From an optimization exercise on the open Yosys and OpenROAD flow, aimed at small area and a short achievable clock period; shortcuts taken in it are not production practice. Where RTL was checked, it was by simulation tests only, not by an equivalence proof against the original. Some runs may be left out. An edit can pass the tests and still lose a function that they never use. For run 2, only the layout was checked, not whether the RTL still works.

run_1/blocks.png
Other sequential cells in the stronger grey, the rest of the logic in the fainter grey.
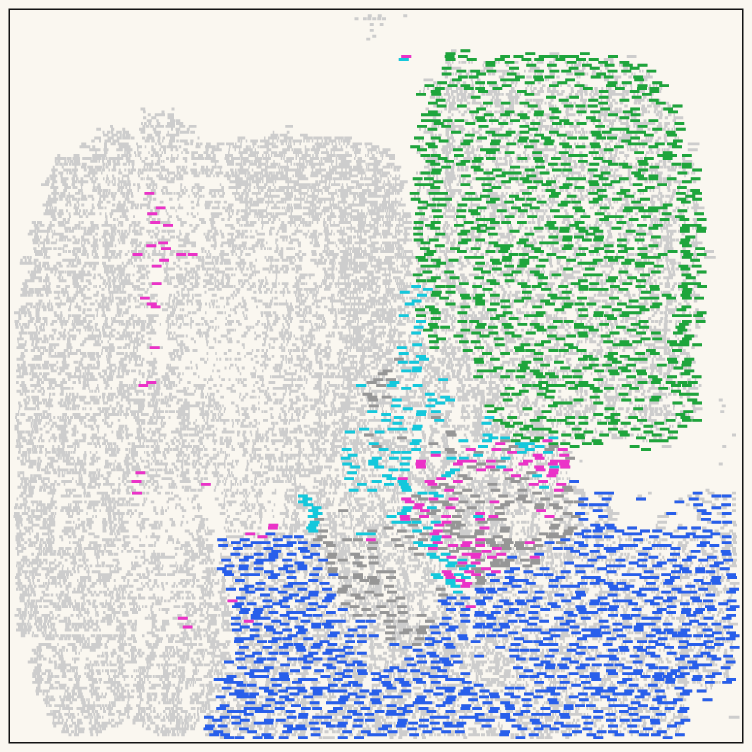
run_1/layers.png
The bar under the picture is 200 µm long.
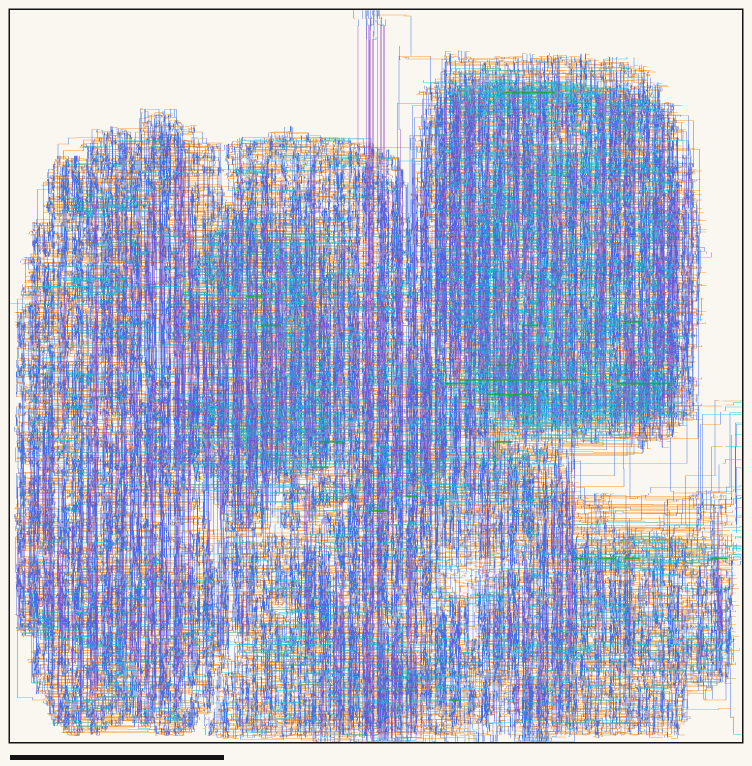
run_1/clock_nets.png
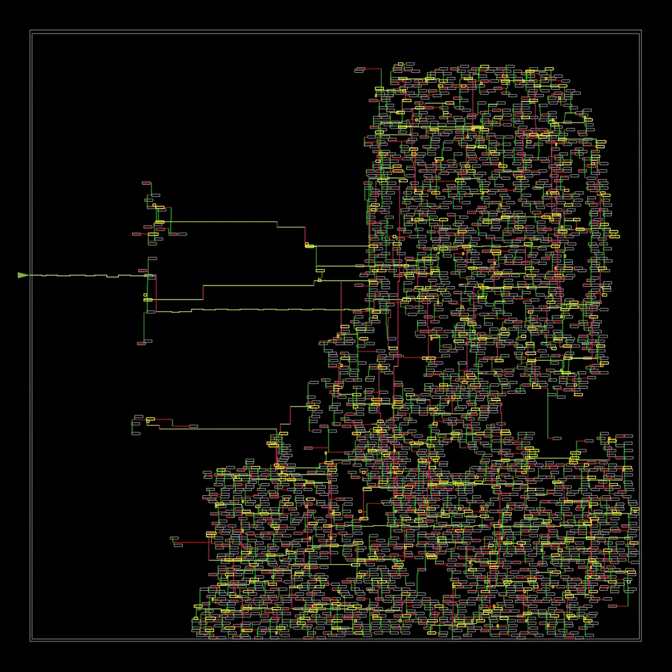
==> design/flow/design.v <==
module alu (
    data1,
    data2,
    data3,
    data4,
    shift_amount,
    alu_select,
    result,
    result2
);
    input [31:0] data1;
    input [31:0] data2;
    input [31:0] data3;
    input [31:0] data4;
    input [4:0] shift_amount;
    input [5:0] alu_select;
    output reg [31:0] result;
    output reg [31:0] result2;
    wire signed [31:0] signed_data1;
    wire signed [31:0] signed_data2;
    wire signed [31:0] signed_data3;
    wire signed [31:0] signed_data4;
    assign signed_data1 = data1;
    assign signed_data2 = data2;
    assign signed_data3 = data3;
    assign signed_data4 = data4;
    wire [31:0] quotient;
    rdiv divider(.a(data1), .b(data2), .q(quotient));
    always @(*) begin
        result = 0;
        result2 = 0;
        case(alu_select)
            6'b000000 : result = data1 ^ data2;                        
            6'b000001 : result = data1 | data2;                        
            6'b000010 : result = ~(data1 | data2);                      
            6'b000011 : result = data1 & data2;                        
            6'b000100 : result = signed_data1 + signed_data2;          
            6'b000101 : result = signed_data1 - signed_data2;          
            6'b000110 : result = data2 + data1;                        
            6'b000111 : result = data1 - data2;                        
            6'b001000 : result = signed_data1 * signed_data2;          
            6'b001001 : result = quotient;                          
            6'b001010 : result = data2 << shift_amount;                
            6'b001011 : result = data2 << data1;                       
            6'b001100 : result = data2 >> shift_amount;                
            6'b001101 : result = data2 >> data1;                       
            6'b001110 : result = signed_data2 >>> shift_amount;                      
            6'b001111 : result = {31'b0, signed_data1 < signed_data2};                        
            6'b010000 : result = 1;                                    
            6'b010001 : result = 1;                                    
            6'b010010 : result = {31'b0, signed_data1 < signed_data2};                    
            6'b010011 : result = data2 << 16;                        
            6'b010100 : result = 32'b0;                                  
            6'b010101 : result = data1;                              
            default: ;
        endcase
    end
endmodule
module rdiv (
    input  [31:0] a,
    input  [31:0] b,
    output [31:0] q
);
    wire an = a[31], bn = b[31];
    wire [31:0] ua = an ? -a : a;
    wire [31:0] ub = bn ? -b : b;
    wire [33:0] D1 = {2'b0, ub};
    wire [33:0] D2 = {1'b0, ub, 1'b0};
    wire [33:0] D3 = D1 + D2;
    wire [31:0] uq;
    genvar j;
    generate
        for (j = 15; j >= 0; j = j - 1) begin : st
            localparam integer WR = 32 - 2 * j;            
            wire [WR-1:0] R4;
            wire [WR-1:0] rn;                             
            if (j == 15) begin : f
                assign R4 = ua[31:30];
            end else begin : n
                assign R4 = {st[j+1].rn, ua[2*j+1:2*j]};
            end
            wire f1, f2, f3;
            if (WR >= 34) begin : wide
                assign f1 = 1'b1; assign f2 = 1'b1; assign f3 = 1'b1;
            end else begin : narrow
                assign f1 = (D1[33:WR] == 0);
                assign f2 = (D2[33:WR] == 0);
                assign f3 = (D3[33:WR] == 0);
            end
            wire [WR:0] d1 = {1'b0, R4} - {1'b0, D1[WR-1:0]};
            wire [WR:0] d2 = {1'b0, R4} - {1'b0, D2[WR-1:0]};
            wire [WR:0] d3 = {1'b0, R4} - {1'b0, D3[WR-1:0]};
            wire c1 = f1 & ~d1[WR];
            wire c2 = f2 & ~d2[WR];
            wire c3 = f3 & ~d3[WR];
            assign rn = c3 ? d3[WR-1:0] : c2 ? d2[WR-1:0] : c1 ? d1[WR-1:0] : R4;
            assign uq[2*j+1] = c2;
            assign uq[2*j] = c3 | (c1 & ~c2);
        end
    endgenerate
    wire bz = (b == 32'b0);
    assign q = bz ? 32'b0 : (an ^ bn) ? -uq : uq;
endmodule
module alu_ctrl (
    funct,
    alu_op,
    alu_select
);
    input [5:0] funct;
    input [4:0] alu_op;
    output reg [5:0] alu_select;
    always @(*) begin
        case(alu_op)
        5'b00000 : begin
            case(funct)
                6'b100110 : alu_select = 6'b000000;  
                6'b100101 : alu_select = 6'b000001;  
                6'b100111 : alu_select = 6'b000010;  
                6'b100100 : alu_select = 6'b000011;  
                6'b100000 : alu_select = 6'b000100;  
                6'b100010 : alu_select = 6'b000101;  
                6'b100001 : alu_select = 6'b000110;  
                6'b100011 : alu_select = 6'b000111;  
                6'b011000 : alu_select = 6'b001000;  
                6'b011010 : alu_select = 6'b001001;  
                6'b000000 : alu_select = 6'b001010;  
                6'b000100 : alu_select = 6'b001011;  
                6'b000010 : alu_select = 6'b001100;  
                6'b000110 : alu_select = 6'b001101;  
                6'b000011 : alu_select = 6'b001110;  
                6'b101010 : alu_select = 6'b001111;  
                6'b001100 : alu_select = 6'b010000;  
                6'b001000 : alu_select = 6'b010001;  
                default : alu_select = 6'b000000;
            endcase
        end
        5'b00001 : alu_select = 6'b000100;  
        5'b00010 : alu_select = 6'b000110;  
        5'b00011 : alu_select = 6'b000011;  
        5'b00100 : alu_select = 6'b000000;  
        5'b00101 : alu_select = 6'b000001;  
        5'b00110 : alu_select = 6'b010110;  
        5'b00111 : alu_select = 6'b010111;  
        5'b01000 : alu_select = 6'b011000;  
        5'b01001 : alu_select = 6'b011001;  
        5'b01010 : alu_select = 6'b011010;  
        5'b01011 : alu_select = 6'b000100;  
        5'b01100 : alu_select = 6'b000100;  
        5'b01101 : alu_select = 6'b000100;  
        5'b01110 : alu_select = 6'b000100;  
        5'b01111 : alu_select = 6'b010010;  
        5'b10000 : alu_select = 6'b010011;  
        5'b10001 : alu_select = 6'b010100;  
        5'b10010 : alu_select = 6'b010101;  
        5'b10011 : alu_select = 6'b010110;  
        5'b10100 : alu_select = 6'b010111;  
        5'b10101 : alu_select = 6'b011000;  
        5'b10110 : alu_select = 6'b011001;  
        5'b10111 : alu_select = 6'b011010;  
        5'b11000 : alu_select = 6'b011011;  
        5'b11001 : alu_select = 6'b011100;  
        5'b11010 : alu_select = 6'b011101;  
        5'b11011 : alu_select = 6'b011110;  
        5'b11100 : alu_select = 6'b010110;  
        5'b11101 : alu_select = 6'b010110;  
        5'b11110 : alu_select = 6'b010110;  
        default : alu_select = 6'b000000;
        endcase
    end
endmodule
module comparison_control (
    compare_op,
    compare_select
);
    input [4:0] compare_op;
    output reg [5:0] compare_select;
    always @(*) begin
        case(compare_op)
            5'b00110 : compare_select = 6'b010110;  
            5'b00111 : compare_select = 6'b010111;  
            5'b01000 : compare_select = 6'b011000;  
            5'b01001 : compare_select = 6'b011001;  
            5'b01010 : compare_select = 6'b011010;  
            default : compare_select = 6'b000000;
        endcase
    end
endmodule
module comparison_unit (
    compare_select,
    data1,
    data2,
    zero
);
    input [5:0] compare_select;
    input [31:0] data1, data2;
    output reg zero;
    wire signed [31:0] signed_data1;
    wire signed [31:0] signed_data2;
    assign signed_data1 = data1;
    assign signed_data2 = data2;
    always @(*) begin
        zero = 1'b0;
        case(compare_select)
            6'b010110 : zero = (signed_data1 == signed_data2);       
            6'b010111 : zero = (signed_data1 != signed_data2);       
            6'b011000 : zero = (signed_data1 <= 0);                  
            6'b011001 : zero = (signed_data1 > 0);                   
            6'b011010 : zero = (signed_data1 >= 0);                  
            default: ;
        endcase
    end
endmodule
module control_unit(
    is_hazard_detected,
    opcode,
    funct,
    reg_write_en,
    reg_dst,
    alu_src,
    alu_op,
    mem_write_en,
    mem_read_en,
    mem_to_reg,
    branch,
    halted,
    jr,
    jal,
    b,
    jump,
    unsign,
    load,
    cache_en,
    complex,
    reg_write_en_C,
    forwarding_en,
    complex_forwarding_en,
    complex_reg_dst,
    alu_src_C,
    mem_write_en_C,
    mem_to_reg_C
);
    input is_hazard_detected;
    input [5:0] opcode;
    input [5:0] funct;
    output reg reg_write_en;
    output reg [1:0] reg_dst;
    output reg alu_src;
    output reg [4:0] alu_op;
    output reg mem_write_en;
    output reg mem_read_en;
    output reg mem_to_reg;
    output reg branch;
    output reg halted;
    output reg b;
    output reg jr;
    output reg jal;
    output reg jump;
    output reg unsign;
    output reg load;
    output reg cache_en;
    output reg complex;
    output reg reg_write_en_C;
    output reg forwarding_en;
    output reg complex_forwarding_en;
    output reg complex_reg_dst;
    output reg alu_src_C;
    output reg mem_write_en_C;
    output reg mem_to_reg_C;
    always @(*) begin
        reg_write_en = 1'b0;
        reg_dst = 2'b00; 
        alu_src = 1'b0;
        alu_op = 5'b00000;
        mem_write_en = 1'b0;
        mem_read_en = 1'b0;
        mem_to_reg = 1'b0;
        branch = 1'b0;
        halted = 1'b0;
        b = 1'b0;
        jr = 1'b0;
        jal = 1'b0;
        jump = 1'b0;
        unsign = 1'b0;
        load = 1'b0;
        cache_en = 1'b0;
        complex = 1'b0;
        reg_write_en_C = 1'b0;
        complex_forwarding_en = 1'b0;
        forwarding_en = 1'b1;
        alu_src_C = 1'b0;
        mem_write_en_C = 1'b0;
        mem_to_reg_C = 1'b0;
        complex_reg_dst = 1'b0;
        if (is_hazard_detected == 1'b0) begin
            case(opcode)
                6'b000000 :  
                    case(funct)
                        6'b001100 :  
                            begin
                                reg_dst = 2'b01;
                                halted = 1'b1;
                            end
                        6'b001000 :  
                            begin
                                jr = 1'b1;
                            end
                        default : 
                            begin 
                                reg_write_en = 1'b1;
                                reg_dst = 2'b01;
                            end
                    endcase
                6'b001000 :  
                begin
                    reg_write_en = 1'b1;
                    alu_src = 1'b1;
                    alu_op = 5'b00001;
                end
                6'b001001 :  
                begin 
                    reg_write_en = 1'b1;
                    alu_src = 1'b1;
                    alu_op = 5'b00010;
                    unsign = 1'b1;
                end
                6'b001100 :  
                begin
                    reg_write_en = 1'b1;
                    alu_src = 1'b1;
                    alu_op = 5'b00011;
                end
                6'b001110 :  
                begin
                    reg_write_en = 1'b1;
                    alu_src = 1'b1;
                    alu_op = 5'b00100;
                end
                6'b001101 :  
                begin
                    reg_write_en = 1'b1;
                    alu_src = 1'b1;
                    alu_op = 5'b00101;
                    unsign = 1'b1;
                end
                6'b000100 :  
                begin
                    alu_src = 1'b0;
                    alu_op = 5'b00110;        
                    branch = 1'b1;
                end
                6'b000101 :  
                begin
                    alu_src = 1'b0;
                    alu_op = 5'b00111;        
                    branch = 1'b1;
                end
                6'b000110 :  
                begin
                    alu_src = 1'b1;
                    alu_op = 5'b01000;        
                    branch = 1'b1;
                end
                6'b000111 :  
                begin
                    alu_src = 1'b1;
                    alu_op = 5'b01001;        
                    branch = 1'b1;
                end
                6'b000001 :  
                begin
                    alu_src = 1'b1;
                    alu_op = 5'b01010;        
                    branch = 1'b1;
                end
                6'b100011 :  
                begin
                    reg_write_en = 1'b1;
                    reg_dst = 2'b00;
                    alu_src = 1'b1;
                    alu_op = 5'b01011;
                    mem_read_en = 1'b1;
                    mem_to_reg = 1'b1;
                    load = 1'b1;
                    cache_en = 1'b1;
                end
                6'b101011 :  
                begin
                    alu_src = 1'b1;
                    alu_op = 5'b01100;
                    cache_en = 1'b1;
                end
                6'b100000 :  
                begin
                    reg_write_en = 1'b1;
                    alu_src = 1'b1;
                    alu_op = 5'b01101;
                    mem_read_en = 1'b1;
                    mem_to_reg = 1'b1;
                    b = 1'b1;
                    load = 1'b1;
                    cache_en = 1'b1;
                end
                6'b101000 :  
                begin
                    alu_src = 1'b1;
                    alu_op = 5'b01110;
                    b = 1'b1;
                    cache_en = 1'b1;
                end
                6'b001010 :  
                begin
                    reg_write_en = 1'b1;
                    alu_src = 1'b1;
                    alu_op = 5'b01111;
                end
                6'b001111 :  
                begin
                    reg_write_en = 1'b1;
                    alu_src = 1'b1;
                    alu_op = 5'b10000;
                end
                6'b000010 :  
                begin
                    alu_src = 1'b1;
                    jump = 1'b1;
                end
                6'b000011 :  
                begin
                    reg_write_en = 1'b1;
                    reg_dst = 2'b10; 
                    alu_op = 5'b10010;
                    jal = 1'b1;
                    jump = 1'b1;
                end
                default : ;
            endcase
        end
    end
endmodule
module hazard_detection (
    src1_ID,
    src2_ID,
    write_reg_EXE,
    write_reg_MEM,
    reg_write_en_EXE,
    reg_write_en_MEM,
    mem_to_reg_EXE,
    opcode_ID,
    opcode_EXE,
    funct,
    is_hazard_detected
);
    input [4:0] src1_ID, src2_ID;
    input [4:0] write_reg_EXE, write_reg_MEM;
    input reg_write_en_EXE, reg_write_en_MEM, mem_to_reg_EXE;
    input [5:0] opcode_ID, funct, opcode_EXE;
    output is_hazard_detected;
    wire src1_is_valid, src2_is_valid, exe_has_hazard, mem_has_hazard, hazard, inst_is_branch, inst_is_store_or_beq_or_bne;
    assign inst_is_store_or_beq_or_bne = (opcode_ID == 6'b000100) || (opcode_ID == 6'b000101) ||  
    (opcode_ID == 6'b101011) || (opcode_ID == 6'b101000);  
    assign src2_is_valid = inst_is_store_or_beq_or_bne ||
    ((opcode_ID == 6'b000000) && (funct != 6'b001100) && (funct != 6'b001000));
    assign src1_is_valid = (opcode_ID != 6'b000010) && (opcode_ID != 6'b000011) && 
    ((opcode_ID == 6'b000000) && (funct != 6'b001100));
    assign inst_is_branch = (opcode_ID == 6'b000100) || (opcode_ID == 6'b000101) || 
    (opcode_ID == 6'b000110) || (opcode_ID == 6'b000111) || (opcode_ID == 6'b000001);
    assign exe_has_hazard = reg_write_en_EXE && write_reg_EXE != 5'b00000 && ((src1_is_valid && (src1_ID == write_reg_EXE)) || (src2_is_valid && (src2_ID == write_reg_EXE)));
    assign mem_has_hazard = reg_write_en_MEM && write_reg_MEM != 5'b00000 && ((src1_is_valid && (src1_ID == write_reg_MEM)) || (src2_is_valid && (src2_ID == write_reg_MEM)));
    assign hazard = exe_has_hazard || mem_has_hazard;
    assign is_hazard_detected = (inst_is_branch && hazard) || (mem_to_reg_EXE && mem_has_hazard);
endmodule
module Forwarding_EXE (
    src1_EXE,
    src2_EXE,
    store_src_EXE,
    write_reg_MEM,
    write_reg_WB,
    reg_write_en_MEM,
    reg_write_en_WB,
    alu_input1_sel,
    alu_input2_sel,
    store_val_sel
);
    input [4:0] src1_EXE, src2_EXE, store_src_EXE;
    input [4:0] write_reg_MEM, write_reg_WB;
    input reg_write_en_MEM, reg_write_en_WB;
    output reg [1:0] alu_input1_sel, alu_input2_sel, store_val_sel;
    always @(*) begin
        {alu_input1_sel, alu_input2_sel, store_val_sel} = 0;
        if ((store_src_EXE != 5'b00000) && reg_write_en_MEM && (store_src_EXE == write_reg_MEM)) begin
            store_val_sel = 2'b01;
        end
        else if ((store_src_EXE != 5'b00000) && reg_write_en_WB && (store_src_EXE == write_reg_WB)) begin
            store_val_sel = 2'b10;
        end
        if ((src1_EXE != 5'b00000) && reg_write_en_MEM && (src1_EXE == write_reg_MEM)) begin
            alu_input1_sel = 2'b01;
        end
        else if ((src1_EXE != 5'b00000) && reg_write_en_WB && (src1_EXE == write_reg_WB)) begin
            alu_input1_sel = 2'b10;
        end
        if ((src2_EXE != 5'b00000) && reg_write_en_MEM && (src2_EXE == write_reg_MEM)) begin
            alu_input2_sel = 2'b01;
        end
        else if ((src2_EXE != 5'b00000) && reg_write_en_WB && (src2_EXE == write_reg_WB)) begin
            alu_input2_sel = 2'b10;
        end
    end
endmodule
module complex_forwarding_EXE (
    src1_EXE,
    src2_EXE,
    src3_EXE,
    src4_EXE,
    store_src_EXE,
    store_src2_EXE,
    write_reg_MEM,
    write_reg2_MEM,
    write_reg_WB,
    write_reg2_WB,
    reg_write_en_MEM,
    reg_write_en_WB,
    alu_input1_sel,
    alu_input2_sel,
    alu_input3_sel,
    alu_input4_sel,
    store_val_sel,
    store_val2_sel  
);
    input [3:0] src1_EXE, src2_EXE, src3_EXE, src4_EXE, store_src_EXE, store_src2_EXE;
    input [3:0] write_reg_MEM, write_reg2_MEM, write_reg_WB, write_reg2_WB;
    input reg_write_en_MEM, reg_write_en_WB;
    output reg [2:0] alu_input1_sel, alu_input2_sel, alu_input3_sel, alu_input4_sel, store_val_sel, store_val2_sel;
    always @(*) begin
        {alu_input1_sel, alu_input2_sel, alu_input3_sel, alu_input4_sel, store_val_sel, store_val2_sel} = 0;
        if ((store_src_EXE != 4'b0000) && reg_write_en_MEM && (store_src_EXE == write_reg_MEM)) begin
            store_val_sel = 3'b001;
        end
        else if ((store_src_EXE != 4'b0000) && reg_write_en_WB && (store_src_EXE == write_reg_WB)) begin
            store_val_sel = 3'b010;
        end 
        if ((store_src2_EXE != 4'b0000) && reg_write_en_MEM && (store_src2_EXE == write_reg_MEM)) begin
            store_val2_sel = 3'b001;
        end
        else if ((store_src2_EXE != 4'b0000) && reg_write_en_WB && (store_src2_EXE == write_reg_WB)) begin
            store_val2_sel = 3'b010;
        end 
        if ((store_src_EXE != 4'b0000) && reg_write_en_MEM && (store_src_EXE == write_reg2_MEM)) begin
            store_val_sel = 3'b011;
        end
        else if ((store_src_EXE != 4'b0000) && reg_write_en_WB && (store_src_EXE == write_reg2_WB)) begin
            store_val_sel = 3'b100;
        end 
        if ((store_src2_EXE != 4'b0000) && reg_write_en_MEM && (store_src2_EXE == write_reg2_MEM)) begin
            store_val2_sel = 3'b011;
        end
        else if ((store_src2_EXE != 4'b0000) && reg_write_en_WB && (store_src2_EXE == write_reg2_WB)) begin
            store_val2_sel = 3'b100;
        end
        if ((src1_EXE != 4'b0000) && reg_write_en_MEM && (src1_EXE == write_reg_MEM)) begin
            alu_input1_sel = 3'b001;
        end
        else if ((src1_EXE != 4'b0000) && reg_write_en_WB && (src1_EXE == write_reg_WB)) begin
            alu_input1_sel = 3'b010;
        end 
        if ((src2_EXE != 4'b0000) && reg_write_en_MEM && (src2_EXE == write_reg_MEM)) begin
            alu_input2_sel = 3'b001;
        end
        else if ((src2_EXE != 4'b0000) && reg_write_en_WB && (src2_EXE == write_reg_WB)) begin
            alu_input2_sel = 3'b010;
        end 
        if ((src1_EXE != 4'b0000) && reg_write_en_MEM && (src1_EXE == write_reg2_MEM)) begin
            alu_input1_sel = 3'b011;
        end
        else if ((src1_EXE != 4'b0000) && reg_write_en_WB && (src1_EXE == write_reg2_WB)) begin
            alu_input1_sel = 3'b100;
        end 
        if ((src2_EXE != 4'b0000) && reg_write_en_MEM && (src2_EXE == write_reg2_MEM)) begin
            alu_input2_sel = 3'b011;
        end
        else if ((src2_EXE != 4'b0000) && reg_write_en_WB && (src2_EXE == write_reg2_WB)) begin
            alu_input2_sel = 3'b100;
        end
        if ((src3_EXE != 4'b0000) && reg_write_en_MEM && (src3_EXE == write_reg_MEM)) begin
            alu_input3_sel = 3'b001;
        end
        else if ((src3_EXE != 4'b0000) && reg_write_en_WB && (src3_EXE == write_reg_WB)) begin
            alu_input3_sel = 3'b010;
        end 
        if ((src4_EXE != 4'b0000) && reg_write_en_MEM && (src4_EXE == write_reg_MEM)) begin
            alu_input4_sel = 3'b001;
        end
        else if ((src4_EXE != 4'b0000) && reg_write_en_WB && (src4_EXE == write_reg_WB)) begin
            alu_input4_sel = 3'b010;
        end 
        if ((src3_EXE != 4'b0000) && reg_write_en_MEM && (src3_EXE == write_reg2_MEM)) begin
            alu_input3_sel = 3'b011;
        end
        else if ((src3_EXE != 4'b0000) && reg_write_en_WB && (src3_EXE == write_reg2_WB)) begin
            alu_input3_sel = 3'b100;
        end 
        if ((src4_EXE != 4'b0000) && reg_write_en_MEM && (src4_EXE == write_reg2_MEM)) begin
            alu_input4_sel = 3'b011;
        end
        else if ((src4_EXE != 4'b0000) && reg_write_en_WB && (src4_EXE == write_reg2_WB)) begin
            alu_input4_sel = 3'b100;
        end
    end
endmodule
module regfile(
    rs_data,
    rt_data,
    rs_num,
    rt_num,
    rd_num,
    rd_data,
    rd_we,
    clk,
    rst_b,
    halted
);
    parameter XLEN=32, size=32;
    output [XLEN-1:0] rs_data;
    output [XLEN-1:0] rt_data;
    input       [4:0] rs_num;
    input       [4:0] rt_num;
    input       [4:0] rd_num;
    input  [XLEN-1:0] rd_data;
    input             rd_we;
    input             clk;
    input             rst_b;
    input             halted;
    reg [XLEN-1:0] data[0:size-1];
    assign rs_data = data[rs_num];
    assign rt_data = data[rt_num];
    always_ff @(posedge clk, negedge rst_b) begin
        if (rst_b == 0) begin
            integer i;
            for (i = 0; i < size; i++)
                data[i] <= 0;
        end else begin
            if (rd_we && (rd_num != 0))
                data[rd_num] <= rd_data;
        end
    end
endmodule
module cache(
    clk,
    rst_b,
    hit,
    cache_addr,
    cache_data_out,
    cache_data_in,
    mem_write_en,
    mem_addr,
    mem_data_in,
    mem_data_out,
    load,
    cache_en
);
    input clk;
    input rst_b;
    output hit;
    input [31:0] cache_addr;
    output reg [31:0] cache_data_out;
    input [31:0] cache_data_in;
    output mem_write_en;
    output reg [31:0] mem_addr;
    output reg [31:0] mem_data_in;
    input [31:0] mem_data_out;
    input load;
    input cache_en;
    reg [31:0] cache_memory[0:15];
    reg [25:0] tag_array[0:15];
    reg valid_array[0:15];
    reg dirty_array[0:15];
    reg [3:0] cycle;
    wire [25:0] address_tag;
    wire [3:0] address_block;
    wire [1:0] address_byte;
    reg temp_hit;
    reg temp_write_en;
    assign address_tag = cache_addr[31:6];
    assign address_block = cache_addr[5:2];
    assign address_byte = cache_addr[1:0];
    assign hit = (address_tag == tag_array[address_block]) && valid_array[address_block] || temp_hit;
    assign mem_write_en = temp_write_en;
    integer j;
    always @(posedge clk, negedge rst_b) begin
        if (!rst_b) begin
            cycle <= 4'b0;
            temp_hit <= 1'b0;
            temp_write_en <= 1'b0;
            cache_data_out <= 32'b0;
            mem_addr <= 32'b0;
            mem_data_in <= 32'b0;
            for (j = 0; j < 16; j = j + 1) begin
                cache_memory[j] <= 32'b0;
                tag_array[j] <= 26'b0;
                valid_array[j] <= 1'b0;
                dirty_array[j] <= 1'b0;
            end
        end 
        else begin
            if (cache_en) begin
                case(cycle)
                    4'b0: begin
                        temp_hit <= 1'b0;
                        if (hit) begin
                            if (load) 
                                cache_data_out <= cache_memory[address_block];
                            else begin
                                cache_memory[address_block] <= cache_data_in;
                                dirty_array[address_block] <= 1'b1;
                            end 
                        end 
                        else
                            cycle <= 4'b0001;
                    end
                    4'b0001: begin
                        if (address_tag != tag_array[address_block] && valid_array[address_block]) begin
                            if (dirty_array[address_block]) begin
                                mem_data_in <= cache_memory[address_block];
                                mem_addr <= {tag_array[address_block], address_block, 2'b0};
                                temp_write_en <= 1'b1;
                                cycle <= 4'b0010;  
                            end
                            else
                                cycle <= 4'b0101;
                        end
                        else cycle <= 4'b0101;
                    end
                    4'b0010: cycle <= 4'b0011;
                    4'b0011: cycle <= 4'b0100;
                    4'b0100: cycle <= 4'b0101;
                    4'b0101: begin  
                        temp_hit <= 1'b1;
                        if (load) begin
                            temp_write_en <= 1'b0;
                            mem_addr <= cache_addr;
                            cycle <= 4'b0110;  
                        end
                        else begin
                            cache_memory[address_block] <= cache_data_in;
                            tag_array[address_block] <= address_tag;
                            valid_array[address_block] <= 1'b1;
                            dirty_array[address_block] <= 1'b1;
                            cycle <= 4'b1010;
                        end
                    end
                    4'b0110: cycle <= 4'b0111;
                    4'b0111: cycle <= 4'b1000;
                    4'b1000: cycle <= 4'b1001;
                    4'b1001: begin
                        cache_memory[address_block] <= mem_data_out;
                        valid_array[address_block] <= 1'b1;
                        tag_array[address_block] <= address_tag;
                        cycle <= 4'b1010;
                    end
                    4'b1010: begin
                        temp_hit <= 1'b0;
                        cycle <= 4'b0;
                    end
                default: cycle <= 4'b0;
                endcase
            end
        end
    end 
endmodule
module IFStage (
    clk,
    rst_b,
    is_hazard_detected,
    is_cache_missed,
    new_PC,
    PC
);
    input clk, rst_b, is_hazard_detected, is_cache_missed;
    input [31:0] new_PC;
    output reg [31:0] PC;
    always @(posedge clk, negedge rst_b) begin
        if (rst_b == 1'b0)
            PC <= 32'b0;
        else if (is_hazard_detected)
            PC <= PC;
        else
            PC <= new_PC;
    end
endmodule
module IF2ID (
    clk,
    rst_b,
    freeze,
    flush,
    PC_in,
    inst_in,
    inst,
    PC
);
    input clk, rst_b, freeze, flush;
    input [31:0] PC_in, inst_in;
    output reg [31:0] inst, PC;
    always @(posedge clk, negedge rst_b) begin
        if (rst_b == 1'b0) begin
            PC <= 32'b0;
            inst <= 32'b0;
        end
        else if (freeze == 1'b0) begin
            if (flush) begin
                PC <= PC_in - 4;
                inst <= 32'b0;
            end
            else begin
                PC <= PC_in;
                inst <= inst_in;
            end
        end
        else begin
            PC <= PC;
            inst <= inst;
        end
    end
endmodule
module IDStage (
    is_hazard_detected,
    inst,
    PC,
    rs_data,
    rt_data,
    rs1_data_C, 
    rs2_data_C, 
    rt1_data_C, 
    rt2_data_C,
    halted,
    mem_read_en,
    mem_to_reg,
    reg_write_en,
    b,
    jal,
    is_load,
    cache_en,
    program_flow_change_taken,
    alu_op,
    rs_num,
    rt_num,
    src2_forwarding,
    opcode,
    val1,
    val2,
    new_PC,
    write_register,
    shift_amount,
    func,
    rs1_num_C, 
    rs2_num_C, 
    rt1_num_C, 
    rt2_num_C, 
    rd1_num_C, 
    rd2_num_C,
    complex_write_register,
    complex_write_register2,
    complex,
    complex_forwarding_en,
    forwarding_en,
    reg_write_en_C,
    mem_write_en_C,
    mem_to_reg_C,
    val3,
    val4,
    src3_forwarding_C,
    src4_forwarding_C,
    input_format_C,
    output_format_C
);
    input is_hazard_detected;
    input [31:0] inst, PC, rs_data, rt_data;
    output reg halted;
    output mem_read_en, mem_to_reg, reg_write_en, b, jal, is_load, cache_en, program_flow_change_taken;
    output [4:0] alu_op;
    output [5:0] opcode, func;
    output [31:0] new_PC;
    output [4:0] shift_amount;
    output [4:0] rs_num, rt_num, src2_forwarding;
    output reg [4:0] write_register;
    output reg [31:0] val1, val2;
    input [31:0] rs1_data_C, rs2_data_C, rt1_data_C, rt2_data_C;
    output [3:0] rs1_num_C, rs2_num_C, rt1_num_C, rt2_num_C, rd1_num_C, rd2_num_C;
    output reg [3:0] complex_write_register, complex_write_register2;
    output complex, forwarding_en, complex_forwarding_en, reg_write_en_C;
    output mem_write_en_C, mem_to_reg_C;
    output reg [31:0] val3,val4;
    output [3:0] src3_forwarding_C, src4_forwarding_C;
    output input_format_C, output_format_C;
    assign rs1_num_C = inst[25:22];
    assign rs2_num_C = inst[21:18];
    assign rt1_num_C = inst[17:14];
    assign rt2_num_C = inst[13:10];
    assign rd1_num_C = inst[9:6];
    assign rd2_num_C = inst[5:2];
    assign signed_extend_immediate_C = {{28{inst[9]}}, inst[9:6]};
    assign signed_extend2_immediate_C = {{28{inst[5]}}, inst[5:2]};
    assign src3_forwarding_C = alu_src_C == 1'b0 ? rt1_num_C : 4'b0000;
    assign src4_forwarding_C = alu_src_C == 1'b0 ? rt2_num_C : 4'b0000;
    assign input_format_C = 1'b0;
    assign output_format_C = 1'b0;
    wire [4:0] rd_num;
    wire [15:0] immediate;
    wire [31:0] signed_extend_immediate;
    wire [31:0] zero_extend_immediate;
    wire [31:0] shifted_immediate;
    wire [27:0] jump_shifted;
    wire [31:0] jump_address;
    wire [31:0] PC_add_4;
    wire [31:0] PC_4_immediate;
    wire [31:0] extended_immediate;
    assign opcode = inst[31:26];
    assign rs_num = inst[25:21];
    assign rt_num = inst[20:16];
    assign rd_num = inst[15:11];
    assign shift_amount = inst[10:6];
    assign func = inst[5:0];
    assign immediate = inst[15:0];
    assign signed_extend_immediate = {{16{inst[15]}}, inst[15:0]};
    assign zero_extend_immediate = {16'b0, inst[15:0]};
    assign extended_immediate = unsign ? zero_extend_immediate : signed_extend_immediate;
    assign shifted_immediate = signed_extend_immediate << 2;
    assign PC_add_4 = PC + 4;
    assign PC_4_immediate = PC_add_4 + shifted_immediate;
    assign jump_shifted = {inst[25:0], 2'b0};
    assign jump_address = {PC_add_4[31:28], jump_shifted};
    assign program_flow_change_taken = (branch && zero) || jump || jr;
    wire branch;
    wire alu_src;
    wire jr;
    wire jump;
    wire unsign;
    wire mem_write_en;
    wire [1:0] reg_dst;
    wire complex_reg_dst;
    wire [5:0] compare_select;
    wire zero;
    wire [31:0] PC_temp1, PC_temp2;
    wire [31:0] signed_extend_immediate_C;
    wire [31:0] signed_extend2_immediate_C;
    wire alu_src_C;
    control_unit controlUnit(
        .is_hazard_detected(is_hazard_detected),
        .opcode(opcode),
        .funct(func),
        .reg_write_en(reg_write_en),
        .reg_dst(reg_dst),
        .alu_src(alu_src),
        .alu_op(alu_op),
        .mem_write_en(mem_write_en),
        .mem_read_en(mem_read_en),
        .mem_to_reg(mem_to_reg),
        .branch(branch),
        .halted(halted),
        .b(b),
        .jr(jr),
        .jal(jal),
        .jump(jump),
        .unsign(unsign),
        .load(is_load),
        .cache_en(cache_en),
        .complex(complex),
        .forwarding_en(forwarding_en),
        .complex_forwarding_en(complex_forwarding_en),
        .complex_reg_dst(complex_reg_dst),
        .reg_write_en_C(reg_write_en_C),
        .alu_src_C(alu_src_C),
        .mem_write_en_C(mem_write_en_C),
        .mem_to_reg_C(mem_to_reg_C)
    );
    comparison_control compare_ctrl(
        .compare_op(alu_op),
        .compare_select(compare_select)
    );
    comparison_unit compare_unit(
        .compare_select(compare_select),
        .data1(rs_data),
        .data2(rt_data),
        .zero(zero)
    );
    assign PC_temp1 = (branch && zero) ? PC_4_immediate : PC_add_4;
    assign PC_temp2 = (jump) ? jump_address : PC_temp1;
    assign new_PC = (jr) ? rs_data : PC_temp2;
    always @(*) begin
        if (complex)
            write_register = 5'b0;
        else begin
            case (reg_dst) 
                2'b0 : write_register = rt_num;
                2'b01 : write_register = rd_num;
                2'b10 : write_register = 5'b11111;
                default : write_register = 5'b00000;
            endcase
            end
    end
    always @(*) begin
        if (~complex) begin
            complex_write_register = 4'b0;
            complex_write_register2 = 4'b0;
        end
        else if (complex_reg_dst == 1'b0) begin
            complex_write_register = rt1_num_C;
            complex_write_register2 = rt2_num_C;
        end
        else begin
            complex_write_register = rd1_num_C;
            complex_write_register2 = rd2_num_C;
        end
    end
    always @(*) begin
        if(~complex) begin
            val3 = 32'b0;
            val4 = 32'b0;
        end
        else if(alu_src_C == 1'b0) begin
            val3 = rt1_data_C;
            val4 = rt2_data_C;
        end 
        else begin
            val3 = signed_extend_immediate_C;
            val4 = signed_extend2_immediate_C;
        end
    end
    always @(*) begin
        if(~complex) begin
            val1 = rs_data;
            if (alu_src == 1'b0)
                val2 = rt_data;
            else 
                val2 = extended_immediate;
        end
        else begin
            val1 = rs1_data_C;
            val2 = rs2_data_C;
        end 
    end
    assign src2_forwarding = ((alu_src == 1'b0) || (opcode == 6'b101011) || (opcode == 6'b101000)) ? rt_num : 5'b00000;
endmodule
module ID2EXE (
    clk,
    rst_b,
    mem_read_en_in,
    mem_to_reg_in,
    reg_write_en_in,
    write_register_in,
    val1_in,
    val2_in,
    val3_in,
    val4_in,
    store_val_in,
    store_val2_in,
    rt_data_in,
    inst_func_in,
    shift_amount_in,
    jal_in,
    b_in,
    alu_op_in,
    PC_in,
    is_load_in,
    cache_en_in,
    src1_in,
    src2_in,
    halted_in,
    complex_in,
    forwarding_en_in,
    complex_forwarding_en_in,
    complex_write_register_in,
    complex_write_register2_in,
    reg_write_en_C_in,
    src1_C_in,
    src2_C_in,
    src3_C_in,
    src4_C_in,
    mem_to_reg_C_in,
    mem_write_en_C_in,
    output_format_C_in,
    input_format_C_in,
    mem_read_en,
    mem_to_reg,
    reg_write_en,
    write_register,
    val1_out,
    val2_out,
    val3_out,
    val4_out,
    store_value,
    store_value2,
    rt_data,
    inst_func,
    shift_amount,
    jal,
    b,
    alu_op,
    PC,
    is_load,
    cache_en,
    src1_out,
    src2_out,
    halted,
    complex,
    forwarding_en,
    complex_forwarding_en,
    complex_write_register,
    complex_write_register2,
    reg_write_en_C,
    src1_C_out,
    src2_C_out,
    src3_C_out,
    src4_C_out,
    mem_to_reg_C,
    mem_write_en_C,
    output_format_C,
    input_format_C
);
    input clk, rst_b, mem_read_en_in, mem_to_reg_in, reg_write_en_in, jal_in, b_in, is_load_in, cache_en_in, halted_in;
    input [4:0] write_register_in, alu_op_in, src1_in, src2_in, shift_amount_in;
    input [5:0] inst_func_in;
    input [31:0] val1_in, val2_in, val3_in, val4_in, store_val_in, store_val2_in, rt_data_in, PC_in;
    input complex_in;
    input forwarding_en_in;
    input complex_forwarding_en_in;
    input [3:0] complex_write_register_in, complex_write_register2_in;
    input reg_write_en_C_in;
    input [3:0] src1_C_in, src2_C_in, src3_C_in, src4_C_in;
    input mem_to_reg_C_in, mem_write_en_C_in;
    input output_format_C_in, input_format_C_in;
    output reg mem_read_en, mem_to_reg, reg_write_en, jal, b, is_load, cache_en, halted;
    output reg [4:0] write_register, alu_op, src1_out, src2_out, shift_amount;
    output reg [5:0] inst_func;
    output reg [31:0] val1_out, val2_out, val3_out, val4_out, store_value, store_value2, rt_data, PC;
    output reg complex;
    output reg forwarding_en;
    output reg complex_forwarding_en;
    output reg [3:0] complex_write_register, complex_write_register2;
    output reg reg_write_en_C;
    output reg [3:0] src1_C_out, src2_C_out, src3_C_out, src4_C_out;
    output reg mem_to_reg_C, mem_write_en_C;
    output reg output_format_C, input_format_C;
    always @(posedge clk, negedge rst_b) begin
        if (rst_b == 1'b0) begin
            {mem_read_en, mem_to_reg, reg_write_en, jal, b, is_load, cache_en, write_register, alu_op, inst_func,
             src1_out, src2_out, shift_amount, val1_out, val2_out, val3_out, val4_out, 
             store_value, store_value2, rt_data, PC, halted, complex, forwarding_en, complex_forwarding_en, complex_write_register,
             complex_write_register2, reg_write_en_C, src1_C_out, src2_C_out, src3_C_out, src4_C_out,
             mem_to_reg_C, mem_write_en_C, output_format_C, input_format_C} <= 0;
        end
        else begin
            mem_read_en <= mem_read_en_in;
            mem_to_reg <= mem_to_reg_in;
            reg_write_en <= reg_write_en_in;
            jal <= jal_in;
            b <= b_in;
            is_load <= is_load_in;
            cache_en <= cache_en_in;
            write_register <= write_register_in;
            alu_op <= alu_op_in;
            inst_func <= inst_func_in;
            val1_out <= val1_in;
            val2_out <= val2_in;
            val3_out <= val3_in;
            val4_out <= val4_in;
            store_value <= store_val_in;
            store_value2 <= store_val2_in;
            PC <= PC_in;
            src1_out <= src1_in;
            src2_out <= src2_in;
            shift_amount <= shift_amount_in;
            rt_data <= rt_data_in;
            halted <= halted_in;
            complex <= complex_in;
            forwarding_en <= forwarding_en_in;
            complex_forwarding_en <= complex_forwarding_en_in;
            complex_write_register <= complex_write_register_in;
            complex_write_register2 <= complex_write_register2_in;
            reg_write_en_C <= reg_write_en_C_in;
            src1_C_out <= src1_C_in;
            src2_C_out <= src2_C_in;
            src3_C_out <= src3_C_in;
            src4_C_out <= src4_C_in;
            mem_to_reg_C <= mem_to_reg_C_in;
            mem_write_en_C <= mem_write_en_C_in;
            output_format_C <= output_format_C_in;
            input_format_C <= input_format_C_in;
        end
    end
endmodule
module EXEStage (
    val1,
    val2,
    val3,
    val4,
    alu_result_MEM,
    alu_result2_MEM,
    rd_data_WB,
    store_val_in,
    store_val2_in,
    rd_data_forwarding_C_WB,
    rd_data2_forwarding_C_WB,
    alu_input1_sel,
    alu_input2_sel,
    alu_input3_sel_C,
    alu_input4_sel_C,
    store_val_sel,
    store_val2_sel,
    alu_op,
    func,
    shift_amount,
    alu_result,
    alu_result2,
    store_val_out,
    store_val2_out,
    alu_input1_sel_C,
    alu_input2_sel_C,
    complex,
    store_val_sel_C
);
    input [31:0] val1, val2, val3, val4, alu_result_MEM, alu_result2_MEM, rd_data_WB, rd_data2_forwarding_C_WB, store_val_in, store_val2_in;
    input [1:0] alu_input1_sel, alu_input2_sel, store_val_sel;
    input [2:0] alu_input3_sel_C, alu_input4_sel_C, store_val2_sel;
    input [4:0] alu_op, shift_amount;
    input [5:0] func;
    input [2:0] alu_input1_sel_C, alu_input2_sel_C, store_val_sel_C;
    input complex;
    input [31:0] rd_data_forwarding_C_WB;
    output [31:0] alu_result, alu_result2;
    output reg [31:0] store_val_out, store_val2_out;
    wire [5:0] alu_select;
    reg [31:0] alu_input1, alu_input2, alu_input3, alu_input4;
    always @(*) begin
        if(~complex) begin
            case(alu_input1_sel)
            2'b00: alu_input1 = val1;
            2'b01: alu_input1 = alu_result_MEM;
            2'b10: alu_input1 = rd_data_WB;
            default: alu_input1 = 32'b0;
        endcase
        end     
        else begin
            case(alu_input1_sel_C)
            3'b000: alu_input1 = val1;
            3'b001: alu_input1 = alu_result_MEM;
            3'b010: alu_input1 = rd_data_forwarding_C_WB;
            3'b011: alu_input1 = alu_result2_MEM;
            3'b100: alu_input1 = rd_data2_forwarding_C_WB;
            default: alu_input1 = 32'b0;
            endcase
        end
    end
    always @(*) begin
        if(~complex) begin
            case(alu_input2_sel)
            2'b00: alu_input2 = val2;
            2'b01: alu_input2 = alu_result_MEM;
            2'b10: alu_input2 = rd_data_WB;
            default: alu_input2 = 32'b0;
        endcase
        end     
        else begin
            case(alu_input2_sel_C)
            3'b000: alu_input2 = val2;
            3'b001: alu_input2 = alu_result_MEM;
            3'b010: alu_input2 = rd_data_forwarding_C_WB;
            3'b011: alu_input2 = alu_result2_MEM;
            3'b100: alu_input2 = rd_data2_forwarding_C_WB;
            default: alu_input2 = 32'b0;
            endcase
        end
    end
    always @(*) begin
        case(alu_input3_sel_C)
            3'b000: alu_input3 = val3;
            3'b001: alu_input3 = alu_result_MEM;
            3'b010: alu_input3 = rd_data_forwarding_C_WB;
            3'b011: alu_input3 = alu_result2_MEM;
            3'b100: alu_input3 = rd_data2_forwarding_C_WB;
            default: alu_input3 = 32'b0;
        endcase
    end
    always @(*) begin
        case(alu_input4_sel_C)
            3'b000: alu_input4 = val4;
            3'b001: alu_input4 = alu_result_MEM;
            3'b010: alu_input4 = rd_data_forwarding_C_WB;
            3'b011: alu_input4 = alu_result2_MEM;
            3'b100: alu_input4 = rd_data2_forwarding_C_WB;
            default: alu_input4 = 32'b0;
        endcase
    end
    always @(*) begin
        if (~complex) begin
            case(store_val_sel)
            2'b00: store_val_out = store_val_in;
            2'b01: store_val_out = alu_result_MEM;
            2'b10: store_val_out = rd_data_WB;
            default: store_val_out = 32'b0;
            endcase
        end
        else begin
            case(store_val_sel_C)
            3'b000: store_val_out = store_val_in;
            3'b001: store_val_out = alu_result_MEM;
            3'b010: store_val_out = rd_data_forwarding_C_WB;
            3'b011: store_val_out = alu_result2_MEM;
            3'b100: store_val_out = rd_data2_forwarding_C_WB;
            default: store_val_out = 32'b0;
            endcase
        end  
    end
    always @(*) begin
        case(store_val2_sel)
            3'b000: store_val2_out = store_val2_in;
            3'b001: store_val2_out = alu_result_MEM;
            3'b010: store_val2_out = rd_data_forwarding_C_WB;
            3'b011: store_val2_out = alu_result2_MEM;
            3'b100: store_val2_out = rd_data2_forwarding_C_WB;
            default: store_val2_out = 32'b0;
        endcase
    end
    alu_ctrl aluControl(
        .funct(func),
        .alu_op(alu_op),
        .alu_select(alu_select)
    );
    alu alu(
        .data1(alu_input1),
        .data2(alu_input2),
        .data3(alu_input3),
        .data4(alu_input4),
        .shift_amount(shift_amount),
        .alu_select(alu_select),
        .result(alu_result),
        .result2(alu_result2)
    );
endmodule
module EXE2MEM (
    clk,
    rst_b,
    mem_to_reg_in,
    mem_read_en_in,
    reg_write_en_in,
    is_load_in,
    cache_en_in,
    jal_in,
    b_in,
    write_register_in,
    store_val_in,
    store_val2_in,
    rt_data_in,
    PC_in,
    alu_result_in,
    alu_result2_in,
    halted_in,
    complex_in,
    forwarding_en_in,
    complex_forwarding_en_in,
    complex_write_register_in,
    complex_write_register2_in,
    reg_write_en_C_in,
    mem_to_reg_C_in,
    mem_write_en_C_in,
    output_format_C_in,
    input_format_C_in,
    mem_to_reg,
    mem_read_en,
    reg_write_en,
    is_load,
    cache_en,
    jal,
    b,
    write_register,
    store_val,
    store_val2,
    rt_data,
    PC,
    alu_result,
    alu_result2,
    halted,
    complex,
    forwarding_en,
    complex_forwarding_en,
    reg_write_en_C,
    complex_write_register,
    complex_write_register2,
    mem_to_reg_C,
    mem_write_en_C,
    output_format_C,
    input_format_C
);
    input clk, rst_b, mem_to_reg_in, mem_read_en_in, reg_write_en_in, is_load_in, cache_en_in, jal_in, b_in, halted_in;
    input [4:0] write_register_in;
    input [31:0] store_val_in, PC_in, alu_result_in, alu_result2_in, rt_data_in;
    input complex_in, forwarding_en_in, complex_forwarding_en_in, reg_write_en_C_in;
    input [3:0] complex_write_register_in, complex_write_register2_in;
    input [31:0] store_val2_in;
    input mem_to_reg_C_in, mem_write_en_C_in;
    input output_format_C_in, input_format_C_in;
    output reg mem_to_reg, mem_read_en, reg_write_en, is_load, cache_en, jal, b, halted;
    output reg [4:0] write_register;
    output reg [31:0] store_val, PC, alu_result, alu_result2, rt_data;
    output reg complex, forwarding_en, complex_forwarding_en, reg_write_en_C;
    output reg [3:0] complex_write_register, complex_write_register2;
    output reg [31:0] store_val2;
    output reg mem_to_reg_C, mem_write_en_C;
    output reg output_format_C, input_format_C;
    always @(posedge clk, negedge rst_b) begin
        if (rst_b == 1'b0) begin
            {mem_to_reg, mem_read_en, reg_write_en, is_load, cache_en, jal, b, 
            write_register, store_val, PC, alu_result, alu_result2, rt_data, halted,
            complex, forwarding_en, complex_forwarding_en, reg_write_en_C,
            complex_write_register, complex_write_register2, store_val2,
            mem_to_reg_C, mem_write_en_C, output_format_C, input_format_C} <= 0;
        end
        else begin
            mem_to_reg <= mem_to_reg_in;
            mem_read_en <= mem_read_en_in;
            reg_write_en <= reg_write_en_in;
            is_load <= is_load_in;
            cache_en <= cache_en_in;
            jal <= jal_in;
            b <= b_in;
            write_register <= write_register_in;
            store_val <= store_val_in;
            PC <= PC_in;
            alu_result <= alu_result_in;
            alu_result2 <= alu_result2_in;
            rt_data <= rt_data_in;
            halted <= halted_in;
            complex <= complex_in;
            forwarding_en <= forwarding_en_in;
            complex_forwarding_en <= complex_forwarding_en_in;
            reg_write_en_C <= reg_write_en_C_in;
            complex_write_register <= complex_write_register_in;
            complex_write_register2 <= complex_write_register2_in;
            store_val2 <= store_val2_in;
            mem_to_reg_C <= mem_to_reg_C_in;
            mem_write_en_C <= mem_write_en_C_in;
            output_format_C <= output_format_C_in;
            input_format_C <= input_format_C_in;
        end
    end
endmodule
module MEMStage (
    clk,
    rst_b,
    cache_addr,
    store_val,
    cache_en,
    is_load,
    mem_write_en,
    b,
    mem_data_out,
    mem_addr,
    hit,
    cache_data_out,
    mem_data_in
);
    input clk, rst_b, cache_en, is_load, b;
    input [31:0] cache_addr, store_val;
    input [31:0] mem_data_out;
    output [31:0] mem_data_in;
    output [31:0] mem_addr, cache_data_out;
    output hit, mem_write_en;
    wire [31:0] cache_data_in;
    assign cache_data_in[7:0] = b ? (cache_addr % 4 == 3 ? store_val[7:0] : cache_data_out[7:0]) : store_val[7:0];
    assign cache_data_in[15:8] = b ? (cache_addr % 4 == 2 ? store_val[7:0] : cache_data_out[15:8]) : store_val[15:8];
    assign cache_data_in[23:16] = b ? (cache_addr % 4 == 1 ? store_val[7:0] : cache_data_out[23:16]) : store_val[23:16];
    assign cache_data_in[31:24] = b ? (cache_addr % 4 == 0 ? store_val[7:0] : cache_data_out[31:24]) : store_val[31:24];
    cache cache_memory(
        .clk(clk),
        .rst_b(rst_b),
        .hit(hit),
        .cache_addr(cache_addr),
        .cache_data_out(cache_data_out),
        .cache_data_in(cache_data_in),
        .mem_write_en(mem_write_en),
        .mem_addr(mem_addr),
        .mem_data_in(mem_data_in),
        .mem_data_out(mem_data_out),
        .load(is_load),
        .cache_en(cache_en)
    );
endmodule
module MEM2WB (
    clk,
    rst_b,
    mem_to_reg_in,
    reg_write_en_in,
    b_in,
    jal_in,
    write_register_in,
    cache_data_out_in,
    alu_result_in,
    rt_data_in,
    PC_in,
    reg_write_en_C_in,
    complex_write_register_in,
    complex_write_register2_in,
    mem_data1_out_C_in,
    mem_data2_out_C_in,
    mem_to_reg_C_in,
    alu_result2_in,
    complex_in,
    output_format_C_in,
    input_format_C_in,
    mem_to_reg,
    reg_write_en,
    b,
    jal,
    write_register,
    cache_data_out,
    alu_result,
    rt_data,
    PC,
    reg_write_en_C,
    complex_write_register,
    complex_write_register2,
    mem_data1_out_C,
    mem_data2_out_C,
    mem_to_reg_C,
    alu_result2,
    complex,
    output_format_C,
    input_format_C
);
    input clk, rst_b, mem_to_reg_in, b_in, jal_in, reg_write_en_in;
    input [4:0] write_register_in;
    input [31:0] cache_data_out_in, alu_result_in, rt_data_in, PC_in;
    input reg_write_en_C_in;
    input [3:0] complex_write_register_in, complex_write_register2_in;
    input [31:0] mem_data1_out_C_in, mem_data2_out_C_in;
    input mem_to_reg_C_in, complex_in;
    input [31:0] alu_result2_in;
    input output_format_C_in, input_format_C_in;
    output reg mem_to_reg, b, jal, reg_write_en;
    output reg [4:0] write_register;
    output reg [31:0] cache_data_out, alu_result, rt_data, PC;
    output reg reg_write_en_C;
    output reg [3:0] complex_write_register, complex_write_register2;
    output reg [31:0] mem_data1_out_C, mem_data2_out_C;
    output reg mem_to_reg_C, complex;
    output reg [31:0] alu_result2;
    output reg output_format_C, input_format_C;
    always @(posedge clk, negedge rst_b) begin
        if (rst_b == 1'b0) begin
            {mem_to_reg, b, jal, reg_write_en, write_register, cache_data_out, alu_result, 
            rt_data, PC, reg_write_en_C, complex_write_register, complex_write_register2,
            mem_data1_out_C, mem_data2_out_C, mem_to_reg_C, alu_result2, complex, output_format_C,
            input_format_C} <= 0;
        end
        else begin
            mem_to_reg <= mem_to_reg_in;
            b <= b_in;
            jal <= jal_in;
            reg_write_en <= reg_write_en_in;
            write_register <= write_register_in;
            cache_data_out <= cache_data_out_in;
            alu_result <= alu_result_in;
            rt_data <= rt_data_in;
            PC <= PC_in;
            reg_write_en_C <= reg_write_en_C_in;
            complex_write_register <= complex_write_register_in;
            complex_write_register2 <= complex_write_register2_in;
            mem_data1_out_C <= mem_data1_out_C_in;
            mem_data2_out_C <= mem_data2_out_C_in;
            mem_to_reg_C <= mem_to_reg_C_in;
            alu_result2 <= alu_result2_in;
            complex <= complex_in;
            output_format_C <= output_format_C_in;
            input_format_C <= input_format_C_in;
        end
    end
endmodule
module WBStage (
    mem_to_reg,
    b,
    jal,
    cache_data_out,
    alu_result,
    PC,
    rt_data,
    mem_to_reg_C,
    complex,
    mem_data1_out_C,
    mem_data2_out_C,
    alu_result2,
    output_format_C,
    rd_data,
    rd_data2,
    rd_data_forwarding_C,
    rd_data2_forwarding_C
);
    input mem_to_reg, b, jal;
    input [31:0] cache_data_out, alu_result, PC, rt_data;
    input mem_to_reg_C, complex;
    input [31:0] mem_data1_out_C, mem_data2_out_C, alu_result2;
    input output_format_C;
    output reg [31:0] rd_data, rd_data2;
    output reg [31:0] rd_data_forwarding_C, rd_data2_forwarding_C;
    reg [31:0] byte_word;
    reg [31:0] bw_result;
    wire signed [31:0] signed_alu_result, signed_alu_result2;
    assign signed_alu_result = alu_result;
    assign signed_alu_result2 = alu_result2;
    always @(*) begin
        if(~complex) begin
            rd_data_forwarding_C = 32'b0;
            rd_data2_forwarding_C = 32'b0;
        end
        else if(mem_to_reg_C) begin
            rd_data_forwarding_C = mem_data1_out_C; 
            rd_data2_forwarding_C = mem_data2_out_C;
        end
        else begin
            rd_data_forwarding_C = alu_result;
            rd_data2_forwarding_C = alu_result2;
        end
    end
    always @(*) begin
        if (~complex) begin
            if (mem_to_reg) begin
                byte_word = cache_data_out;
                if (b) begin
                    case (alu_result % 4)
                        0: byte_word[7:0] = cache_data_out[31:24];
                        1: byte_word[7:0] = cache_data_out[23:16];
                        2: byte_word[7:0] = cache_data_out[15:8];
                        3: byte_word[7:0] = cache_data_out[7:0];
                    endcase
                end
            end
            else begin
                byte_word = alu_result;
            end
            bw_result[7:0] = byte_word[7:0];
            bw_result[31:8] = b ? rt_data[31:8] : byte_word[31:8];
            rd_data = jal ? PC : bw_result;
            rd_data2 = 32'b0;
        end
        else begin
            if (mem_to_reg_C) begin
                rd_data = mem_data1_out_C;
                rd_data2 = mem_data2_out_C;
            end
            else begin
                rd_data = alu_result;
                rd_data2 = alu_result2;
            end
        end
    end
endmodule
module mips_core(
    inst_addr,
    inst,
    mem_addr,
    mem_data_out,
    mem_data_in,
    mem_write_en,
    halted,
    clk,
    rst_b
);
    output  [31:0] inst_addr;
    input   [31:0] inst;
    output  [31:0] mem_addr;
    input   [31:0] mem_data_out;
    output  [31:0] mem_data_in;
    output         mem_write_en;
    output         halted;
    input          clk;
    input          rst_b;
    wire [5:0] opcode;
    wire [4:0] rd_num;
    wire [4:0] shift_amount;
    wire [5:0] func;
    wire [15:0] immediate;
    wire [31:0] signed_extend_immediate;
    wire [31:0] zero_extend_immediate;
    wire [31:0] alu_input2_immediate;
    wire [31:0] shifted_immediate;
    wire [27:0] jump_shifted;
    wire [31:0] jump_address;
    wire [31:0] byte_number;
    wire reg_write_en;
    wire [1:0] reg_dst;
    wire alu_src;
    wire [4:0] alu_op;
    wire mem_read_en;
    wire mem_to_reg;
    wire branch;
    wire b;
    wire jr;
    wire jal;
    wire jump;
    wire unsign;
    wire [31:0] bw_result;
    wire [5:0] alu_select;
    wire zero;
    wire [31:0] alu_result;
    reg [31:0] PC;
    reg [31:0] alu_input2;
    wire [31:0] byte_word;
    wire [31:0] PC_add_4;
    wire [31:0] PC_4_immediate;
    reg [31:0] PC_4_immediate_branch;
    reg [31:0] PC_jump;
    reg [31:0] PC_next;
    wire hit;
    reg [31:0] cache_addr;
    wire [31:0] cache_data_in;
    wire load;
    wire cache_en;
    assign rd_num = inst[15:11];
    assign shift_amount = inst[10:6];
    assign func = inst[5:0];
    assign immediate = inst[15:0];
    assign signed_extend_immediate = {{16{inst[15]}}, inst[15:0]};
    assign zero_extend_immediate = {16'b0, inst[15:0]};
    assign alu_input2_immediate = unsign ? zero_extend_immediate : signed_extend_immediate;
    assign shifted_immediate = signed_extend_immediate << 2;
    assign jump_shifted = {inst[25:0], 2'b0};
    assign PC_add_4 = PC + 4;
    assign PC_4_immediate = PC_add_4 + shifted_immediate;
    assign jump_address = {PC_add_4[31:28], jump_shifted};
    wire is_hazard_detected;
    wire [31:0] PC_IF, PC_ID, new_PC_ID, PC_EXE, PC_MEM, PC_WB;
    assign inst_addr = PC_IF;
    wire [31:0] inst_IF, inst_ID;
    wire prog_fl_chg_tkn_ID, flush_IF;
    wire mem_read_en_ID, mem_read_en_EXE, mem_read_en_MEM;
    wire mem_to_reg_ID, mem_to_reg_EXE, mem_to_reg_MEM, mem_to_reg_WB;
    wire reg_write_en_ID, reg_write_en_EXE, reg_write_en_MEM, reg_write_en_WB;
    wire b_ID, b_EXE, b_MEM, b_WB;
    wire jal_ID, jal_EXE, jal_MEM, jal_WB;
    wire is_load_ID, is_load_EXE, is_load_MEM;
    wire cache_en_ID, cache_en_EXE, cache_en_MEM;
    wire [4:0] alu_op_ID, alu_op_EXE;
    wire [4:0] rs_num_ID, rt_num_ID, src2_forwarding_ID, src1_forwarding_EXE, src2_forwarding_EXE;
    wire [5:0] opcode_ID;
    wire [5:0] opcode_EXE = 6'b0;
    wire [31:0] val1_ID, val1_EXE;
    wire [31:0] val2_ID, val2_EXE;
    wire [31:0] rs_data_ID;
    wire [31:0] rt_data_ID, rt_data_EXE, rt_data_MEM, rt_data_WB;
    wire [4:0] write_register_ID, write_register_EXE, write_register_MEM, write_register_WB;
    wire [5:0] inst_func_ID, inst_func_EXE;
    wire [31:0] alu_result_EXE, alu_result_MEM, alu_result_WB;
    wire [31:0] alu_result2_EXE, alu_result2_MEM, alu_result2_WB;
    wire [31:0] rd_data_WB;
    wire [31:0] store_val_MEM;
    wire [31:0] store_val_EXE, store_val_EXE2MEM;
    wire [1:0] alu_input1_sel, alu_input2_sel, store_val_sel;
    wire [4:0] shift_amount_ID, shift_amount_EXE;
    wire [31:0] cache_data_out_MEM, cache_data_out_WB;
    wire halted_ID, halted_EXE, halted_MEM;
    reg [31:0] store_val_ID;
    wire [31:0] rs1_data_C_ID, rs2_data_C_ID;
    wire [31:0] rt1_data_C_ID, rt2_data_C_ID;
    wire [31:0] rd_data2_WB;
    wire [31:0] store_val2_EXE, store_val2_EXE2MEM;
    wire [31:0] store_val2_MEM;
    wire [31:0] val3_ID, val3_EXE;
    wire [31:0] val4_ID, val4_EXE;
    wire [3:0] complex_write_register_ID, complex_write_register_EXE, complex_write_register_MEM, complex_write_register_WB;
    wire [3:0] complex_write_register2_ID, complex_write_register2_EXE, complex_write_register2_MEM, complex_write_register2_WB;
    wire [3:0] rs1_num_C_ID, rs2_num_C_ID, rt1_num_C_ID, rt2_num_C_ID;
    wire [3:0] rd1_num_C_ID, rd2_num_C_ID;
    wire [2:0] store_val2_sel = 3'b0;
    wire mem_write_en_C_ID, mem_write_en_C_EXE, mem_write_en_C_MEM;
    wire complex_ID, complex_EXE, complex_MEM, complex_WB;
    wire forwarding_en_ID, forwarding_en_EXE, forwarding_en_MEM;
    wire complex_forwarding_en_ID, complex_forwarding_en_EXE, complex_forwarding_en_MEM;
    wire reg_write_en_C_ID, reg_write_en_C_EXE, reg_write_en_C_MEM, reg_write_en_C_WB;
    wire [3:0] src3_forwarding_C_ID, src3_forwarding_C_EXE;
    wire [3:0] src4_forwarding_C_ID, src4_forwarding_C_EXE;
    wire [3:0] src1_forwarding_C_EXE, src2_forwarding_C_EXE;
    wire [2:0] alu_input1_sel_C_EXE, alu_input2_sel_C_EXE, alu_input3_sel_C_EXE, alu_input4_sel_C_EXE;
    wire [2:0] store_val_sel_C_EXE, store_val2_sel_C_EXE;
    wire [31:0] mem_data1_out_C_MEM = 32'b0;
    wire [31:0] mem_data2_out_C_MEM = 32'b0;
    wire [31:0] mem_data1_out_C_WB, mem_data2_out_C_WB;
    wire mem_to_reg_C_ID, mem_to_reg_C_EXE, mem_to_reg_C_MEM, mem_to_reg_C_WB;
    wire input_format_C_ID, input_format_C_EXE, input_format_C_MEM, input_format_C_WB;
    wire output_format_C_ID, output_format_C_EXE, output_format_C_MEM, output_format_C_WB;
    wire [31:0] rd_data_forwarding_C_WB, rd_data2_forwarding_C_WB;
    wire [31:0] mem_data1_out_C_P_WB, mem_data2_out_C_P_WB;
    reg [31:0] store_val2_ID;
    assign mem_data1_out_C_P_WB = mem_data1_out_C_WB;
    assign mem_data2_out_C_P_WB = mem_data2_out_C_WB;
    assign rs1_data_C_ID = 32'b0;
    assign rs2_data_C_ID = 32'b0;
    assign rt1_data_C_ID = 32'b0;
    assign rt2_data_C_ID = 32'b0;
    always @(*) begin
        store_val_ID = rt_data_ID;
        store_val2_ID = 32'b0;
    end
    IFStage ifstage(
        .clk(clk),
        .rst_b(rst_b),
        .is_hazard_detected(is_hazard_detected),
        .is_cache_missed(~hit),
        .new_PC(new_PC_ID),
        .PC(PC_IF)
    );
    assign flush_IF = prog_fl_chg_tkn_ID;
    assign inst_IF = inst;
    IF2ID if2id(
        .clk(clk),
        .rst_b(rst_b),
        .freeze(is_hazard_detected),
        .flush(flush_IF),
        .PC_in(PC_IF),
        .inst_in(inst_IF),
        .inst(inst_ID),
        .PC(PC_ID)
    );
    IDStage idstage(
        .is_hazard_detected(is_hazard_detected),
        .inst(inst_ID),
        .PC(PC_ID),
        .rs_data(rs_data_ID),
        .rt_data(rt_data_ID),
        .rs1_data_C(rs1_data_C_ID), 
        .rs2_data_C(rs2_data_C_ID), 
        .rt1_data_C(rt1_data_C_ID), 
        .rt2_data_C(rt2_data_C_ID),
        .halted(halted_ID),
        .mem_read_en(mem_read_en_ID),
        .mem_to_reg(mem_to_reg_ID),
        .reg_write_en(reg_write_en_ID),
        .b(b_ID),
        .jal(jal_ID),
        .is_load(is_load_ID),
        .cache_en(cache_en_ID),
        .program_flow_change_taken(prog_fl_chg_tkn_ID),
        .alu_op(alu_op_ID),
        .rs_num(rs_num_ID),
        .rt_num(rt_num_ID),
        .src2_forwarding(src2_forwarding_ID),
        .opcode(opcode_ID),
        .val1(val1_ID),
        .val2(val2_ID),
        .new_PC(new_PC_ID),
        .write_register(write_register_ID),
        .shift_amount(shift_amount_ID),
        .func(inst_func_ID),
        .rs1_num_C(rs1_num_C_ID), 
        .rs2_num_C(rs2_num_C_ID), 
        .rt1_num_C(rt1_num_C_ID), 
        .rt2_num_C(rt2_num_C_ID), 
        .rd1_num_C(rd1_num_C_ID), 
        .rd2_num_C(rd2_num_C_ID),
        .complex_write_register(complex_write_register_ID),
        .complex_write_register2(complex_write_register2_ID),
        .complex(complex_ID),
        .complex_forwarding_en(complex_forwarding_en_ID),
        .forwarding_en(forwarding_en_ID),
        .reg_write_en_C(reg_write_en_C_ID),
        .val3(val3_ID),
        .val4(val4_ID),
        .src3_forwarding_C(src3_forwarding_C_ID),
        .src4_forwarding_C(src4_forwarding_C_ID),
        .mem_to_reg_C(mem_to_reg_C_ID),
        .mem_write_en_C(mem_write_en_C_ID),
        .input_format_C(input_format_C_ID),
        .output_format_C(output_format_C_ID)
    );
    ID2EXE id2exe(
        .clk(clk),
        .rst_b(rst_b),
        .mem_read_en_in(mem_read_en_ID),
        .mem_to_reg_in(mem_to_reg_ID),
        .reg_write_en_in(reg_write_en_ID),
        .write_register_in(write_register_ID),
        .val1_in(val1_ID),
        .val2_in(val2_ID),
        .val3_in(val3_ID),
        .val4_in(val4_ID),
        .store_val_in(store_val_ID),
        .store_val2_in(store_val2_ID),
        .rt_data_in(rt_data_ID),
        .inst_func_in(inst_func_ID),
        .jal_in(jal_ID),
        .b_in(b_ID),
        .alu_op_in(alu_op_ID),
        .PC_in(new_PC_ID),
        .is_load_in(is_load_ID),
        .cache_en_in(cache_en_ID),
        .src1_in(rs_num_ID),
        .src2_in(src2_forwarding_ID),
        .shift_amount_in(shift_amount_ID),
        .halted_in(halted_ID),
        .complex_in(complex_ID),
        .complex_forwarding_en_in(complex_forwarding_en_ID),
        .forwarding_en_in(forwarding_en_ID),
        .complex_write_register_in(complex_write_register_ID),
        .complex_write_register2_in(complex_write_register2_ID),
        .reg_write_en_C_in(reg_write_en_C_ID),
        .src1_C_in(rs1_num_C_ID),
        .src2_C_in(rs2_num_C_ID),
        .src3_C_in(src3_forwarding_C_ID),
        .src4_C_in(src4_forwarding_C_ID),
        .mem_to_reg_C_in(mem_to_reg_C_ID),
        .mem_write_en_C_in(mem_write_en_C_ID),
        .output_format_C_in(output_format_C_ID),
        .input_format_C_in(input_format_C_ID),
        .mem_read_en(mem_read_en_EXE),
        .mem_to_reg(mem_to_reg_EXE),
        .reg_write_en(reg_write_en_EXE),
        .write_register(write_register_EXE),
        .val1_out(val1_EXE),
        .val2_out(val2_EXE),
        .val3_out(val3_EXE),
        .val4_out(val4_EXE),
        .store_value(store_val_EXE),
        .store_value2(store_val2_EXE),
        .rt_data(rt_data_EXE),
        .inst_func(inst_func_EXE),
        .jal(jal_EXE),
        .b(b_EXE),
        .alu_op(alu_op_EXE),
        .PC(PC_EXE),
        .is_load(is_load_EXE),
        .cache_en(cache_en_EXE),
        .src1_out(src1_forwarding_EXE),
        .src2_out(src2_forwarding_EXE),
        .shift_amount(shift_amount_EXE),
        .halted(halted_EXE),
        .complex(complex_EXE),
        .complex_forwarding_en(complex_forwarding_en_EXE),
        .forwarding_en(forwarding_en_EXE),
        .complex_write_register(complex_write_register_EXE),
        .complex_write_register2(complex_write_register2_EXE),
        .reg_write_en_C(reg_write_en_C_EXE),
        .src1_C_out(src1_forwarding_C_EXE),
        .src2_C_out(src2_forwarding_C_EXE),
        .src3_C_out(src3_forwarding_C_EXE),
        .src4_C_out(src4_forwarding_C_EXE),
        .mem_to_reg_C(mem_to_reg_C_EXE),
        .mem_write_en_C(mem_write_en_C_EXE),
        .output_format_C(output_format_C_EXE),
        .input_format_C(input_format_C_EXE)
    );
    EXEStage exestage(
        .val1(val1_EXE),
        .val2(val2_EXE),
        .val3(val3_EXE),
        .val4(val4_EXE),
        .alu_result_MEM(alu_result_MEM),
        .alu_result2_MEM(alu_result2_MEM),
        .rd_data_WB(rd_data_WB),
        .rd_data_forwarding_C_WB(rd_data_forwarding_C_WB),
        .rd_data2_forwarding_C_WB(rd_data2_forwarding_C_WB),
        .store_val_in(store_val_EXE),
        .store_val2_in(store_val2_EXE),
        .alu_input1_sel(alu_input1_sel),
        .alu_input2_sel(alu_input2_sel),
        .store_val_sel(store_val_sel),
        .store_val2_sel(store_val2_sel),
        .alu_op(alu_op_EXE),
        .func(inst_func_EXE),
        .shift_amount(shift_amount_EXE),
        .alu_input1_sel_C(alu_input1_sel_C_EXE),
        .alu_input2_sel_C(alu_input2_sel_C_EXE),
        .alu_input3_sel_C(alu_input3_sel_C_EXE),
        .alu_input4_sel_C(alu_input4_sel_C_EXE),
        .complex(complex_EXE),
        .store_val_sel_C(store_val_sel_C_EXE),
        .alu_result(alu_result_EXE),
        .alu_result2(alu_result2_EXE),
        .store_val_out(store_val_EXE2MEM),
        .store_val2_out(store_val2_EXE2MEM)
    );
    EXE2MEM exe2mem(
        .clk(clk),
        .rst_b(rst_b),
        .mem_to_reg_in(mem_to_reg_EXE),
        .mem_read_en_in(mem_read_en_EXE),
        .reg_write_en_in(reg_write_en_EXE),
        .is_load_in(is_load_EXE),
        .cache_en_in(cache_en_EXE),
        .jal_in(jal_EXE),
        .b_in(b_EXE),
        .write_register_in(write_register_EXE),
        .store_val_in(store_val_EXE2MEM),
        .store_val2_in(store_val2_EXE2MEM),
        .rt_data_in(rt_data_EXE),
        .PC_in(PC_EXE),
        .alu_result_in(alu_result_EXE),
        .alu_result2_in(alu_result2_EXE),
        .halted_in(halted_EXE),
        .complex_in(complex_EXE),
        .complex_forwarding_en_in(complex_forwarding_en_EXE),
        .forwarding_en_in(forwarding_en_EXE),
        .reg_write_en_C_in(reg_write_en_C_EXE),
        .complex_write_register_in(complex_write_register_EXE),
        .complex_write_register2_in(complex_write_register2_EXE),
        .mem_to_reg_C_in(mem_to_reg_C_EXE),
        .mem_write_en_C_in(mem_write_en_C_EXE),
        .output_format_C_in(output_format_C_EXE),
        .input_format_C_in(input_format_C_EXE),
        .mem_to_reg(mem_to_reg_MEM),
        .mem_read_en(mem_read_en_MEM),
        .reg_write_en(reg_write_en_MEM),
        .is_load(is_load_MEM),
        .cache_en(cache_en_MEM),
        .jal(jal_MEM),
        .b(b_MEM),
        .write_register(write_register_MEM),
        .store_val(store_val_MEM),
        .store_val2(store_val2_MEM),
        .rt_data(rt_data_MEM),
        .PC(PC_MEM),
        .alu_result(alu_result_MEM),
        .alu_result2(alu_result2_MEM),
        .halted(halted),
        .complex(complex_MEM),
        .complex_forwarding_en(complex_forwarding_en_MEM),
        .forwarding_en(forwarding_en_MEM),
        .reg_write_en_C(reg_write_en_C_MEM),
        .complex_write_register(complex_write_register_MEM),
        .complex_write_register2(complex_write_register2_MEM),
        .mem_to_reg_C(mem_to_reg_C_MEM),
        .mem_write_en_C(mem_write_en_C_MEM),
        .output_format_C(output_format_C_MEM),
        .input_format_C(input_format_C_MEM)
    );
    MEMStage memstage(
        .clk(clk),
        .rst_b(rst_b),
        .cache_addr(alu_result_MEM),
        .store_val(store_val_MEM),
        .cache_en(cache_en_MEM),
        .is_load(is_load_MEM),
        .b(b_MEM),
        .mem_data_out(mem_data_out),
        .mem_addr(mem_addr),
        .hit(hit),
        .mem_write_en(mem_write_en),
        .cache_data_out(cache_data_out_MEM),
        .mem_data_in(mem_data_in)
    );
    MEM2WB mem2wb(
        .clk(clk),
        .rst_b(rst_b),
        .mem_to_reg_in(mem_to_reg_MEM),
        .reg_write_en_in(reg_write_en_MEM),
        .b_in(b_MEM),
        .jal_in(jal_MEM),
        .write_register_in(write_register_MEM),
        .cache_data_out_in(cache_data_out_MEM),
        .alu_result_in(alu_result_MEM),
        .rt_data_in(rt_data_MEM),
        .PC_in(PC_MEM),
        .reg_write_en_C_in(reg_write_en_C_MEM),
        .complex_write_register_in(complex_write_register_MEM),
        .complex_write_register2_in(complex_write_register2_MEM),
        .mem_data1_out_C_in(mem_data1_out_C_MEM),
        .mem_data2_out_C_in(mem_data2_out_C_MEM),
        .mem_to_reg_C_in(mem_to_reg_C_MEM),
        .complex_in(complex_MEM),
        .alu_result2_in(alu_result2_MEM),
        .output_format_C_in(output_format_C_MEM),
        .input_format_C_in(input_format_C_MEM),
        .mem_to_reg(mem_to_reg_WB),
        .reg_write_en(reg_write_en_WB),
        .b(b_WB),
        .jal(jal_WB),
        .write_register(write_register_WB),
        .cache_data_out(cache_data_out_WB),
        .alu_result(alu_result_WB),
        .rt_data(rt_data_WB),
        .PC(PC_WB),
        .reg_write_en_C(reg_write_en_C_WB),
        .complex_write_register(complex_write_register_WB),
        .complex_write_register2(complex_write_register2_WB),
        .mem_data1_out_C(mem_data1_out_C_WB),
        .mem_data2_out_C(mem_data2_out_C_WB),
        .mem_to_reg_C(mem_to_reg_C_WB),
        .complex(complex_WB),
        .alu_result2(alu_result2_WB),
        .output_format_C(output_format_C_WB),
        .input_format_C(input_format_C_WB)
    );
    WBStage wbstage(
        .mem_to_reg(mem_to_reg_WB),
        .b(b_WB),
        .jal(jal_WB),
        .cache_data_out(cache_data_out_WB),
        .alu_result(alu_result_WB),
        .PC(PC_WB),
        .rt_data(rt_data_WB),
        .complex(complex_WB),
        .mem_to_reg_C(mem_to_reg_C_WB),
        .mem_data1_out_C(mem_data1_out_C_P_WB),
        .mem_data2_out_C(mem_data2_out_C_P_WB),
        .alu_result2(alu_result2_WB),
        .output_format_C(output_format_C_WB),
        .rd_data(rd_data_WB),
        .rd_data2(rd_data2_WB),
        .rd_data_forwarding_C(rd_data_forwarding_C_WB),
        .rd_data2_forwarding_C(rd_data2_forwarding_C_WB)
    );
    regfile RegisterFile(
        .rs_data(rs_data_ID),
        .rt_data(rt_data_ID),
        .rs_num(rs_num_ID),
        .rt_num(rt_num_ID),
        .rd_num(write_register_WB),
        .rd_data(rd_data_WB),
        .rd_we(reg_write_en_WB),
        .clk(clk),
        .rst_b(rst_b),
        .halted(halted)
    );
    Forwarding_EXE forwarding_EXE(
        .src1_EXE(src1_forwarding_EXE),
        .src2_EXE(src2_forwarding_EXE),
        .store_src_EXE(write_register_EXE),
        .write_reg_MEM(write_register_MEM),
        .write_reg_WB(write_register_WB),
        .reg_write_en_MEM(reg_write_en_MEM),
        .reg_write_en_WB(reg_write_en_WB),
        .alu_input1_sel(alu_input1_sel),
        .alu_input2_sel(alu_input2_sel),
        .store_val_sel(store_val_sel)
    );
    hazard_detection hazard_detection_unit(
        .src1_ID(rs_num_ID),
        .src2_ID(rt_num_ID),
        .write_reg_EXE(write_register_EXE),
        .write_reg_MEM(write_register_MEM),
        .reg_write_en_EXE(reg_write_en_EXE),
        .reg_write_en_MEM(reg_write_en_MEM),
        .mem_to_reg_EXE(mem_to_reg_EXE),
        .opcode_ID(opcode_ID),
        .opcode_EXE(opcode_EXE),
        .funct(inst_func_ID),
        .is_hazard_detected(is_hazard_detected)
    );
    complex_forwarding_EXE C_forwarding_EXE(
        .src1_EXE(src1_forwarding_C_EXE),
        .src2_EXE(src2_forwarding_C_EXE),
        .src3_EXE(src3_forwarding_C_EXE),
        .src4_EXE(src4_forwarding_C_EXE),
        .store_src_EXE(complex_write_register_EXE),
        .store_src2_EXE(complex_write_register2_EXE),
        .write_reg_MEM(complex_write_register_MEM),
        .write_reg2_MEM(complex_write_register2_MEM),
        .write_reg_WB(complex_write_register_WB),
        .write_reg2_WB(complex_write_register2_WB),
        .reg_write_en_MEM(reg_write_en_C_MEM),
        .reg_write_en_WB(reg_write_en_C_WB),
        .alu_input1_sel(alu_input1_sel_C_EXE),
        .alu_input2_sel(alu_input2_sel_C_EXE),
        .alu_input3_sel(alu_input3_sel_C_EXE),
        .alu_input4_sel(alu_input4_sel_C_EXE),
        .store_val_sel(store_val_sel_C_EXE),
        .store_val2_sel (store_val2_sel_C_EXE)
    );
endmodule
==> design/flow/run.sh <==
#!/bin/bash
# synth_recipe.tcl (not shown) runs the flow's synth.tcl, then flattens the netlist and writes it again
# the make line also repeats each setting of config.mk as NAME=value (left out here)
make -C /OpenROAD-flow-scripts/flow DESIGN_CONFIG=/design/flow/config.mk WORK_HOME=/design/flow/orfs CLKGATE_MAP_FILE= SYNTH_SCRIPT=/design/flow/synth_recipe.tcl finish
==> design/flow/config.mk <==
export PLATFORM = sky130hd
export DESIGN_NAME = mips_core
export DESIGN_NICKNAME = mips_core
export VERILOG_FILES = /design/flow/design.v
export SDC_FILE = /design/flow/constraint.sdc
export NUM_CORES = 4
export LEC_CHECK = 0
export CAP_MARGIN = 20
export CORE_MARGIN = 2
export CORE_UTILIZATION = 40
export PLACE_DENSITY = 0.6
export SLEW_MARGIN = 20
==> design/flow/constraint.sdc <==
create_clock -name core_clock -period 92.0 [get_ports {clk}]
set_input_delay 18.4000 -clock core_clock [delete_from_list [all_inputs] [get_ports {clk}]]
set_output_delay 18.4000 -clock core_clock [all_outputs]
set_load 0.01 [all_outputs]
==> metrics.md, run 1 <==
| Metric | Value |
|---|---|
| Max reg flops | 1024 |
| Clock-pin slew on the worst setup and hold paths | 0.06 ns |
| Post-synth design cell area | 185000 µm² |
| Regs by FF count | RegisterFile.data x1024, memstage.cache_memory.cache_memory x512, memstage.cache_memory.tag_array x416 |
| Setup crit end | exe2mem.alu_result[23] |
| Crit-path max cell delay | 0.95 ns |
| Initial Util | 40.20% |
| Placed cell areas | 195300 µm² |
| Stages on the worst setup path | 281 |
| Most common cell after layout, fill and taps aside | dfrtp_1 |
| Bufs w/o clock | 831 |
| Sequential fraction of total cell area | 31.76% |
| Crit path DAT | 72.65 ns |
| Routed wl met3 | 102.9 mm |
| Endpoint of the worst hold path | mem2wb.rt_data[14] |
| Vias in the first global route | 167600 |
| Hold Fails Final Rpt | 0 |
| M2 GR Usage | 55.11% |
| Final setup vio count | 0 |
| Async set-or-reset flop fraction in the synthesized netlist | 100.0% |
| Die width | 684.1 µm |
| Post-CTS Hold Buffers | 0 |
| Register area share after synthesis | 35.26% |
| Most used cell, CP | o21ai_0 |
| Met3 Use GR | 11.37% |
| Routed len/inst | 33.23 µm |
| Die Footprint | 468000 µm² |
| Mapped Nets | 22740 |
| Post-CTS Setup Inserts | 0 |
| Unrepaired setup endpoints after global routing | false |
| Row cnt | 249 |
| Remaining global-route overflow | 0 |
| Post-synthesis xor/xnor area fraction | 4.216% |
| Post-Synthesis Cells | 21100 |
| Root Driver | clkbuf_16 |
| Multi-input logic area | 111800 µm² |
| Crit path max-delay family | compound AO/OA/AOI/OAI gates |
| Count of state elements after synthesis | 2607 |
| Adder-cell share of the synthesized area | 12.52% |
| Tot GR Track Use | 37.38% |
| Max Cap Viol | 0 |
| Top reg by flops | RegisterFile.data |
| Tmin final | 71.83 ns |
| Kind of critical path | flop to flop |
| Die Ht | 684.1 µm |
| Fin area | 205400 µm² |
| WP buf/inv | 20 |
| Sum Neg Setup Slack | 0 ns |
| Met1 Use GR | 45.36% |
| Sink Count | 2607 |
| Setup ws final | 20.17 ns |
| Area share of and/or/nand/nor cells after synthesis | 14.10% |
| Largest family of logic cells by synthesized area | compound AO/OA/AOI/OAI gates |
| Leading cell type by number of instances after synthesis | dfrtp_1 |
| Fillers | 44950 |
| Inverters excl. clock | 1063 |
| DRT Pass-1 Iters | 10 |
| Mux contribution to synthesized area | 4.412% |
| Gpl congestion | 1.064 |
| Core Box Area | 460200 µm² |
| Residual DRC | 0 |
| Fin Clk Skew | 0.08504 ns |
| Post-DP HPWL | 605.4 mm |
| Compound-Gate Fraction of Synth Area | 24.23% |
| # H-tree levels | 5 |
| Final ANT Viol Nets | 0 |
| Area growth, synth to finish | 11.05% |
| Top cell type's share of synthesized area | 35.26% |
| Most instantiated cells after synthesis | 2607 x dfrtp_1, 2185 x nand2_1, 2029 x nor2_1, 2000 x a21oi_1, 1548 x o21ai_0 |
| Met1 WL | 332.4 mm |
| EDFF count, synth | 0 |
| Largest net degree at the start of global routing | 146 |
| ClkCell Share | 4.715% |
| Yosys cell types | 128 |
| CP max-delay cell | a2111oi_0 |
| Finished Layout Cells | 27220 |
| Hold Path Class | flop to flop |
| Startpoint types | flop |
| Worst R2R Setup Slack | 20.17 ns |
| NonClk Buf Share | 3.311% |
| Reg2reg end | exe2mem.alu_result[23] |
| Diode count | 93 |
| Max-slew headroom | 9.456% |
| Worst slack, placed | 22.05 ns |
| Yosys top cell by area | dfrtp_1 |
| Post-cts resize count | 0 |
| CTS buffer count | 285 |
| Slew @ Worst Pin | 1.344 ns |
| Share of cells above drive strength 1 | 10.21% |
| Worst r2r src | mem2wb.write_register[1] |
| Comb_multi_in | 15980 |
| Initial antenna violation count | 99 |
| CTS tree | done |
| Multi-input combinational area share | 54.42% |
| Util after Layout | 44.65% |
| IO Pins | 164 |
| Leading cell kind | multi-input combinational cells |
| Worst setup EP type | flop |
| Uppermost routed layer | met5 |
| Most Used Layer, Global Route | met2 |
| DR iter-0 viols | 24190 |
| WP data required | 92.83 ns |
| Outcome | no timing/DRC/antenna violations |
| Dominant synthesized flop cell | dfrtp_1 |
| Clock buffer count | 395 |
| Critical path origin | mem2wb.write_register[1] |
| Hold Crit Start | exe2mem.rt_data[14] |
| Placed insts | 26620 |
| Clock Tree Buf Depth | 4 |
| WHS Path Cells | 0 |
| Synth top area cells | dfrtp_1 35%, ha_1 7.6%, a21oi_1 5.4% |
| First-pass GRT wire length | 1268 mm |
| Reg2reg path depth | 281 |
| F_max | 13.92 MHz |
| Tapcells | 6149 |
| FF+latch area | 65240 µm² |
| Avg Synthesized Cell Area | 8.767 µm² |
| Mean number of vias per cell | 6.512 |
| Final cycle utilization of the critical path | 78.07% |
| Critical path peak fanout | 43 |
| Vias | 177300 |
| Routed wire length | 904.5 mm |
| Post-layout net count | 22410 |
| YS warnings | 23 |
About blocks.png:
| colour | scope | placed flops |
|---|---|---|
| blue | memstage | 1062 |
| cyan | id2exe | 165 |
| magenta | exe2mem | 131 |
| green | RegisterFile | 1024 |

About layers.png:
| colour | layer | wire length |
|---|---|---|
| purple | M4 | 90.0 mm |
| orange | M1 | 332 mm |
| cyan | M3 | 103 mm |
| blue | M2 | 379 mm |
| green | M5 | 470 µm |

About clock_nets.png:
Clk Latency, worst-skew pair: 0.97 ns
sequential cell count: 2607

## Run 2: what changed since run 1
--- a/design/flow/design.v
+++ b/design/flow/design.v
@@ -25,6 +25,4 @@
     assign signed_data3 = data3;
     assign signed_data4 = data4;
-    wire [31:0] quotient;
-    rdiv divider(.a(data1), .b(data2), .q(quotient));
     always @(*) begin
         result = 0;
@@ -40,5 +38,12 @@
             6'b000111 : result = data1 - data2;                        
             6'b001000 : result = signed_data1 * signed_data2;          
-            6'b001001 : result = quotient;                          
+            6'b001001 : begin                                        
+                if (data2 == 32'b0)
+                    result = 32'b0;
+                else if (data1 == 32'h80000000 && data2 == 32'hffffffff)
+                    result = 32'h80000000;
+                else
+                    result = signed_data1 / signed_data2;
+            end
             6'b001010 : result = data2 << shift_amount;                
             6'b001011 : result = data2 << data1;                       
@@ -57,49 +62,4 @@
     end
 endmodule
-module rdiv (
-    input  [31:0] a,
-    input  [31:0] b,
-    output [31:0] q
-);
-    wire an = a[31], bn = b[31];
-    wire [31:0] ua = an ? -a : a;
-    wire [31:0] ub = bn ? -b : b;
-    wire [33:0] D1 = {2'b0, ub};
-    wire [33:0] D2 = {1'b0, ub, 1'b0};
-    wire [33:0] D3 = D1 + D2;
-    wire [31:0] uq;
-    genvar j;
-    generate
-        for (j = 15; j >= 0; j = j - 1) begin : st
-            localparam integer WR = 32 - 2 * j;            
-            wire [WR-1:0] R4;
-            wire [WR-1:0] rn;                             
-            if (j == 15) begin : f
-                assign R4 = ua[31:30];
-            end else begin : n
-                assign R4 = {st[j+1].rn, ua[2*j+1:2*j]};
-            end
-            wire f1, f2, f3;
-            if (WR >= 34) begin : wide
-                assign f1 = 1'b1; assign f2 = 1'b1; assign f3 = 1'b1;
-            end else begin : narrow
-                assign f1 = (D1[33:WR] == 0);
-                assign f2 = (D2[33:WR] == 0);
-                assign f3 = (D3[33:WR] == 0);
-            end
-            wire [WR:0] d1 = {1'b0, R4} - {1'b0, D1[WR-1:0]};
-            wire [WR:0] d2 = {1'b0, R4} - {1'b0, D2[WR-1:0]};
-            wire [WR:0] d3 = {1'b0, R4} - {1'b0, D3[WR-1:0]};
-            wire c1 = f1 & ~d1[WR];
-            wire c2 = f2 & ~d2[WR];
-            wire c3 = f3 & ~d3[WR];
-            assign rn = c3 ? d3[WR-1:0] : c2 ? d2[WR-1:0] : c1 ? d1[WR-1:0] : R4;
-            assign uq[2*j+1] = c2;
-            assign uq[2*j] = c3 | (c1 & ~c2);
-        end
-    endgenerate
-    wire bz = (b == 32'b0);
-    assign q = bz ? 32'b0 : (an ^ bn) ? -uq : uq;
-endmodule
 module alu_ctrl (
     funct,
run_2/layers.png
The bar under the picture is 200 µm long.
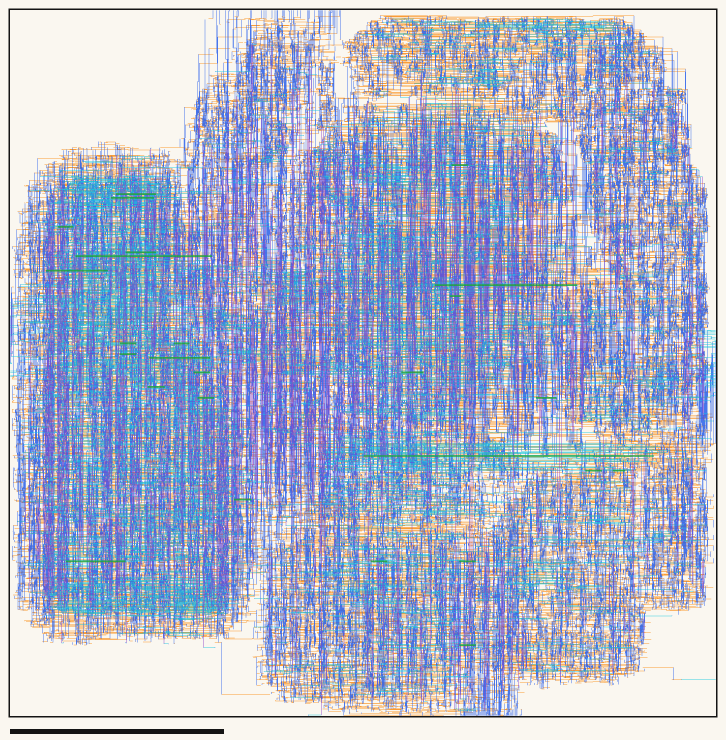
| colour | layer | wire length |
|---|---|---|
| orange | M1 | 334 mm |
| cyan | M3 | 104 mm |
| purple | M4 | 74.9 mm |
| green | M5 | 1030 µm |
| blue | M2 | 361 mm |

run_2/clock_nets.png
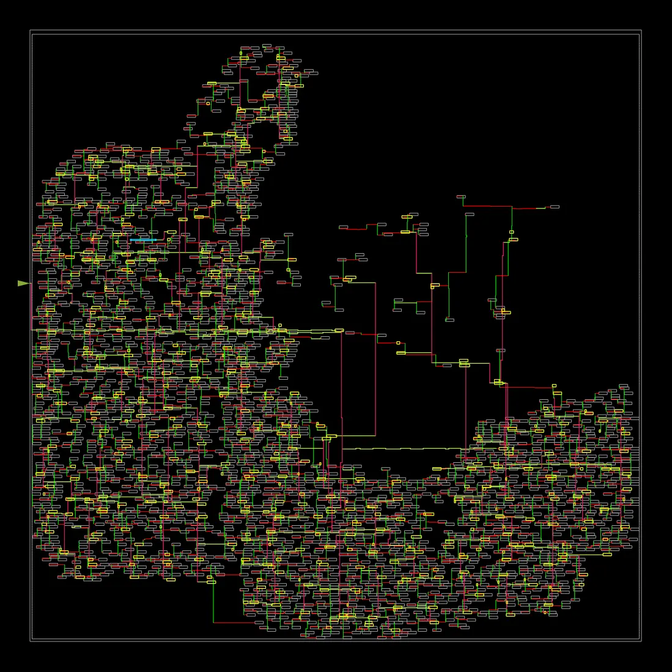
Sink Count: 2607

==> run 2 against run 1 <==
  * Synthesized area fell by 6.9%
  * Flip-flop and latch count did not move
  * Non-clock buffer count rose by 247
  * Clock skew fell by 0.0079 ns
  * Sequential share of layout area rose by 1.7 points
==> metrics.md, run 2 <==
| Metric | Value |
|---|---|
| Multi-input logic area | 100600 µm² |
| DR iter-0 viols | 22520 |
| Reg2reg end | exe2mem.alu_result[19] |
| Clock buffer count | 412 |
| Mapped Nets | 20700 |
| Most Used Layer, Global Route | met2 |
| Compound-Gate Fraction of Synth Area | 22.87% |
| Setup crit end | exe2mem.alu_result[19] |
| Crit path max-delay family | compound AO/OA/AOI/OAI gates |
| Fin Clk Skew | 0.07712 ns |
| ClkCell Share | 4.972% |
| WP buf/inv | 15 |
| WHS Path Cells | 0 |
| Sum Neg Setup Slack | 0 ns |
| Most common cell after layout, fill and taps aside | dfrtp_1 |
| Bufs w/o clock | 1078 |
| M2 GR Usage | 56.46% |
| Setup ws final | 5.257 ns |
| Max Cap Viol | 0 |
| Row cnt | 240 |
| Tmin final | 86.74 ns |
| Final ANT Viol Nets | 0 |
| Slew @ Worst Pin | 1.349 ns |
| Reg2reg path depth | 430 |
| Root Driver | clkbuf_16 |
| Routed wire length | 874.8 mm |
| Placed cell areas | 183900 µm² |
| IO Pins | 164 |
| Sequential fraction of total cell area | 33.48% |
| Critical path peak fanout | 30 |
| Multi-input combinational area share | 51.63% |
| Area share of and/or/nand/nor cells after synthesis | 14.66% |
| Synth top area cells | dfrtp_1 38%, ha_1 6.1%, a21oi_1 5.0% |
| Post-CTS Hold Buffers | 0 |
| Placed insts | 24660 |
| Crit path DAT | 87.51 ns |
| Area growth, synth to finish | 13.18% |
| Worst slack, placed | -0.4983 ns |
| CTS tree | done |
| Crit-path max cell delay | 0.71 ns |
| Max-slew headroom | 9.092% |
| Mux contribution to synthesized area | 5.266% |
| Routed wl met3 | 104.3 mm |
| Avg Synthesized Cell Area | 8.888 µm² |
| Final setup vio count | 0 |
| Clk Latency, worst-skew pair | 0.98 ns |
| Share of cells above drive strength 1 | 13.03% |
| F_max | 11.53 MHz |
| WP data required | 92.77 ns |
| Max reg flops | 1024 |
| Remaining global-route overflow | 0 |
| Critical path origin | mem2wb.alu_result[1] |
| Count of state elements after synthesis | 2607 |
| Endpoint of the worst hold path | mem2wb.PC[12] |
| Leading cell type by number of instances after synthesis | dfrtp_1 |
| Met1 Use GR | 49.22% |
| Largest net degree at the start of global routing | 182 |
| Diode count | 45 |
| Regs by FF count | RegisterFile.data x1024, memstage.cache_memory.cache_memory x512, memstage.cache_memory.tag_array x416 |
| Register area share after synthesis | 37.88% |
| Top reg by flops | RegisterFile.data |
| Util after Layout | 45.55% |
| Vias | 164600 |
| Gpl congestion | 1.098 |
| Post-synthesis xor/xnor area fraction | 3.301% |
| Worst R2R Setup Slack | 5.26 ns |
| NonClk Buf Share | 4.541% |
| Met3 Use GR | 13.04% |
| Most instantiated cells after synthesis | 2607 x dfrtp_1, 2027 x nand2_1, 1977 x nor2_1, 1722 x a21oi_1, 1361 x o21ai_0 |
| Met1 WL | 333.9 mm |
| Outcome | no timing/DRC/antenna violations |
| Fin area | 194900 µm² |
| Post-synth design cell area | 172200 µm² |
| Final cycle utilization of the critical path | 94.29% |
| Post-CTS Setup Inserts | 4 |
| Die Ht | 660.2 µm |
| Yosys cell types | 122 |
| Post-cts resize count | 5 |
| Worst setup EP type | flop |
| Yosys top cell by area | dfrtp_1 |
| EDFF count, synth | 0 |
| Tot GR Track Use | 39.02% |
| Worst r2r src | mem2wb.alu_result[1] |
| DRT Pass-1 Iters | 12 |
| Post-layout net count | 20640 |
| Most used cell, CP | o21a_1 |
| Die Footprint | 435800 µm² |
| Fillers | 41290 |
| Uppermost routed layer | met5 |
| Leading cell kind | multi-input combinational cells |
| Initial antenna violation count | 62 |
| Largest family of logic cells by synthesized area | compound AO/OA/AOI/OAI gates |
| Hold Path Class | flop to flop |
| First-pass GRT wire length | 1216 mm |
| Finished Layout Cells | 25270 |
run_2/blocks.png
Other sequential cells in the stronger grey, the rest of the logic in the fainter grey.
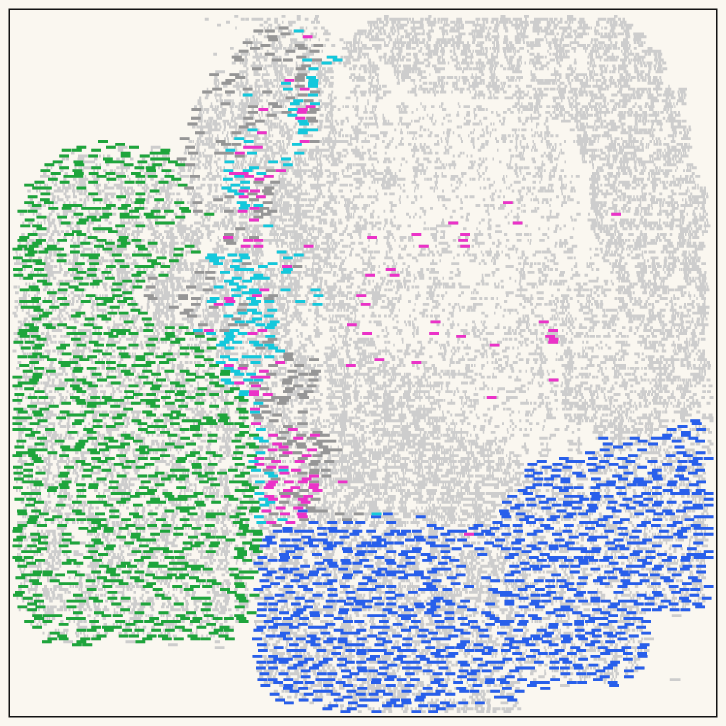
| colour | scope | placed flops |
|---|---|---|
| magenta | exe2mem | 131 |
| green | RegisterFile | 1024 |
| cyan | id2exe | 165 |
| blue | memstage | 1062 |
not coloured: 225

==> run 3: too many edits to list; what changed since run 2 <==
design/flow/design.v: 2125 -> 1401 lines; modules unchanged: 7
  alu: edited, 63 -> 45 lines
  rdiv: new, 48 lines
  control_unit: edited, 227 -> 203 lines
  regfile: edited, 37 -> 36 lines
  cache: edited, 123 -> 115 lines
  IFStage: edited, 20 -> 19 lines
  IDStage: edited, 219 -> 125 lines
  ID2EXE: edited, 148 -> 71 lines
  EXEStage: edited, 148 -> 50 lines
  EXE2MEM: edited, 107 -> 48 lines
  MEMStage: edited, 41 -> 39 lines
  MEM2WB: edited, 90 -> 27 lines
  WBStage: edited, 78 -> 31 lines
  mips_core: edited, 511 -> 231 lines
==> module cache as of run 3 <==
module cache(
    clk,
    rst_b,
    cache_addr,
    cache_data_out,
    cache_data_in,
    mem_write_en,
    mem_addr,
    mem_data_in,
    mem_data_out,
    load,
    cache_en
);
    input clk;
    input rst_b;
    input [31:0] cache_addr;
    output reg [31:0] cache_data_out;
    input [31:0] cache_data_in;
    output reg mem_write_en;
    output reg [31:0] mem_addr;
    output reg [31:0] mem_data_in;
    input [31:0] mem_data_out;
    input load;
    input cache_en;
    reg [31:0] cache_memory[0:15];
    reg [25:0] tag_array[0:15];
    reg [15:0] valid_array;
    reg [15:0] dirty_array;
    reg [3:0] cycle;
    wire [25:0] address_tag = cache_addr[31:6];
    wire [3:0] address_block = cache_addr[5:2];
    wire [25:0] line_tag = tag_array[address_block];
    wire line_valid = valid_array[address_block];
    wire tag_match = (address_tag == line_tag);
    wire hit = tag_match && line_valid;
    wire st0 = (cycle == 4'd0);
    wire st1 = (cycle == 4'd1);
    wire st5 = (cycle == 4'd5);
    wire st9 = (cycle == 4'd9);
    wire wr_data = cache_en && ((st0 && hit && !load) || (st5 && !load) || st9);
    wire [31:0] wdata = st9 ? mem_data_out : cache_data_in;
    wire wr_tag = cache_en && ((st5 && !load) || st9);
    wire set_dirty = cache_en && ((st0 && hit && !load) || (st5 && !load));
    always @(posedge clk) begin
        if (wr_data)
            cache_memory[address_block] <= wdata;
        if (wr_tag)
            tag_array[address_block] <= address_tag;
    end
    always @(posedge clk, negedge rst_b) begin
        if (!rst_b) begin
            valid_array <= 16'b0;
            dirty_array <= 16'b0;
        end else begin
            if (wr_tag)
                valid_array[address_block] <= 1'b1;
            if (set_dirty)
                dirty_array[address_block] <= 1'b1;
        end
    end
    always @(posedge clk, negedge rst_b) begin
        if (!rst_b) begin
            cycle <= 4'b0;
            mem_write_en <= 1'b0;
            cache_data_out <= 32'b0;
            mem_addr <= 32'b0;
            mem_data_in <= 32'b0;
        end
        else begin
            if (cache_en) begin
                case(cycle)
                    4'b0: begin
                        if (hit) begin
                            if (load)
                                cache_data_out <= cache_memory[address_block];
                        end
                        else
                            cycle <= 4'b0001;
                    end
                    4'b0001: begin
                        if (!tag_match && line_valid) begin
                            if (dirty_array[address_block]) begin
                                mem_data_in <= cache_memory[address_block];
                                mem_addr <= {line_tag, address_block, 2'b0};
                                mem_write_en <= 1'b1;
                                cycle <= 4'b0010;  
                            end
                            else
                                cycle <= 4'b0101;
                        end
                        else cycle <= 4'b0101;
                    end
                    4'b0010: cycle <= 4'b0011;
                    4'b0011: cycle <= 4'b0100;
                    4'b0100: cycle <= 4'b0101;
                    4'b0101: begin
                        if (load) begin
                            mem_write_en <= 1'b0;
                            mem_addr <= cache_addr;
                            cycle <= 4'b0110;
                        end
                        else
                            cycle <= 4'b1010;
                    end
                    4'b0110: cycle <= 4'b0111;
                    4'b0111: cycle <= 4'b1000;
                    4'b1000: cycle <= 4'b1001;
                    4'b1001: cycle <= 4'b1010;
                    4'b1010: cycle <= 4'b0;
                    default: cycle <= 4'b0;
                endcase
            end
        end
    end
endmodule
==> module MEMStage as of run 3 <==
module MEMStage (
    clk,
    rst_b,
    cache_addr,
    store_val,
    cache_en,
    is_load,
    mem_write_en,
    b,
    mem_data_out,
    mem_addr,
    cache_data_out,
    mem_data_in
);
    input clk, rst_b, cache_en, is_load, b;
    input [31:0] cache_addr, store_val;
    input [31:0] mem_data_out;
    output [31:0] mem_data_in;
    output [31:0] mem_addr, cache_data_out;
    output mem_write_en;
    wire [31:0] cache_data_in;
    assign cache_data_in[7:0] = b ? (cache_addr[1:0] == 2'd3 ? store_val[7:0] : cache_data_out[7:0]) : store_val[7:0];
    assign cache_data_in[15:8] = b ? (cache_addr[1:0] == 2'd2 ? store_val[7:0] : cache_data_out[15:8]) : store_val[15:8];
    assign cache_data_in[23:16] = b ? (cache_addr[1:0] == 2'd1 ? store_val[7:0] : cache_data_out[23:16]) : store_val[23:16];
    assign cache_data_in[31:24] = b ? (cache_addr[1:0] == 2'd0 ? store_val[7:0] : cache_data_out[31:24]) : store_val[31:24];
    cache cache_memory(
        .clk(clk),
        .rst_b(rst_b),
        .cache_addr(cache_addr),
        .cache_data_out(cache_data_out),
        .cache_data_in(cache_data_in),
        .mem_write_en(mem_write_en),
        .mem_addr(mem_addr),
        .mem_data_in(mem_data_in),
        .mem_data_out(mem_data_out),
        .load(is_load),
        .cache_en(cache_en)
    );
endmodule
==> module ID2EXE as of run 3 <==
module ID2EXE (
    clk,
    rst_b,
    mem_to_reg_in,
    reg_write_en_in,
    write_register_in,
    val1_in,
    val2_in,
    rt_data_in,
    alu_select_in,
    shift_amount_in,
    jal_in,
    b_in,
    is_load_in,
    cache_en_in,
    halted_in,
    fwd1_in,
    fwd2_in,
    fwds_in,
    mem_to_reg,
    reg_write_en,
    write_register,
    val1_out,
    val2_out,
    rt_data,
    alu_select,
    shift_amount,
    jal,
    b,
    is_load,
    cache_en,
    halted,
    fwd1,
    fwd2,
    fwds
);
    input clk, rst_b, mem_to_reg_in, reg_write_en_in, jal_in, b_in, is_load_in, cache_en_in, halted_in;
    input [4:0] write_register_in, shift_amount_in;
    input [5:0] alu_select_in;
    input [31:0] val1_in, val2_in, rt_data_in;
    input [1:0] fwd1_in, fwd2_in, fwds_in;
    output reg mem_to_reg, reg_write_en, jal, b, is_load, cache_en, halted;
    output reg [4:0] write_register, shift_amount;
    output reg [5:0] alu_select;
    output reg [31:0] val1_out, val2_out, rt_data;
    output reg [1:0] fwd1, fwd2, fwds;
    always @(posedge clk, negedge rst_b) begin
        if (rst_b == 1'b0) begin
            {mem_to_reg, reg_write_en, jal, b, is_load, cache_en, halted, write_register, shift_amount,
             alu_select, val1_out, val2_out, rt_data, fwd1, fwd2, fwds} <= 0;
        end
        else begin
            mem_to_reg <= mem_to_reg_in;
            reg_write_en <= reg_write_en_in;
            jal <= jal_in;
            b <= b_in;
            is_load <= is_load_in;
            cache_en <= cache_en_in;
            halted <= halted_in;
            write_register <= write_register_in;
            shift_amount <= shift_amount_in;
            alu_select <= alu_select_in;
            val1_out <= val1_in;
            val2_out <= val2_in;
            rt_data <= rt_data_in;
            fwd1 <= fwd1_in;
            fwd2 <= fwd2_in;
            fwds <= fwds_in;
        end
    end
endmodule
==> module WBStage as of run 3 <==
module WBStage (
    mem_to_reg,
    b,
    jal,
    cache_data_out,
    alu_result,
    aux,
    rd_data
);
    input mem_to_reg, b, jal;
    input [31:0] cache_data_out, alu_result;
    input [31:0] aux;             
    output [31:0] rd_data;
    reg [7:0] low;
    always @(*) begin
        if (mem_to_reg) begin
            if (b) begin
                case (alu_result[1:0])
                    2'd0: low = cache_data_out[31:24];
                    2'd1: low = cache_data_out[23:16];
                    2'd2: low = cache_data_out[15:8];
                    default: low = cache_data_out[7:0];
                endcase
            end
            else low = cache_data_out[7:0];
        end
        else low = alu_result[7:0];
    end
    wire [31:8] high = b ? aux[31:8] : (mem_to_reg ? cache_data_out[31:8] : alu_result[31:8]);
    assign rd_data = jal ? aux : {high, low};
endmodule
==> module IFStage as of run 3 <==
module IFStage (
    clk,
    rst_b,
    is_hazard_detected,
    new_PC,
    PC
);
    input clk, rst_b, is_hazard_detected;
    input [31:0] new_PC;
    output reg [31:0] PC;
    always @(posedge clk, negedge rst_b) begin
        if (rst_b == 1'b0)
            PC <= 32'b0;
        else if (is_hazard_detected)
            PC <= PC;
        else
            PC <= new_PC;
    end
endmodule
--- a/design/flow/config.mk
+++ b/design/flow/config.mk
@@ -6,4 +6,5 @@
 export NUM_CORES = 4
 export LEC_CHECK = 0
+export ABC_AREA = 1
 export CAP_MARGIN = 20
 export CORE_MARGIN = 2
run_3/layers.png
The bar under the picture is 200 µm long.
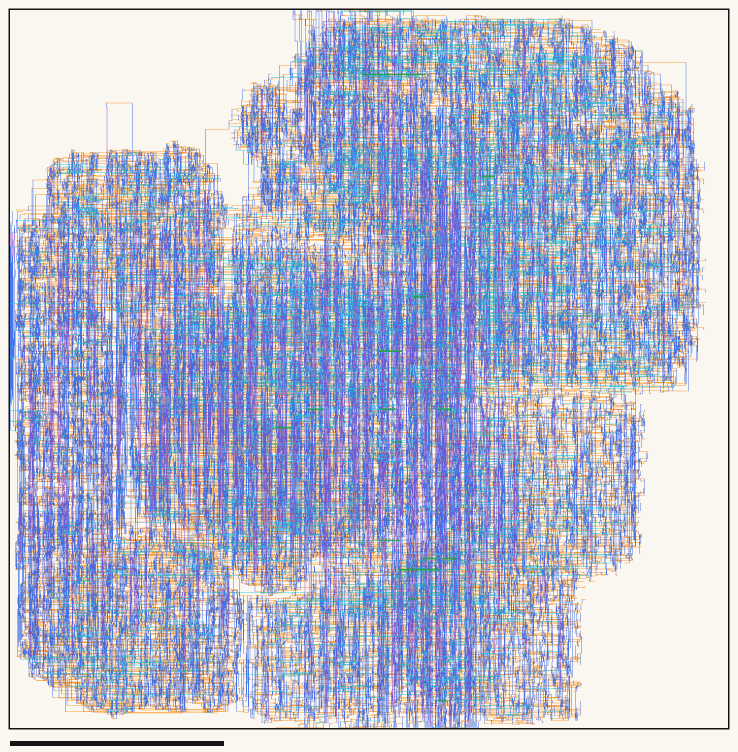
| colour | layer | wire length |
|---|---|---|
| blue | M2 | 340 mm |
| cyan | M3 | 81.9 mm |
| purple | M4 | 66.1 mm |
| green | M5 | 254 µm |
| orange | M1 | 297 mm |

run_3/blocks.png
Other sequential cells in the stronger grey, the rest of the logic in the fainter grey.
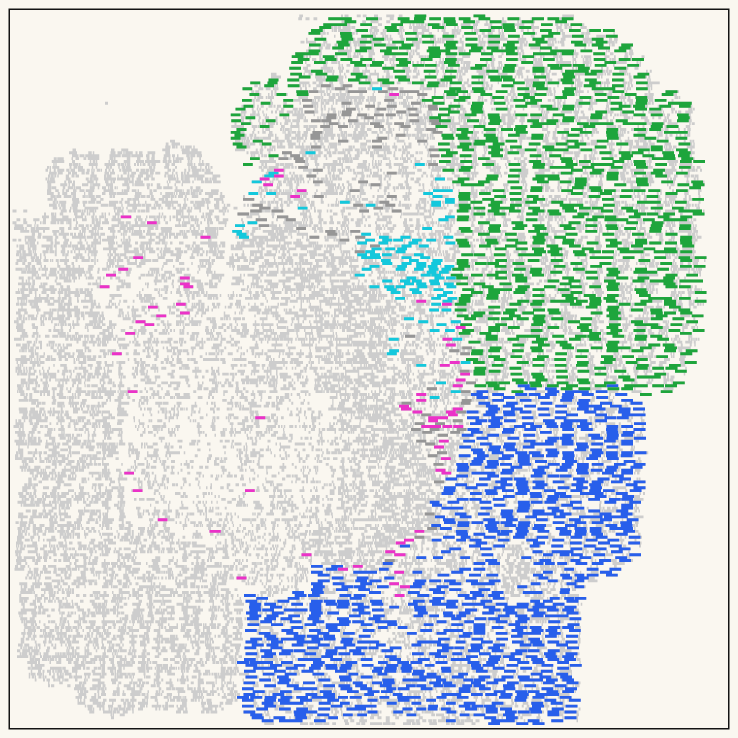
| colour | scope | placed flops |
|---|---|---|
| magenta | exe2mem | 75 |
| blue | memstage | 1061 |
| cyan | id2exe | 123 |
| green | RegisterFile | 1023 |
not coloured: 134

==> run 3 against run 2 <==
  * Utilization fell by 1.2 points
  * Fmax rose by 31%
  * Cell count rose by 7.5%
  * Count of clock-buffer cells in the layout fell by 69
  * Setup slack improved by 20 ns
  * Via count rose by 0.24%
  * Synthesized area rose by 3.2%
  * Critical path type unchanged
  * Critical endpoint is now exe2mem.alu_result[29]
==> metrics.md, run 3 <==
| Metric | Value |
|---|---|
| Reg2reg path depth | 346 |
| Post-layout net count | 22710 |
| WP data required | 92.90 ns |
| Die Ht | 670.5 µm |
| Tot GR Track Use | 33.67% |
| Sequential cell count | 2416 |
| Startpoint types | flop |
| Unrepaired setup endpoints after global routing | false |
| Setup ws final | 25.74 ns |
| Count of buffers from port buffering | 163 |
| Root Driver | clkbuf_16 |
| Util after Layout | 44.39% |
| Slew @ Worst Pin | 1.323 ns |
| Post-CTS Setup Inserts | 0 |
| Crit path max-delay family | compound AO/OA/AOI/OAI gates |
| Most Used Layer, Global Route | met2 |
| # H-tree levels | 5 |
| Finished Layout Cells | 27160 |
| Multi-input logic area | 96170 µm² |
| DRT Pass-1 Iters | 9 |
| Routed wl met3 | 81.92 mm |
| Gpl congestion | 1.056 |
| EDFF count, synth | 1920 |
| Sink Count | 2416 |
| Stages on the worst setup path | 346 |
| Comb_multi_in | 15500 |
| Register area share after synthesis | 39.43% |
| Tapcells | 5904 |
| Regs by FF count | RegisterFile.data x992, memstage.cache_memory.cache_memory x512, memstage.cache_memory.tag_array x416 |
| Met3 Use GR | 7.152% |
| Initial Util | 40.20% |
| Setup crit end | exe2mem.alu_result[29] |
| IO Pins | 164 |
| Hold Crit Start | id2exe.halted |
| Residual DRC | 0 |
| Fin Clk Skew | 0.1061 ns |
| Critical path peak fanout | 46 |
| Routed met2 length | 340.2 mm |
| Synth top area cells | edfxtp_1 32%, nand2_1 8.5%, ha_1 8.3% |
| Post-DP HPWL | 533.1 mm |
| NonClk Buf Share | 2.940% |
| Kind of critical path | flop to flop |
| Max-slew headroom | 10.90% |
| CTS tree | done |
| Final slew viol count | 0 |
| Placed cell areas | 187400 µm² |
| Outcome | no timing/DRC/antenna violations |
| Max reg flops | 992 |
| Post-synth design cell area | 177700 µm² |
| Crit path DAT | 67.16 ns |
| Yosys cell types | 88 |
| WP buf/inv | 48 |
| Die width | 670.5 µm |
| Placed insts | 26640 |
| Post-Synthesis Cells | 21150 |
| Die Footprint | 449600 µm² |
| Worst r2r src | id2exe.fwd2[0] |
| Mux contribution to synthesized area | 0.1746% |
| Routed len/inst | 28.92 µm |
| Area growth, synth to finish | 10.41% |
| Inverters excl. clock | 2123 |
| Leading cell type by number of instances after synthesis | nand2_1 |
| FF+latch area | 70110 µm² |
| Most frequent cells in the layout | 4027 x nand2_1, 2071 x a21oi_1, 2026 x o21ai_0, 2025 x inv_1, 1920 x edfxtp_1 |
| Max Cap Viol | 0 |
| Routed wire length | 785.4 mm |
| Uppermost routed layer | met5 |
| Multi-input combinational area share | 49.01% |
| Post-synthesis xor/xnor area fraction | 3.548% |
| F_max | 15.09 MHz |
| ClkCell Share | 4.404% |
| Sum Neg Setup Slack | 0 ns |
| Compound-Gate Fraction of Synth Area | 19.96% |
| Bufs w/o clock | 695 |
| Most common cell after layout, fill and taps aside | nand2_1 |
| Share of cells above drive strength 1 | 6.744% |
| Avg Synthesized Cell Area | 8.402 µm² |
| Mapped Nets | 22860 |
| Row cnt | 244 |
| Area share of and/or/nand/nor cells after synthesis | 16.42% |
| Fin area | 196200 µm² |
| Fillers | 43480 |
| Clock Tree Buf Depth | 4 |
| Critical path origin | id2exe.fwd2[0] |
| Post-cts resize count | 0 |
| Tmin final | 66.26 ns |
| WHS Path Cells | 0 |
| Clock-pin slew on the worst setup and hold paths | 0.07 ns |
| Reg2reg end | exe2mem.alu_result[29] |
| DR iter-0 viols | 20920 |
| Count of state elements after synthesis | 2416 |
| Vias | 164900 |
| M2 GR Usage | 51.57% |
| Remaining global-route overflow | 0 |
| Sequential fraction of total cell area | 35.73% |
| CTS buffer count | 267 |
| Crit-path max cell delay | 0.78 ns |
| Hold Path Class | flop to flop |
| Diode count | 39 |
| Clk Latency, worst-skew pair | 0.97 ns |
| Final setup vio count | 0 |
| Vias in the first global route | 154500 |
| Hold Fails Final Rpt | 0 |
| Worst slack, placed | 27.57 ns |
| Leading cell kind | multi-input combinational cells |
| Post-CTS Hold Buffers | 0 |
| YS warnings | 16 |
| Final ANT Viol Nets | 0 |
| Async set-or-reset flop fraction in the synthesized netlist | 20.53% |
| Adder-cell share of the synthesized area | 13.48% |
| Dominant synthesized flop cell | edfxtp_1 |
| Largest family of logic cells by synthesized area | compound AO/OA/AOI/OAI gates |
| Met1 WL | 296.9 mm |
| Most instantiated cells after synthesis | 4032 x nand2_1, 2086 x a21oi_1, 2060 x o21ai_0, 2038 x inv_1, 1920 x edfxtp_1 |
| CP max-delay cell | nor4_1 |
| Mean number of vias per cell | 6.073 |
| Worst R2R Setup Slack | 25.74 ns |
| Worst setup EP type | flop |
| Top reg by flops | RegisterFile.data |
| Yosys top cell by area | edfxtp_1 |
| Core Box Area | 442100 µm² |
| Final cycle utilization of the critical path | 72.02% |
| Worst hold slack | 0.3676 ns |
| Met1 Use GR | 42.62% |
| Largest net degree at the start of global routing | 188 |
| Endpoint of the worst hold path | exe2mem.halted |
| Most used cell, CP | a21oi_1 |
| Top cell type's share of synthesized area | 32.44% |
| First-pass GRT wire length | 1110 mm |
| Initial antenna violation count | 83 |
run_3/clock_nets.png
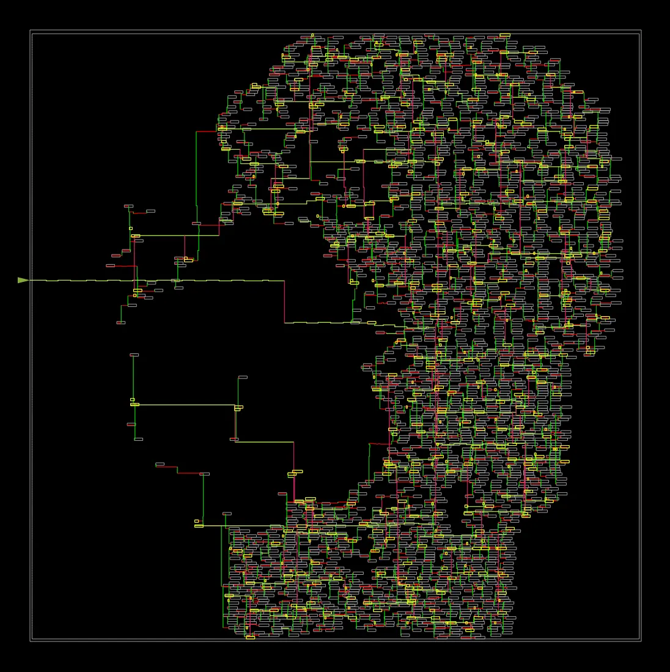
clock buffer count: 343

--- run 4: outline of the changes from run 3 ---
design/flow/design.v: 1401 -> 1463 lines; modules unchanged: 13
  alu: edited, 45 -> 47 lines
  rdiv: edited, 48 -> 73 lines
  bmul: new, 32 lines
  IF2ID: edited, 34 -> 34 lines
  IDStage: edited, 125 -> 123 lines
  ID2EXE: edited, 71 -> 72 lines
  EXE2MEM: edited, 48 -> 50 lines
  MEM2WB: edited, 27 -> 29 lines
  mips_core: edited, 231 -> 231 lines
==> module alu as of run 4 <==
module alu (
    data1,
    data2,
    shift_amount,
    alu_select,
    result
);
    input [31:0] data1;
    input [31:0] data2;
    input [4:0] shift_amount;
    input [5:0] alu_select;
    output reg [31:0] result;
    wire signed [31:0] signed_data1 = data1;
    wire signed [31:0] signed_data2 = data2;
    wire [31:0] product;
    bmul multiplier(.a(data1), .b(data2), .p(product));
    wire [31:0] quotient;
    rdiv divider(.a(data1), .b(data2), .q(quotient));
    always @(*) begin
        result = 0;
        case(alu_select)
            6'b000000 : result = data1 ^ data2;                        
            6'b000001 : result = data1 | data2;                        
            6'b000010 : result = ~(data1 | data2);                      
            6'b000011 : result = data1 & data2;                        
            6'b000100 : result = signed_data1 + signed_data2;          
            6'b000101 : result = signed_data1 - signed_data2;          
            6'b000110 : result = data2 + data1;                        
            6'b000111 : result = data1 - data2;                        
            6'b001000 : result = product;                              
            6'b001001 : result = quotient;                          
            6'b001010 : result = data2 << shift_amount;                
            6'b001011 : result = data2 << data1;                       
            6'b001100 : result = data2 >> shift_amount;                
            6'b001101 : result = data2 >> data1;                       
            6'b001110 : result = signed_data2 >>> shift_amount;                      
            6'b001111 : result = {31'b0, signed_data1 < signed_data2};                        
            6'b010000 : result = 1;                                    
            6'b010001 : result = 1;                                    
            6'b010010 : result = {31'b0, signed_data1 < signed_data2};                    
            6'b010011 : result = data2 << 16;                        
            6'b010100 : result = 32'b0;                                  
            6'b010101 : result = data1;                              
            default: ;
        endcase
    end
endmodule
==> module MEM2WB as of run 4 <==
module MEM2WB (
    clk,
    rst_b,
    reg_write_en_in,
    write_register_in,
    rd_data_in,
    reg_write_en,
    write_register,
    rd_data
);
    input clk, rst_b, reg_write_en_in;
    input [4:0] write_register_in;
    input [31:0] rd_data_in;
    output reg reg_write_en;
    output reg [4:0] write_register;
    output reg [31:0] rd_data;
    always @(posedge clk, negedge rst_b) begin
        if (rst_b == 1'b0) begin
            reg_write_en <= 1'b0;
        end
        else begin
            reg_write_en <= reg_write_en_in;
        end
    end
    always @(posedge clk) begin
        write_register <= write_register_in;
        rd_data <= rd_data_in;
    end
endmodule
==> module IF2ID as of run 4 <==
module IF2ID (
    clk,
    rst_b,
    freeze,
    flush,
    PC_in,
    inst_in,
    inst,
    PC_add_4
);
    input clk, rst_b, freeze, flush;
    input [31:0] PC_in, inst_in;
    output reg [31:0] inst, PC_add_4;    
    always @(posedge clk, negedge rst_b) begin
        if (rst_b == 1'b0) begin
            PC_add_4 <= 32'd4;
            inst <= 32'b0;
        end
        else if (freeze == 1'b0) begin
            if (flush) begin
                PC_add_4 <= PC_in;
                inst <= 32'b0;
            end
            else begin
                PC_add_4 <= PC_in + 4;
                inst <= inst_in;
            end
        end
        else begin
            PC_add_4 <= PC_add_4;
            inst <= inst;
        end
    end
endmodule
==> design/flow/flow/run.sh (new file) <==
#!/bin/bash
# The standard layout (standard.sh), with timing repair asked to overfix
# setup by a margin: the divider paths already meet the clock, and without a
# margin repair_timing leaves them at minimum size.
set -e
export SETUP_SLACK_MARGIN=56
bash standard.sh > standard.log 2>&1
==> design/flow/standard.sh (new file) <==
#!/bin/bash
# synth_recipe.tcl (not shown) runs the flow's synth.tcl, then flattens the netlist and writes it again
# the make line also repeats each setting of config.mk as NAME=value (left out here)
make -C /OpenROAD-flow-scripts/flow DESIGN_CONFIG=/design/flow/config.mk WORK_HOME=/design/flow/orfs CLKGATE_MAP_FILE= SYNTH_SCRIPT=/design/flow/synth_recipe.tcl "${@:-finish}"
--- a/design/flow/config.mk
+++ b/design/flow/config.mk
@@ -7,7 +7,7 @@
 export LEC_CHECK = 0
 export ABC_AREA = 1
-export CAP_MARGIN = 20
+export CAP_MARGIN = 35
 export CORE_MARGIN = 2
 export CORE_UTILIZATION = 40
 export PLACE_DENSITY = 0.6
-export SLEW_MARGIN = 20
+export SLEW_MARGIN = 30
removed: design/flow/run.sh
run_4/blocks.png
Other sequential cells in the stronger grey, the rest of the logic in the fainter grey.
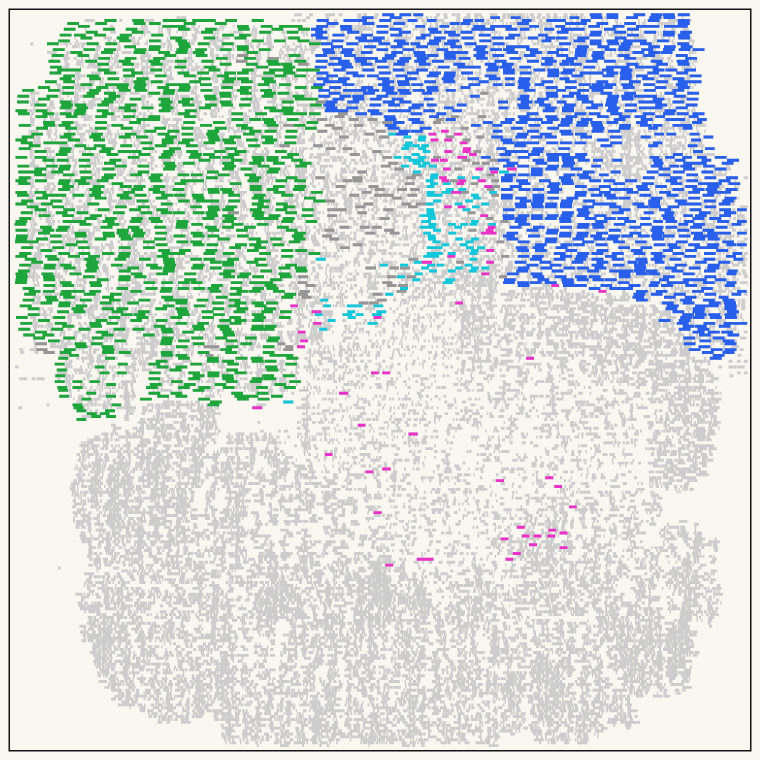
| colour | scope | placed flops |
|---|---|---|
| cyan | id2exe | 123 |
| green | RegisterFile | 1023 |
| magenta | exe2mem | 75 |
| blue | memstage | 1061 |

run_4/clock_nets.png
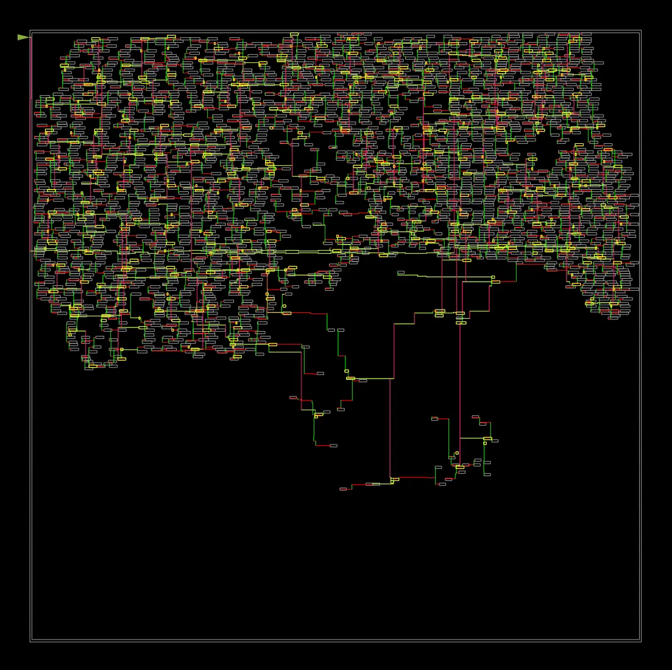
sequential cell count: 2416
Sink Count: 2416

run_4/layers.png
The bar under the picture is 200 µm long.
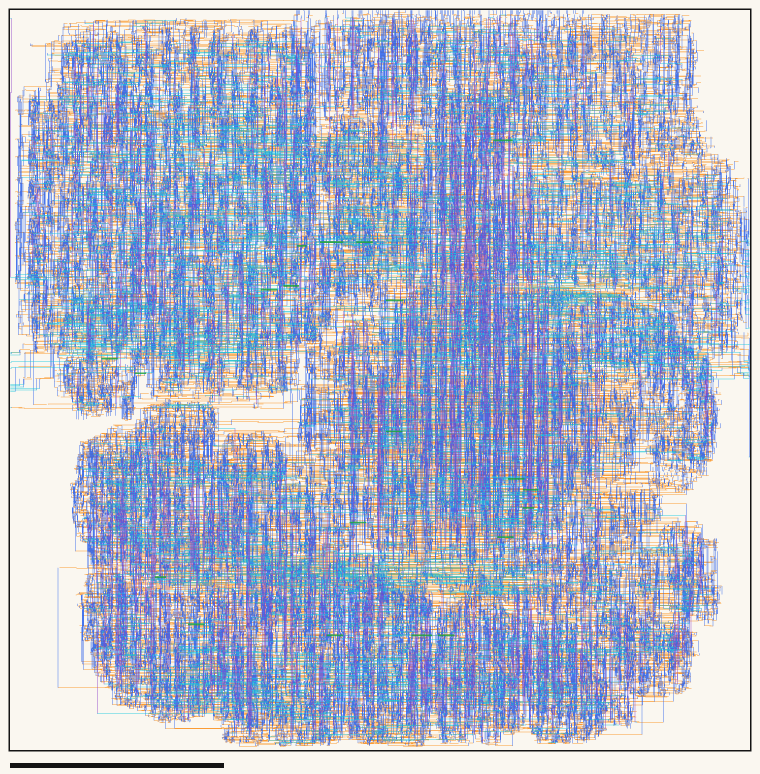
| colour | layer | wire length |
|---|---|---|
| blue | M2 | 382 mm |
| orange | M1 | 375 mm |
| cyan | M3 | 112 mm |
| green | M5 | 268 µm |
| purple | M4 | 57.7 mm |

==> run 4 against run 3 <==
  * Worst hold slack worse by 0.021 ns
  * Setup slack better by 29 ns
  * Critical path type unchanged
  * Global-route usage is 3.2 points higher
  * Still clean on timing, DRC and antenna
  * Highest routed layer unchanged
  * Cell area is 15% higher
  * Synthesized cell count is 9.5% higher
  * Fmax is 79% higher
  * Wire length is 18% higher
==> metrics.md, run 4 <==
| Metric | Value |
|---|---|
| Diode count | 45 |
| Regs by FF count | RegisterFile.data x992, memstage.cache_memory.cache_memory x512, memstage.cache_memory.tag_array x416 |
| Clock buffer count | 351 |
| Clock Tree Buf Depth | 4 |
| WP buf/inv | 94 |
| Post-Synthesis Cells | 23150 |
| Post-CTS Setup Inserts | 736 |
| NonClk Buf Share | 7.270% |
| WP data required | 92.77 ns |
| Largest family of logic cells by synthesized area | compound AO/OA/AOI/OAI gates |
| Leading cell type by number of instances after synthesis | nand2_1 |
| Count of buffers from port buffering | 163 |
| Register area share after synthesis | 36.52% |
| Sequential fraction of total cell area | 30.61% |
| Remaining global-route overflow | 0 |
| DR iter-0 viols | 27090 |
| Initial antenna violation count | 84 |
| Routed met2 length | 382.2 mm |
| Avg Synthesized Cell Area | 8.158 µm² |
| Max reg flops | 992 |
| Comb_multi_in | 17530 |
| DRT Pass-1 Iters | 9 |
| Outcome | no timing/DRC/antenna violations |
| Most used cell, CP | buf_4 |
| Most frequent cells in the layout | 3730 x nand2_1, 2470 x a21oi_1, 2026 x o21ai_0, 1929 x inv_1, 1920 x edfxtp_1 |
| Tapcells | 6223 |
| Dominant synthesized flop cell | edfxtp_1 |
| FF+latch area | 69030 µm² |
| Gpl congestion | 1.078 |
| Worst R2R Setup Slack | 55.07 ns |
| Initial Util | 40.13% |
| Die Footprint | 477700 µm² |
| Vias in the first global route | 176600 |
| Met3 Use GR | 9.099% |
| Uppermost routed layer | met5 |
| Area growth, synth to finish | 19.38% |
| Util after Layout | 47.90% |
| Largest net degree at the start of global routing | 155 |
| Post-layout net count | 26160 |
| Post-cts resize count | 1118 |
| Fin Clk Skew | 0.07636 ns |
| Hold Crit Start | id2exe.cache_en |
| IO Pins | 164 |
| Routed wire length | 927.3 mm |
| Clock-pin slew on the worst setup and hold paths | 0.07 ns |
| EDFF count, synth | 1920 |
| Fillers | 45220 |
| CTS tree | done |
| Crit-path max cell delay | 0.73 ns |
| Startpoint types | flop |
| Vias | 191900 |
| CTS buffer count | 263 |
| Endpoint of the worst hold path | exe2mem.cache_en |
| WHS Path Cells | 0 |
| Sum Neg Setup Slack | 0 ns |
| Slew @ Worst Pin | 1.157 ns |
| Placed insts | 29130 |
| Worst slack, placed | 39.99 ns |
| M2 GR Usage | 53.74% |
| Met1 Use GR | 50.69% |
| Setup ws final | 55.07 ns |
| Multi-input combinational area share | 51.31% |
| Final cycle utilization of the critical path | 40.15% |
| Worst r2r src | id2exe.fwd2[1] |
| Count of state elements after synthesis | 2416 |

-- what the ideal ports hide --
The flow's constraints put no driver on any port. The routed layouts listed below were extracted and timed again, unchanged, in two steps.
Step 1 sets driving cells, clkbuf_16 on the clock port and buf_2 on the other inputs (assumed; they add their load-dependent delay and slew).
Step 2 moves the port delays by t, midway between the first and last clock arrival at a register: inputs arrive t later, outputs are due t later. That takes back most of the time a late clock gives input paths.
Slacks: no drivers / after step 1 / after step 2; pairs: no drivers / after step 1.
run	shift t [ns]	slack for setup (ns)	latest minus earliest clock arrival (ns)
run 1	1.061	20.173 / 20.173 / 20.173	0.102 / 0.102
run 2	1.051	5.257 / 5.257 / 5.257	0.086 / 0.087
run 3	1.018	25.738 / 25.738 / 25.738	0.107 / 0.107
run 4	1.028	55.065 / 55.065 / 55.065	0.078 / 0.077
After both steps every run listed still meets setup and hold.
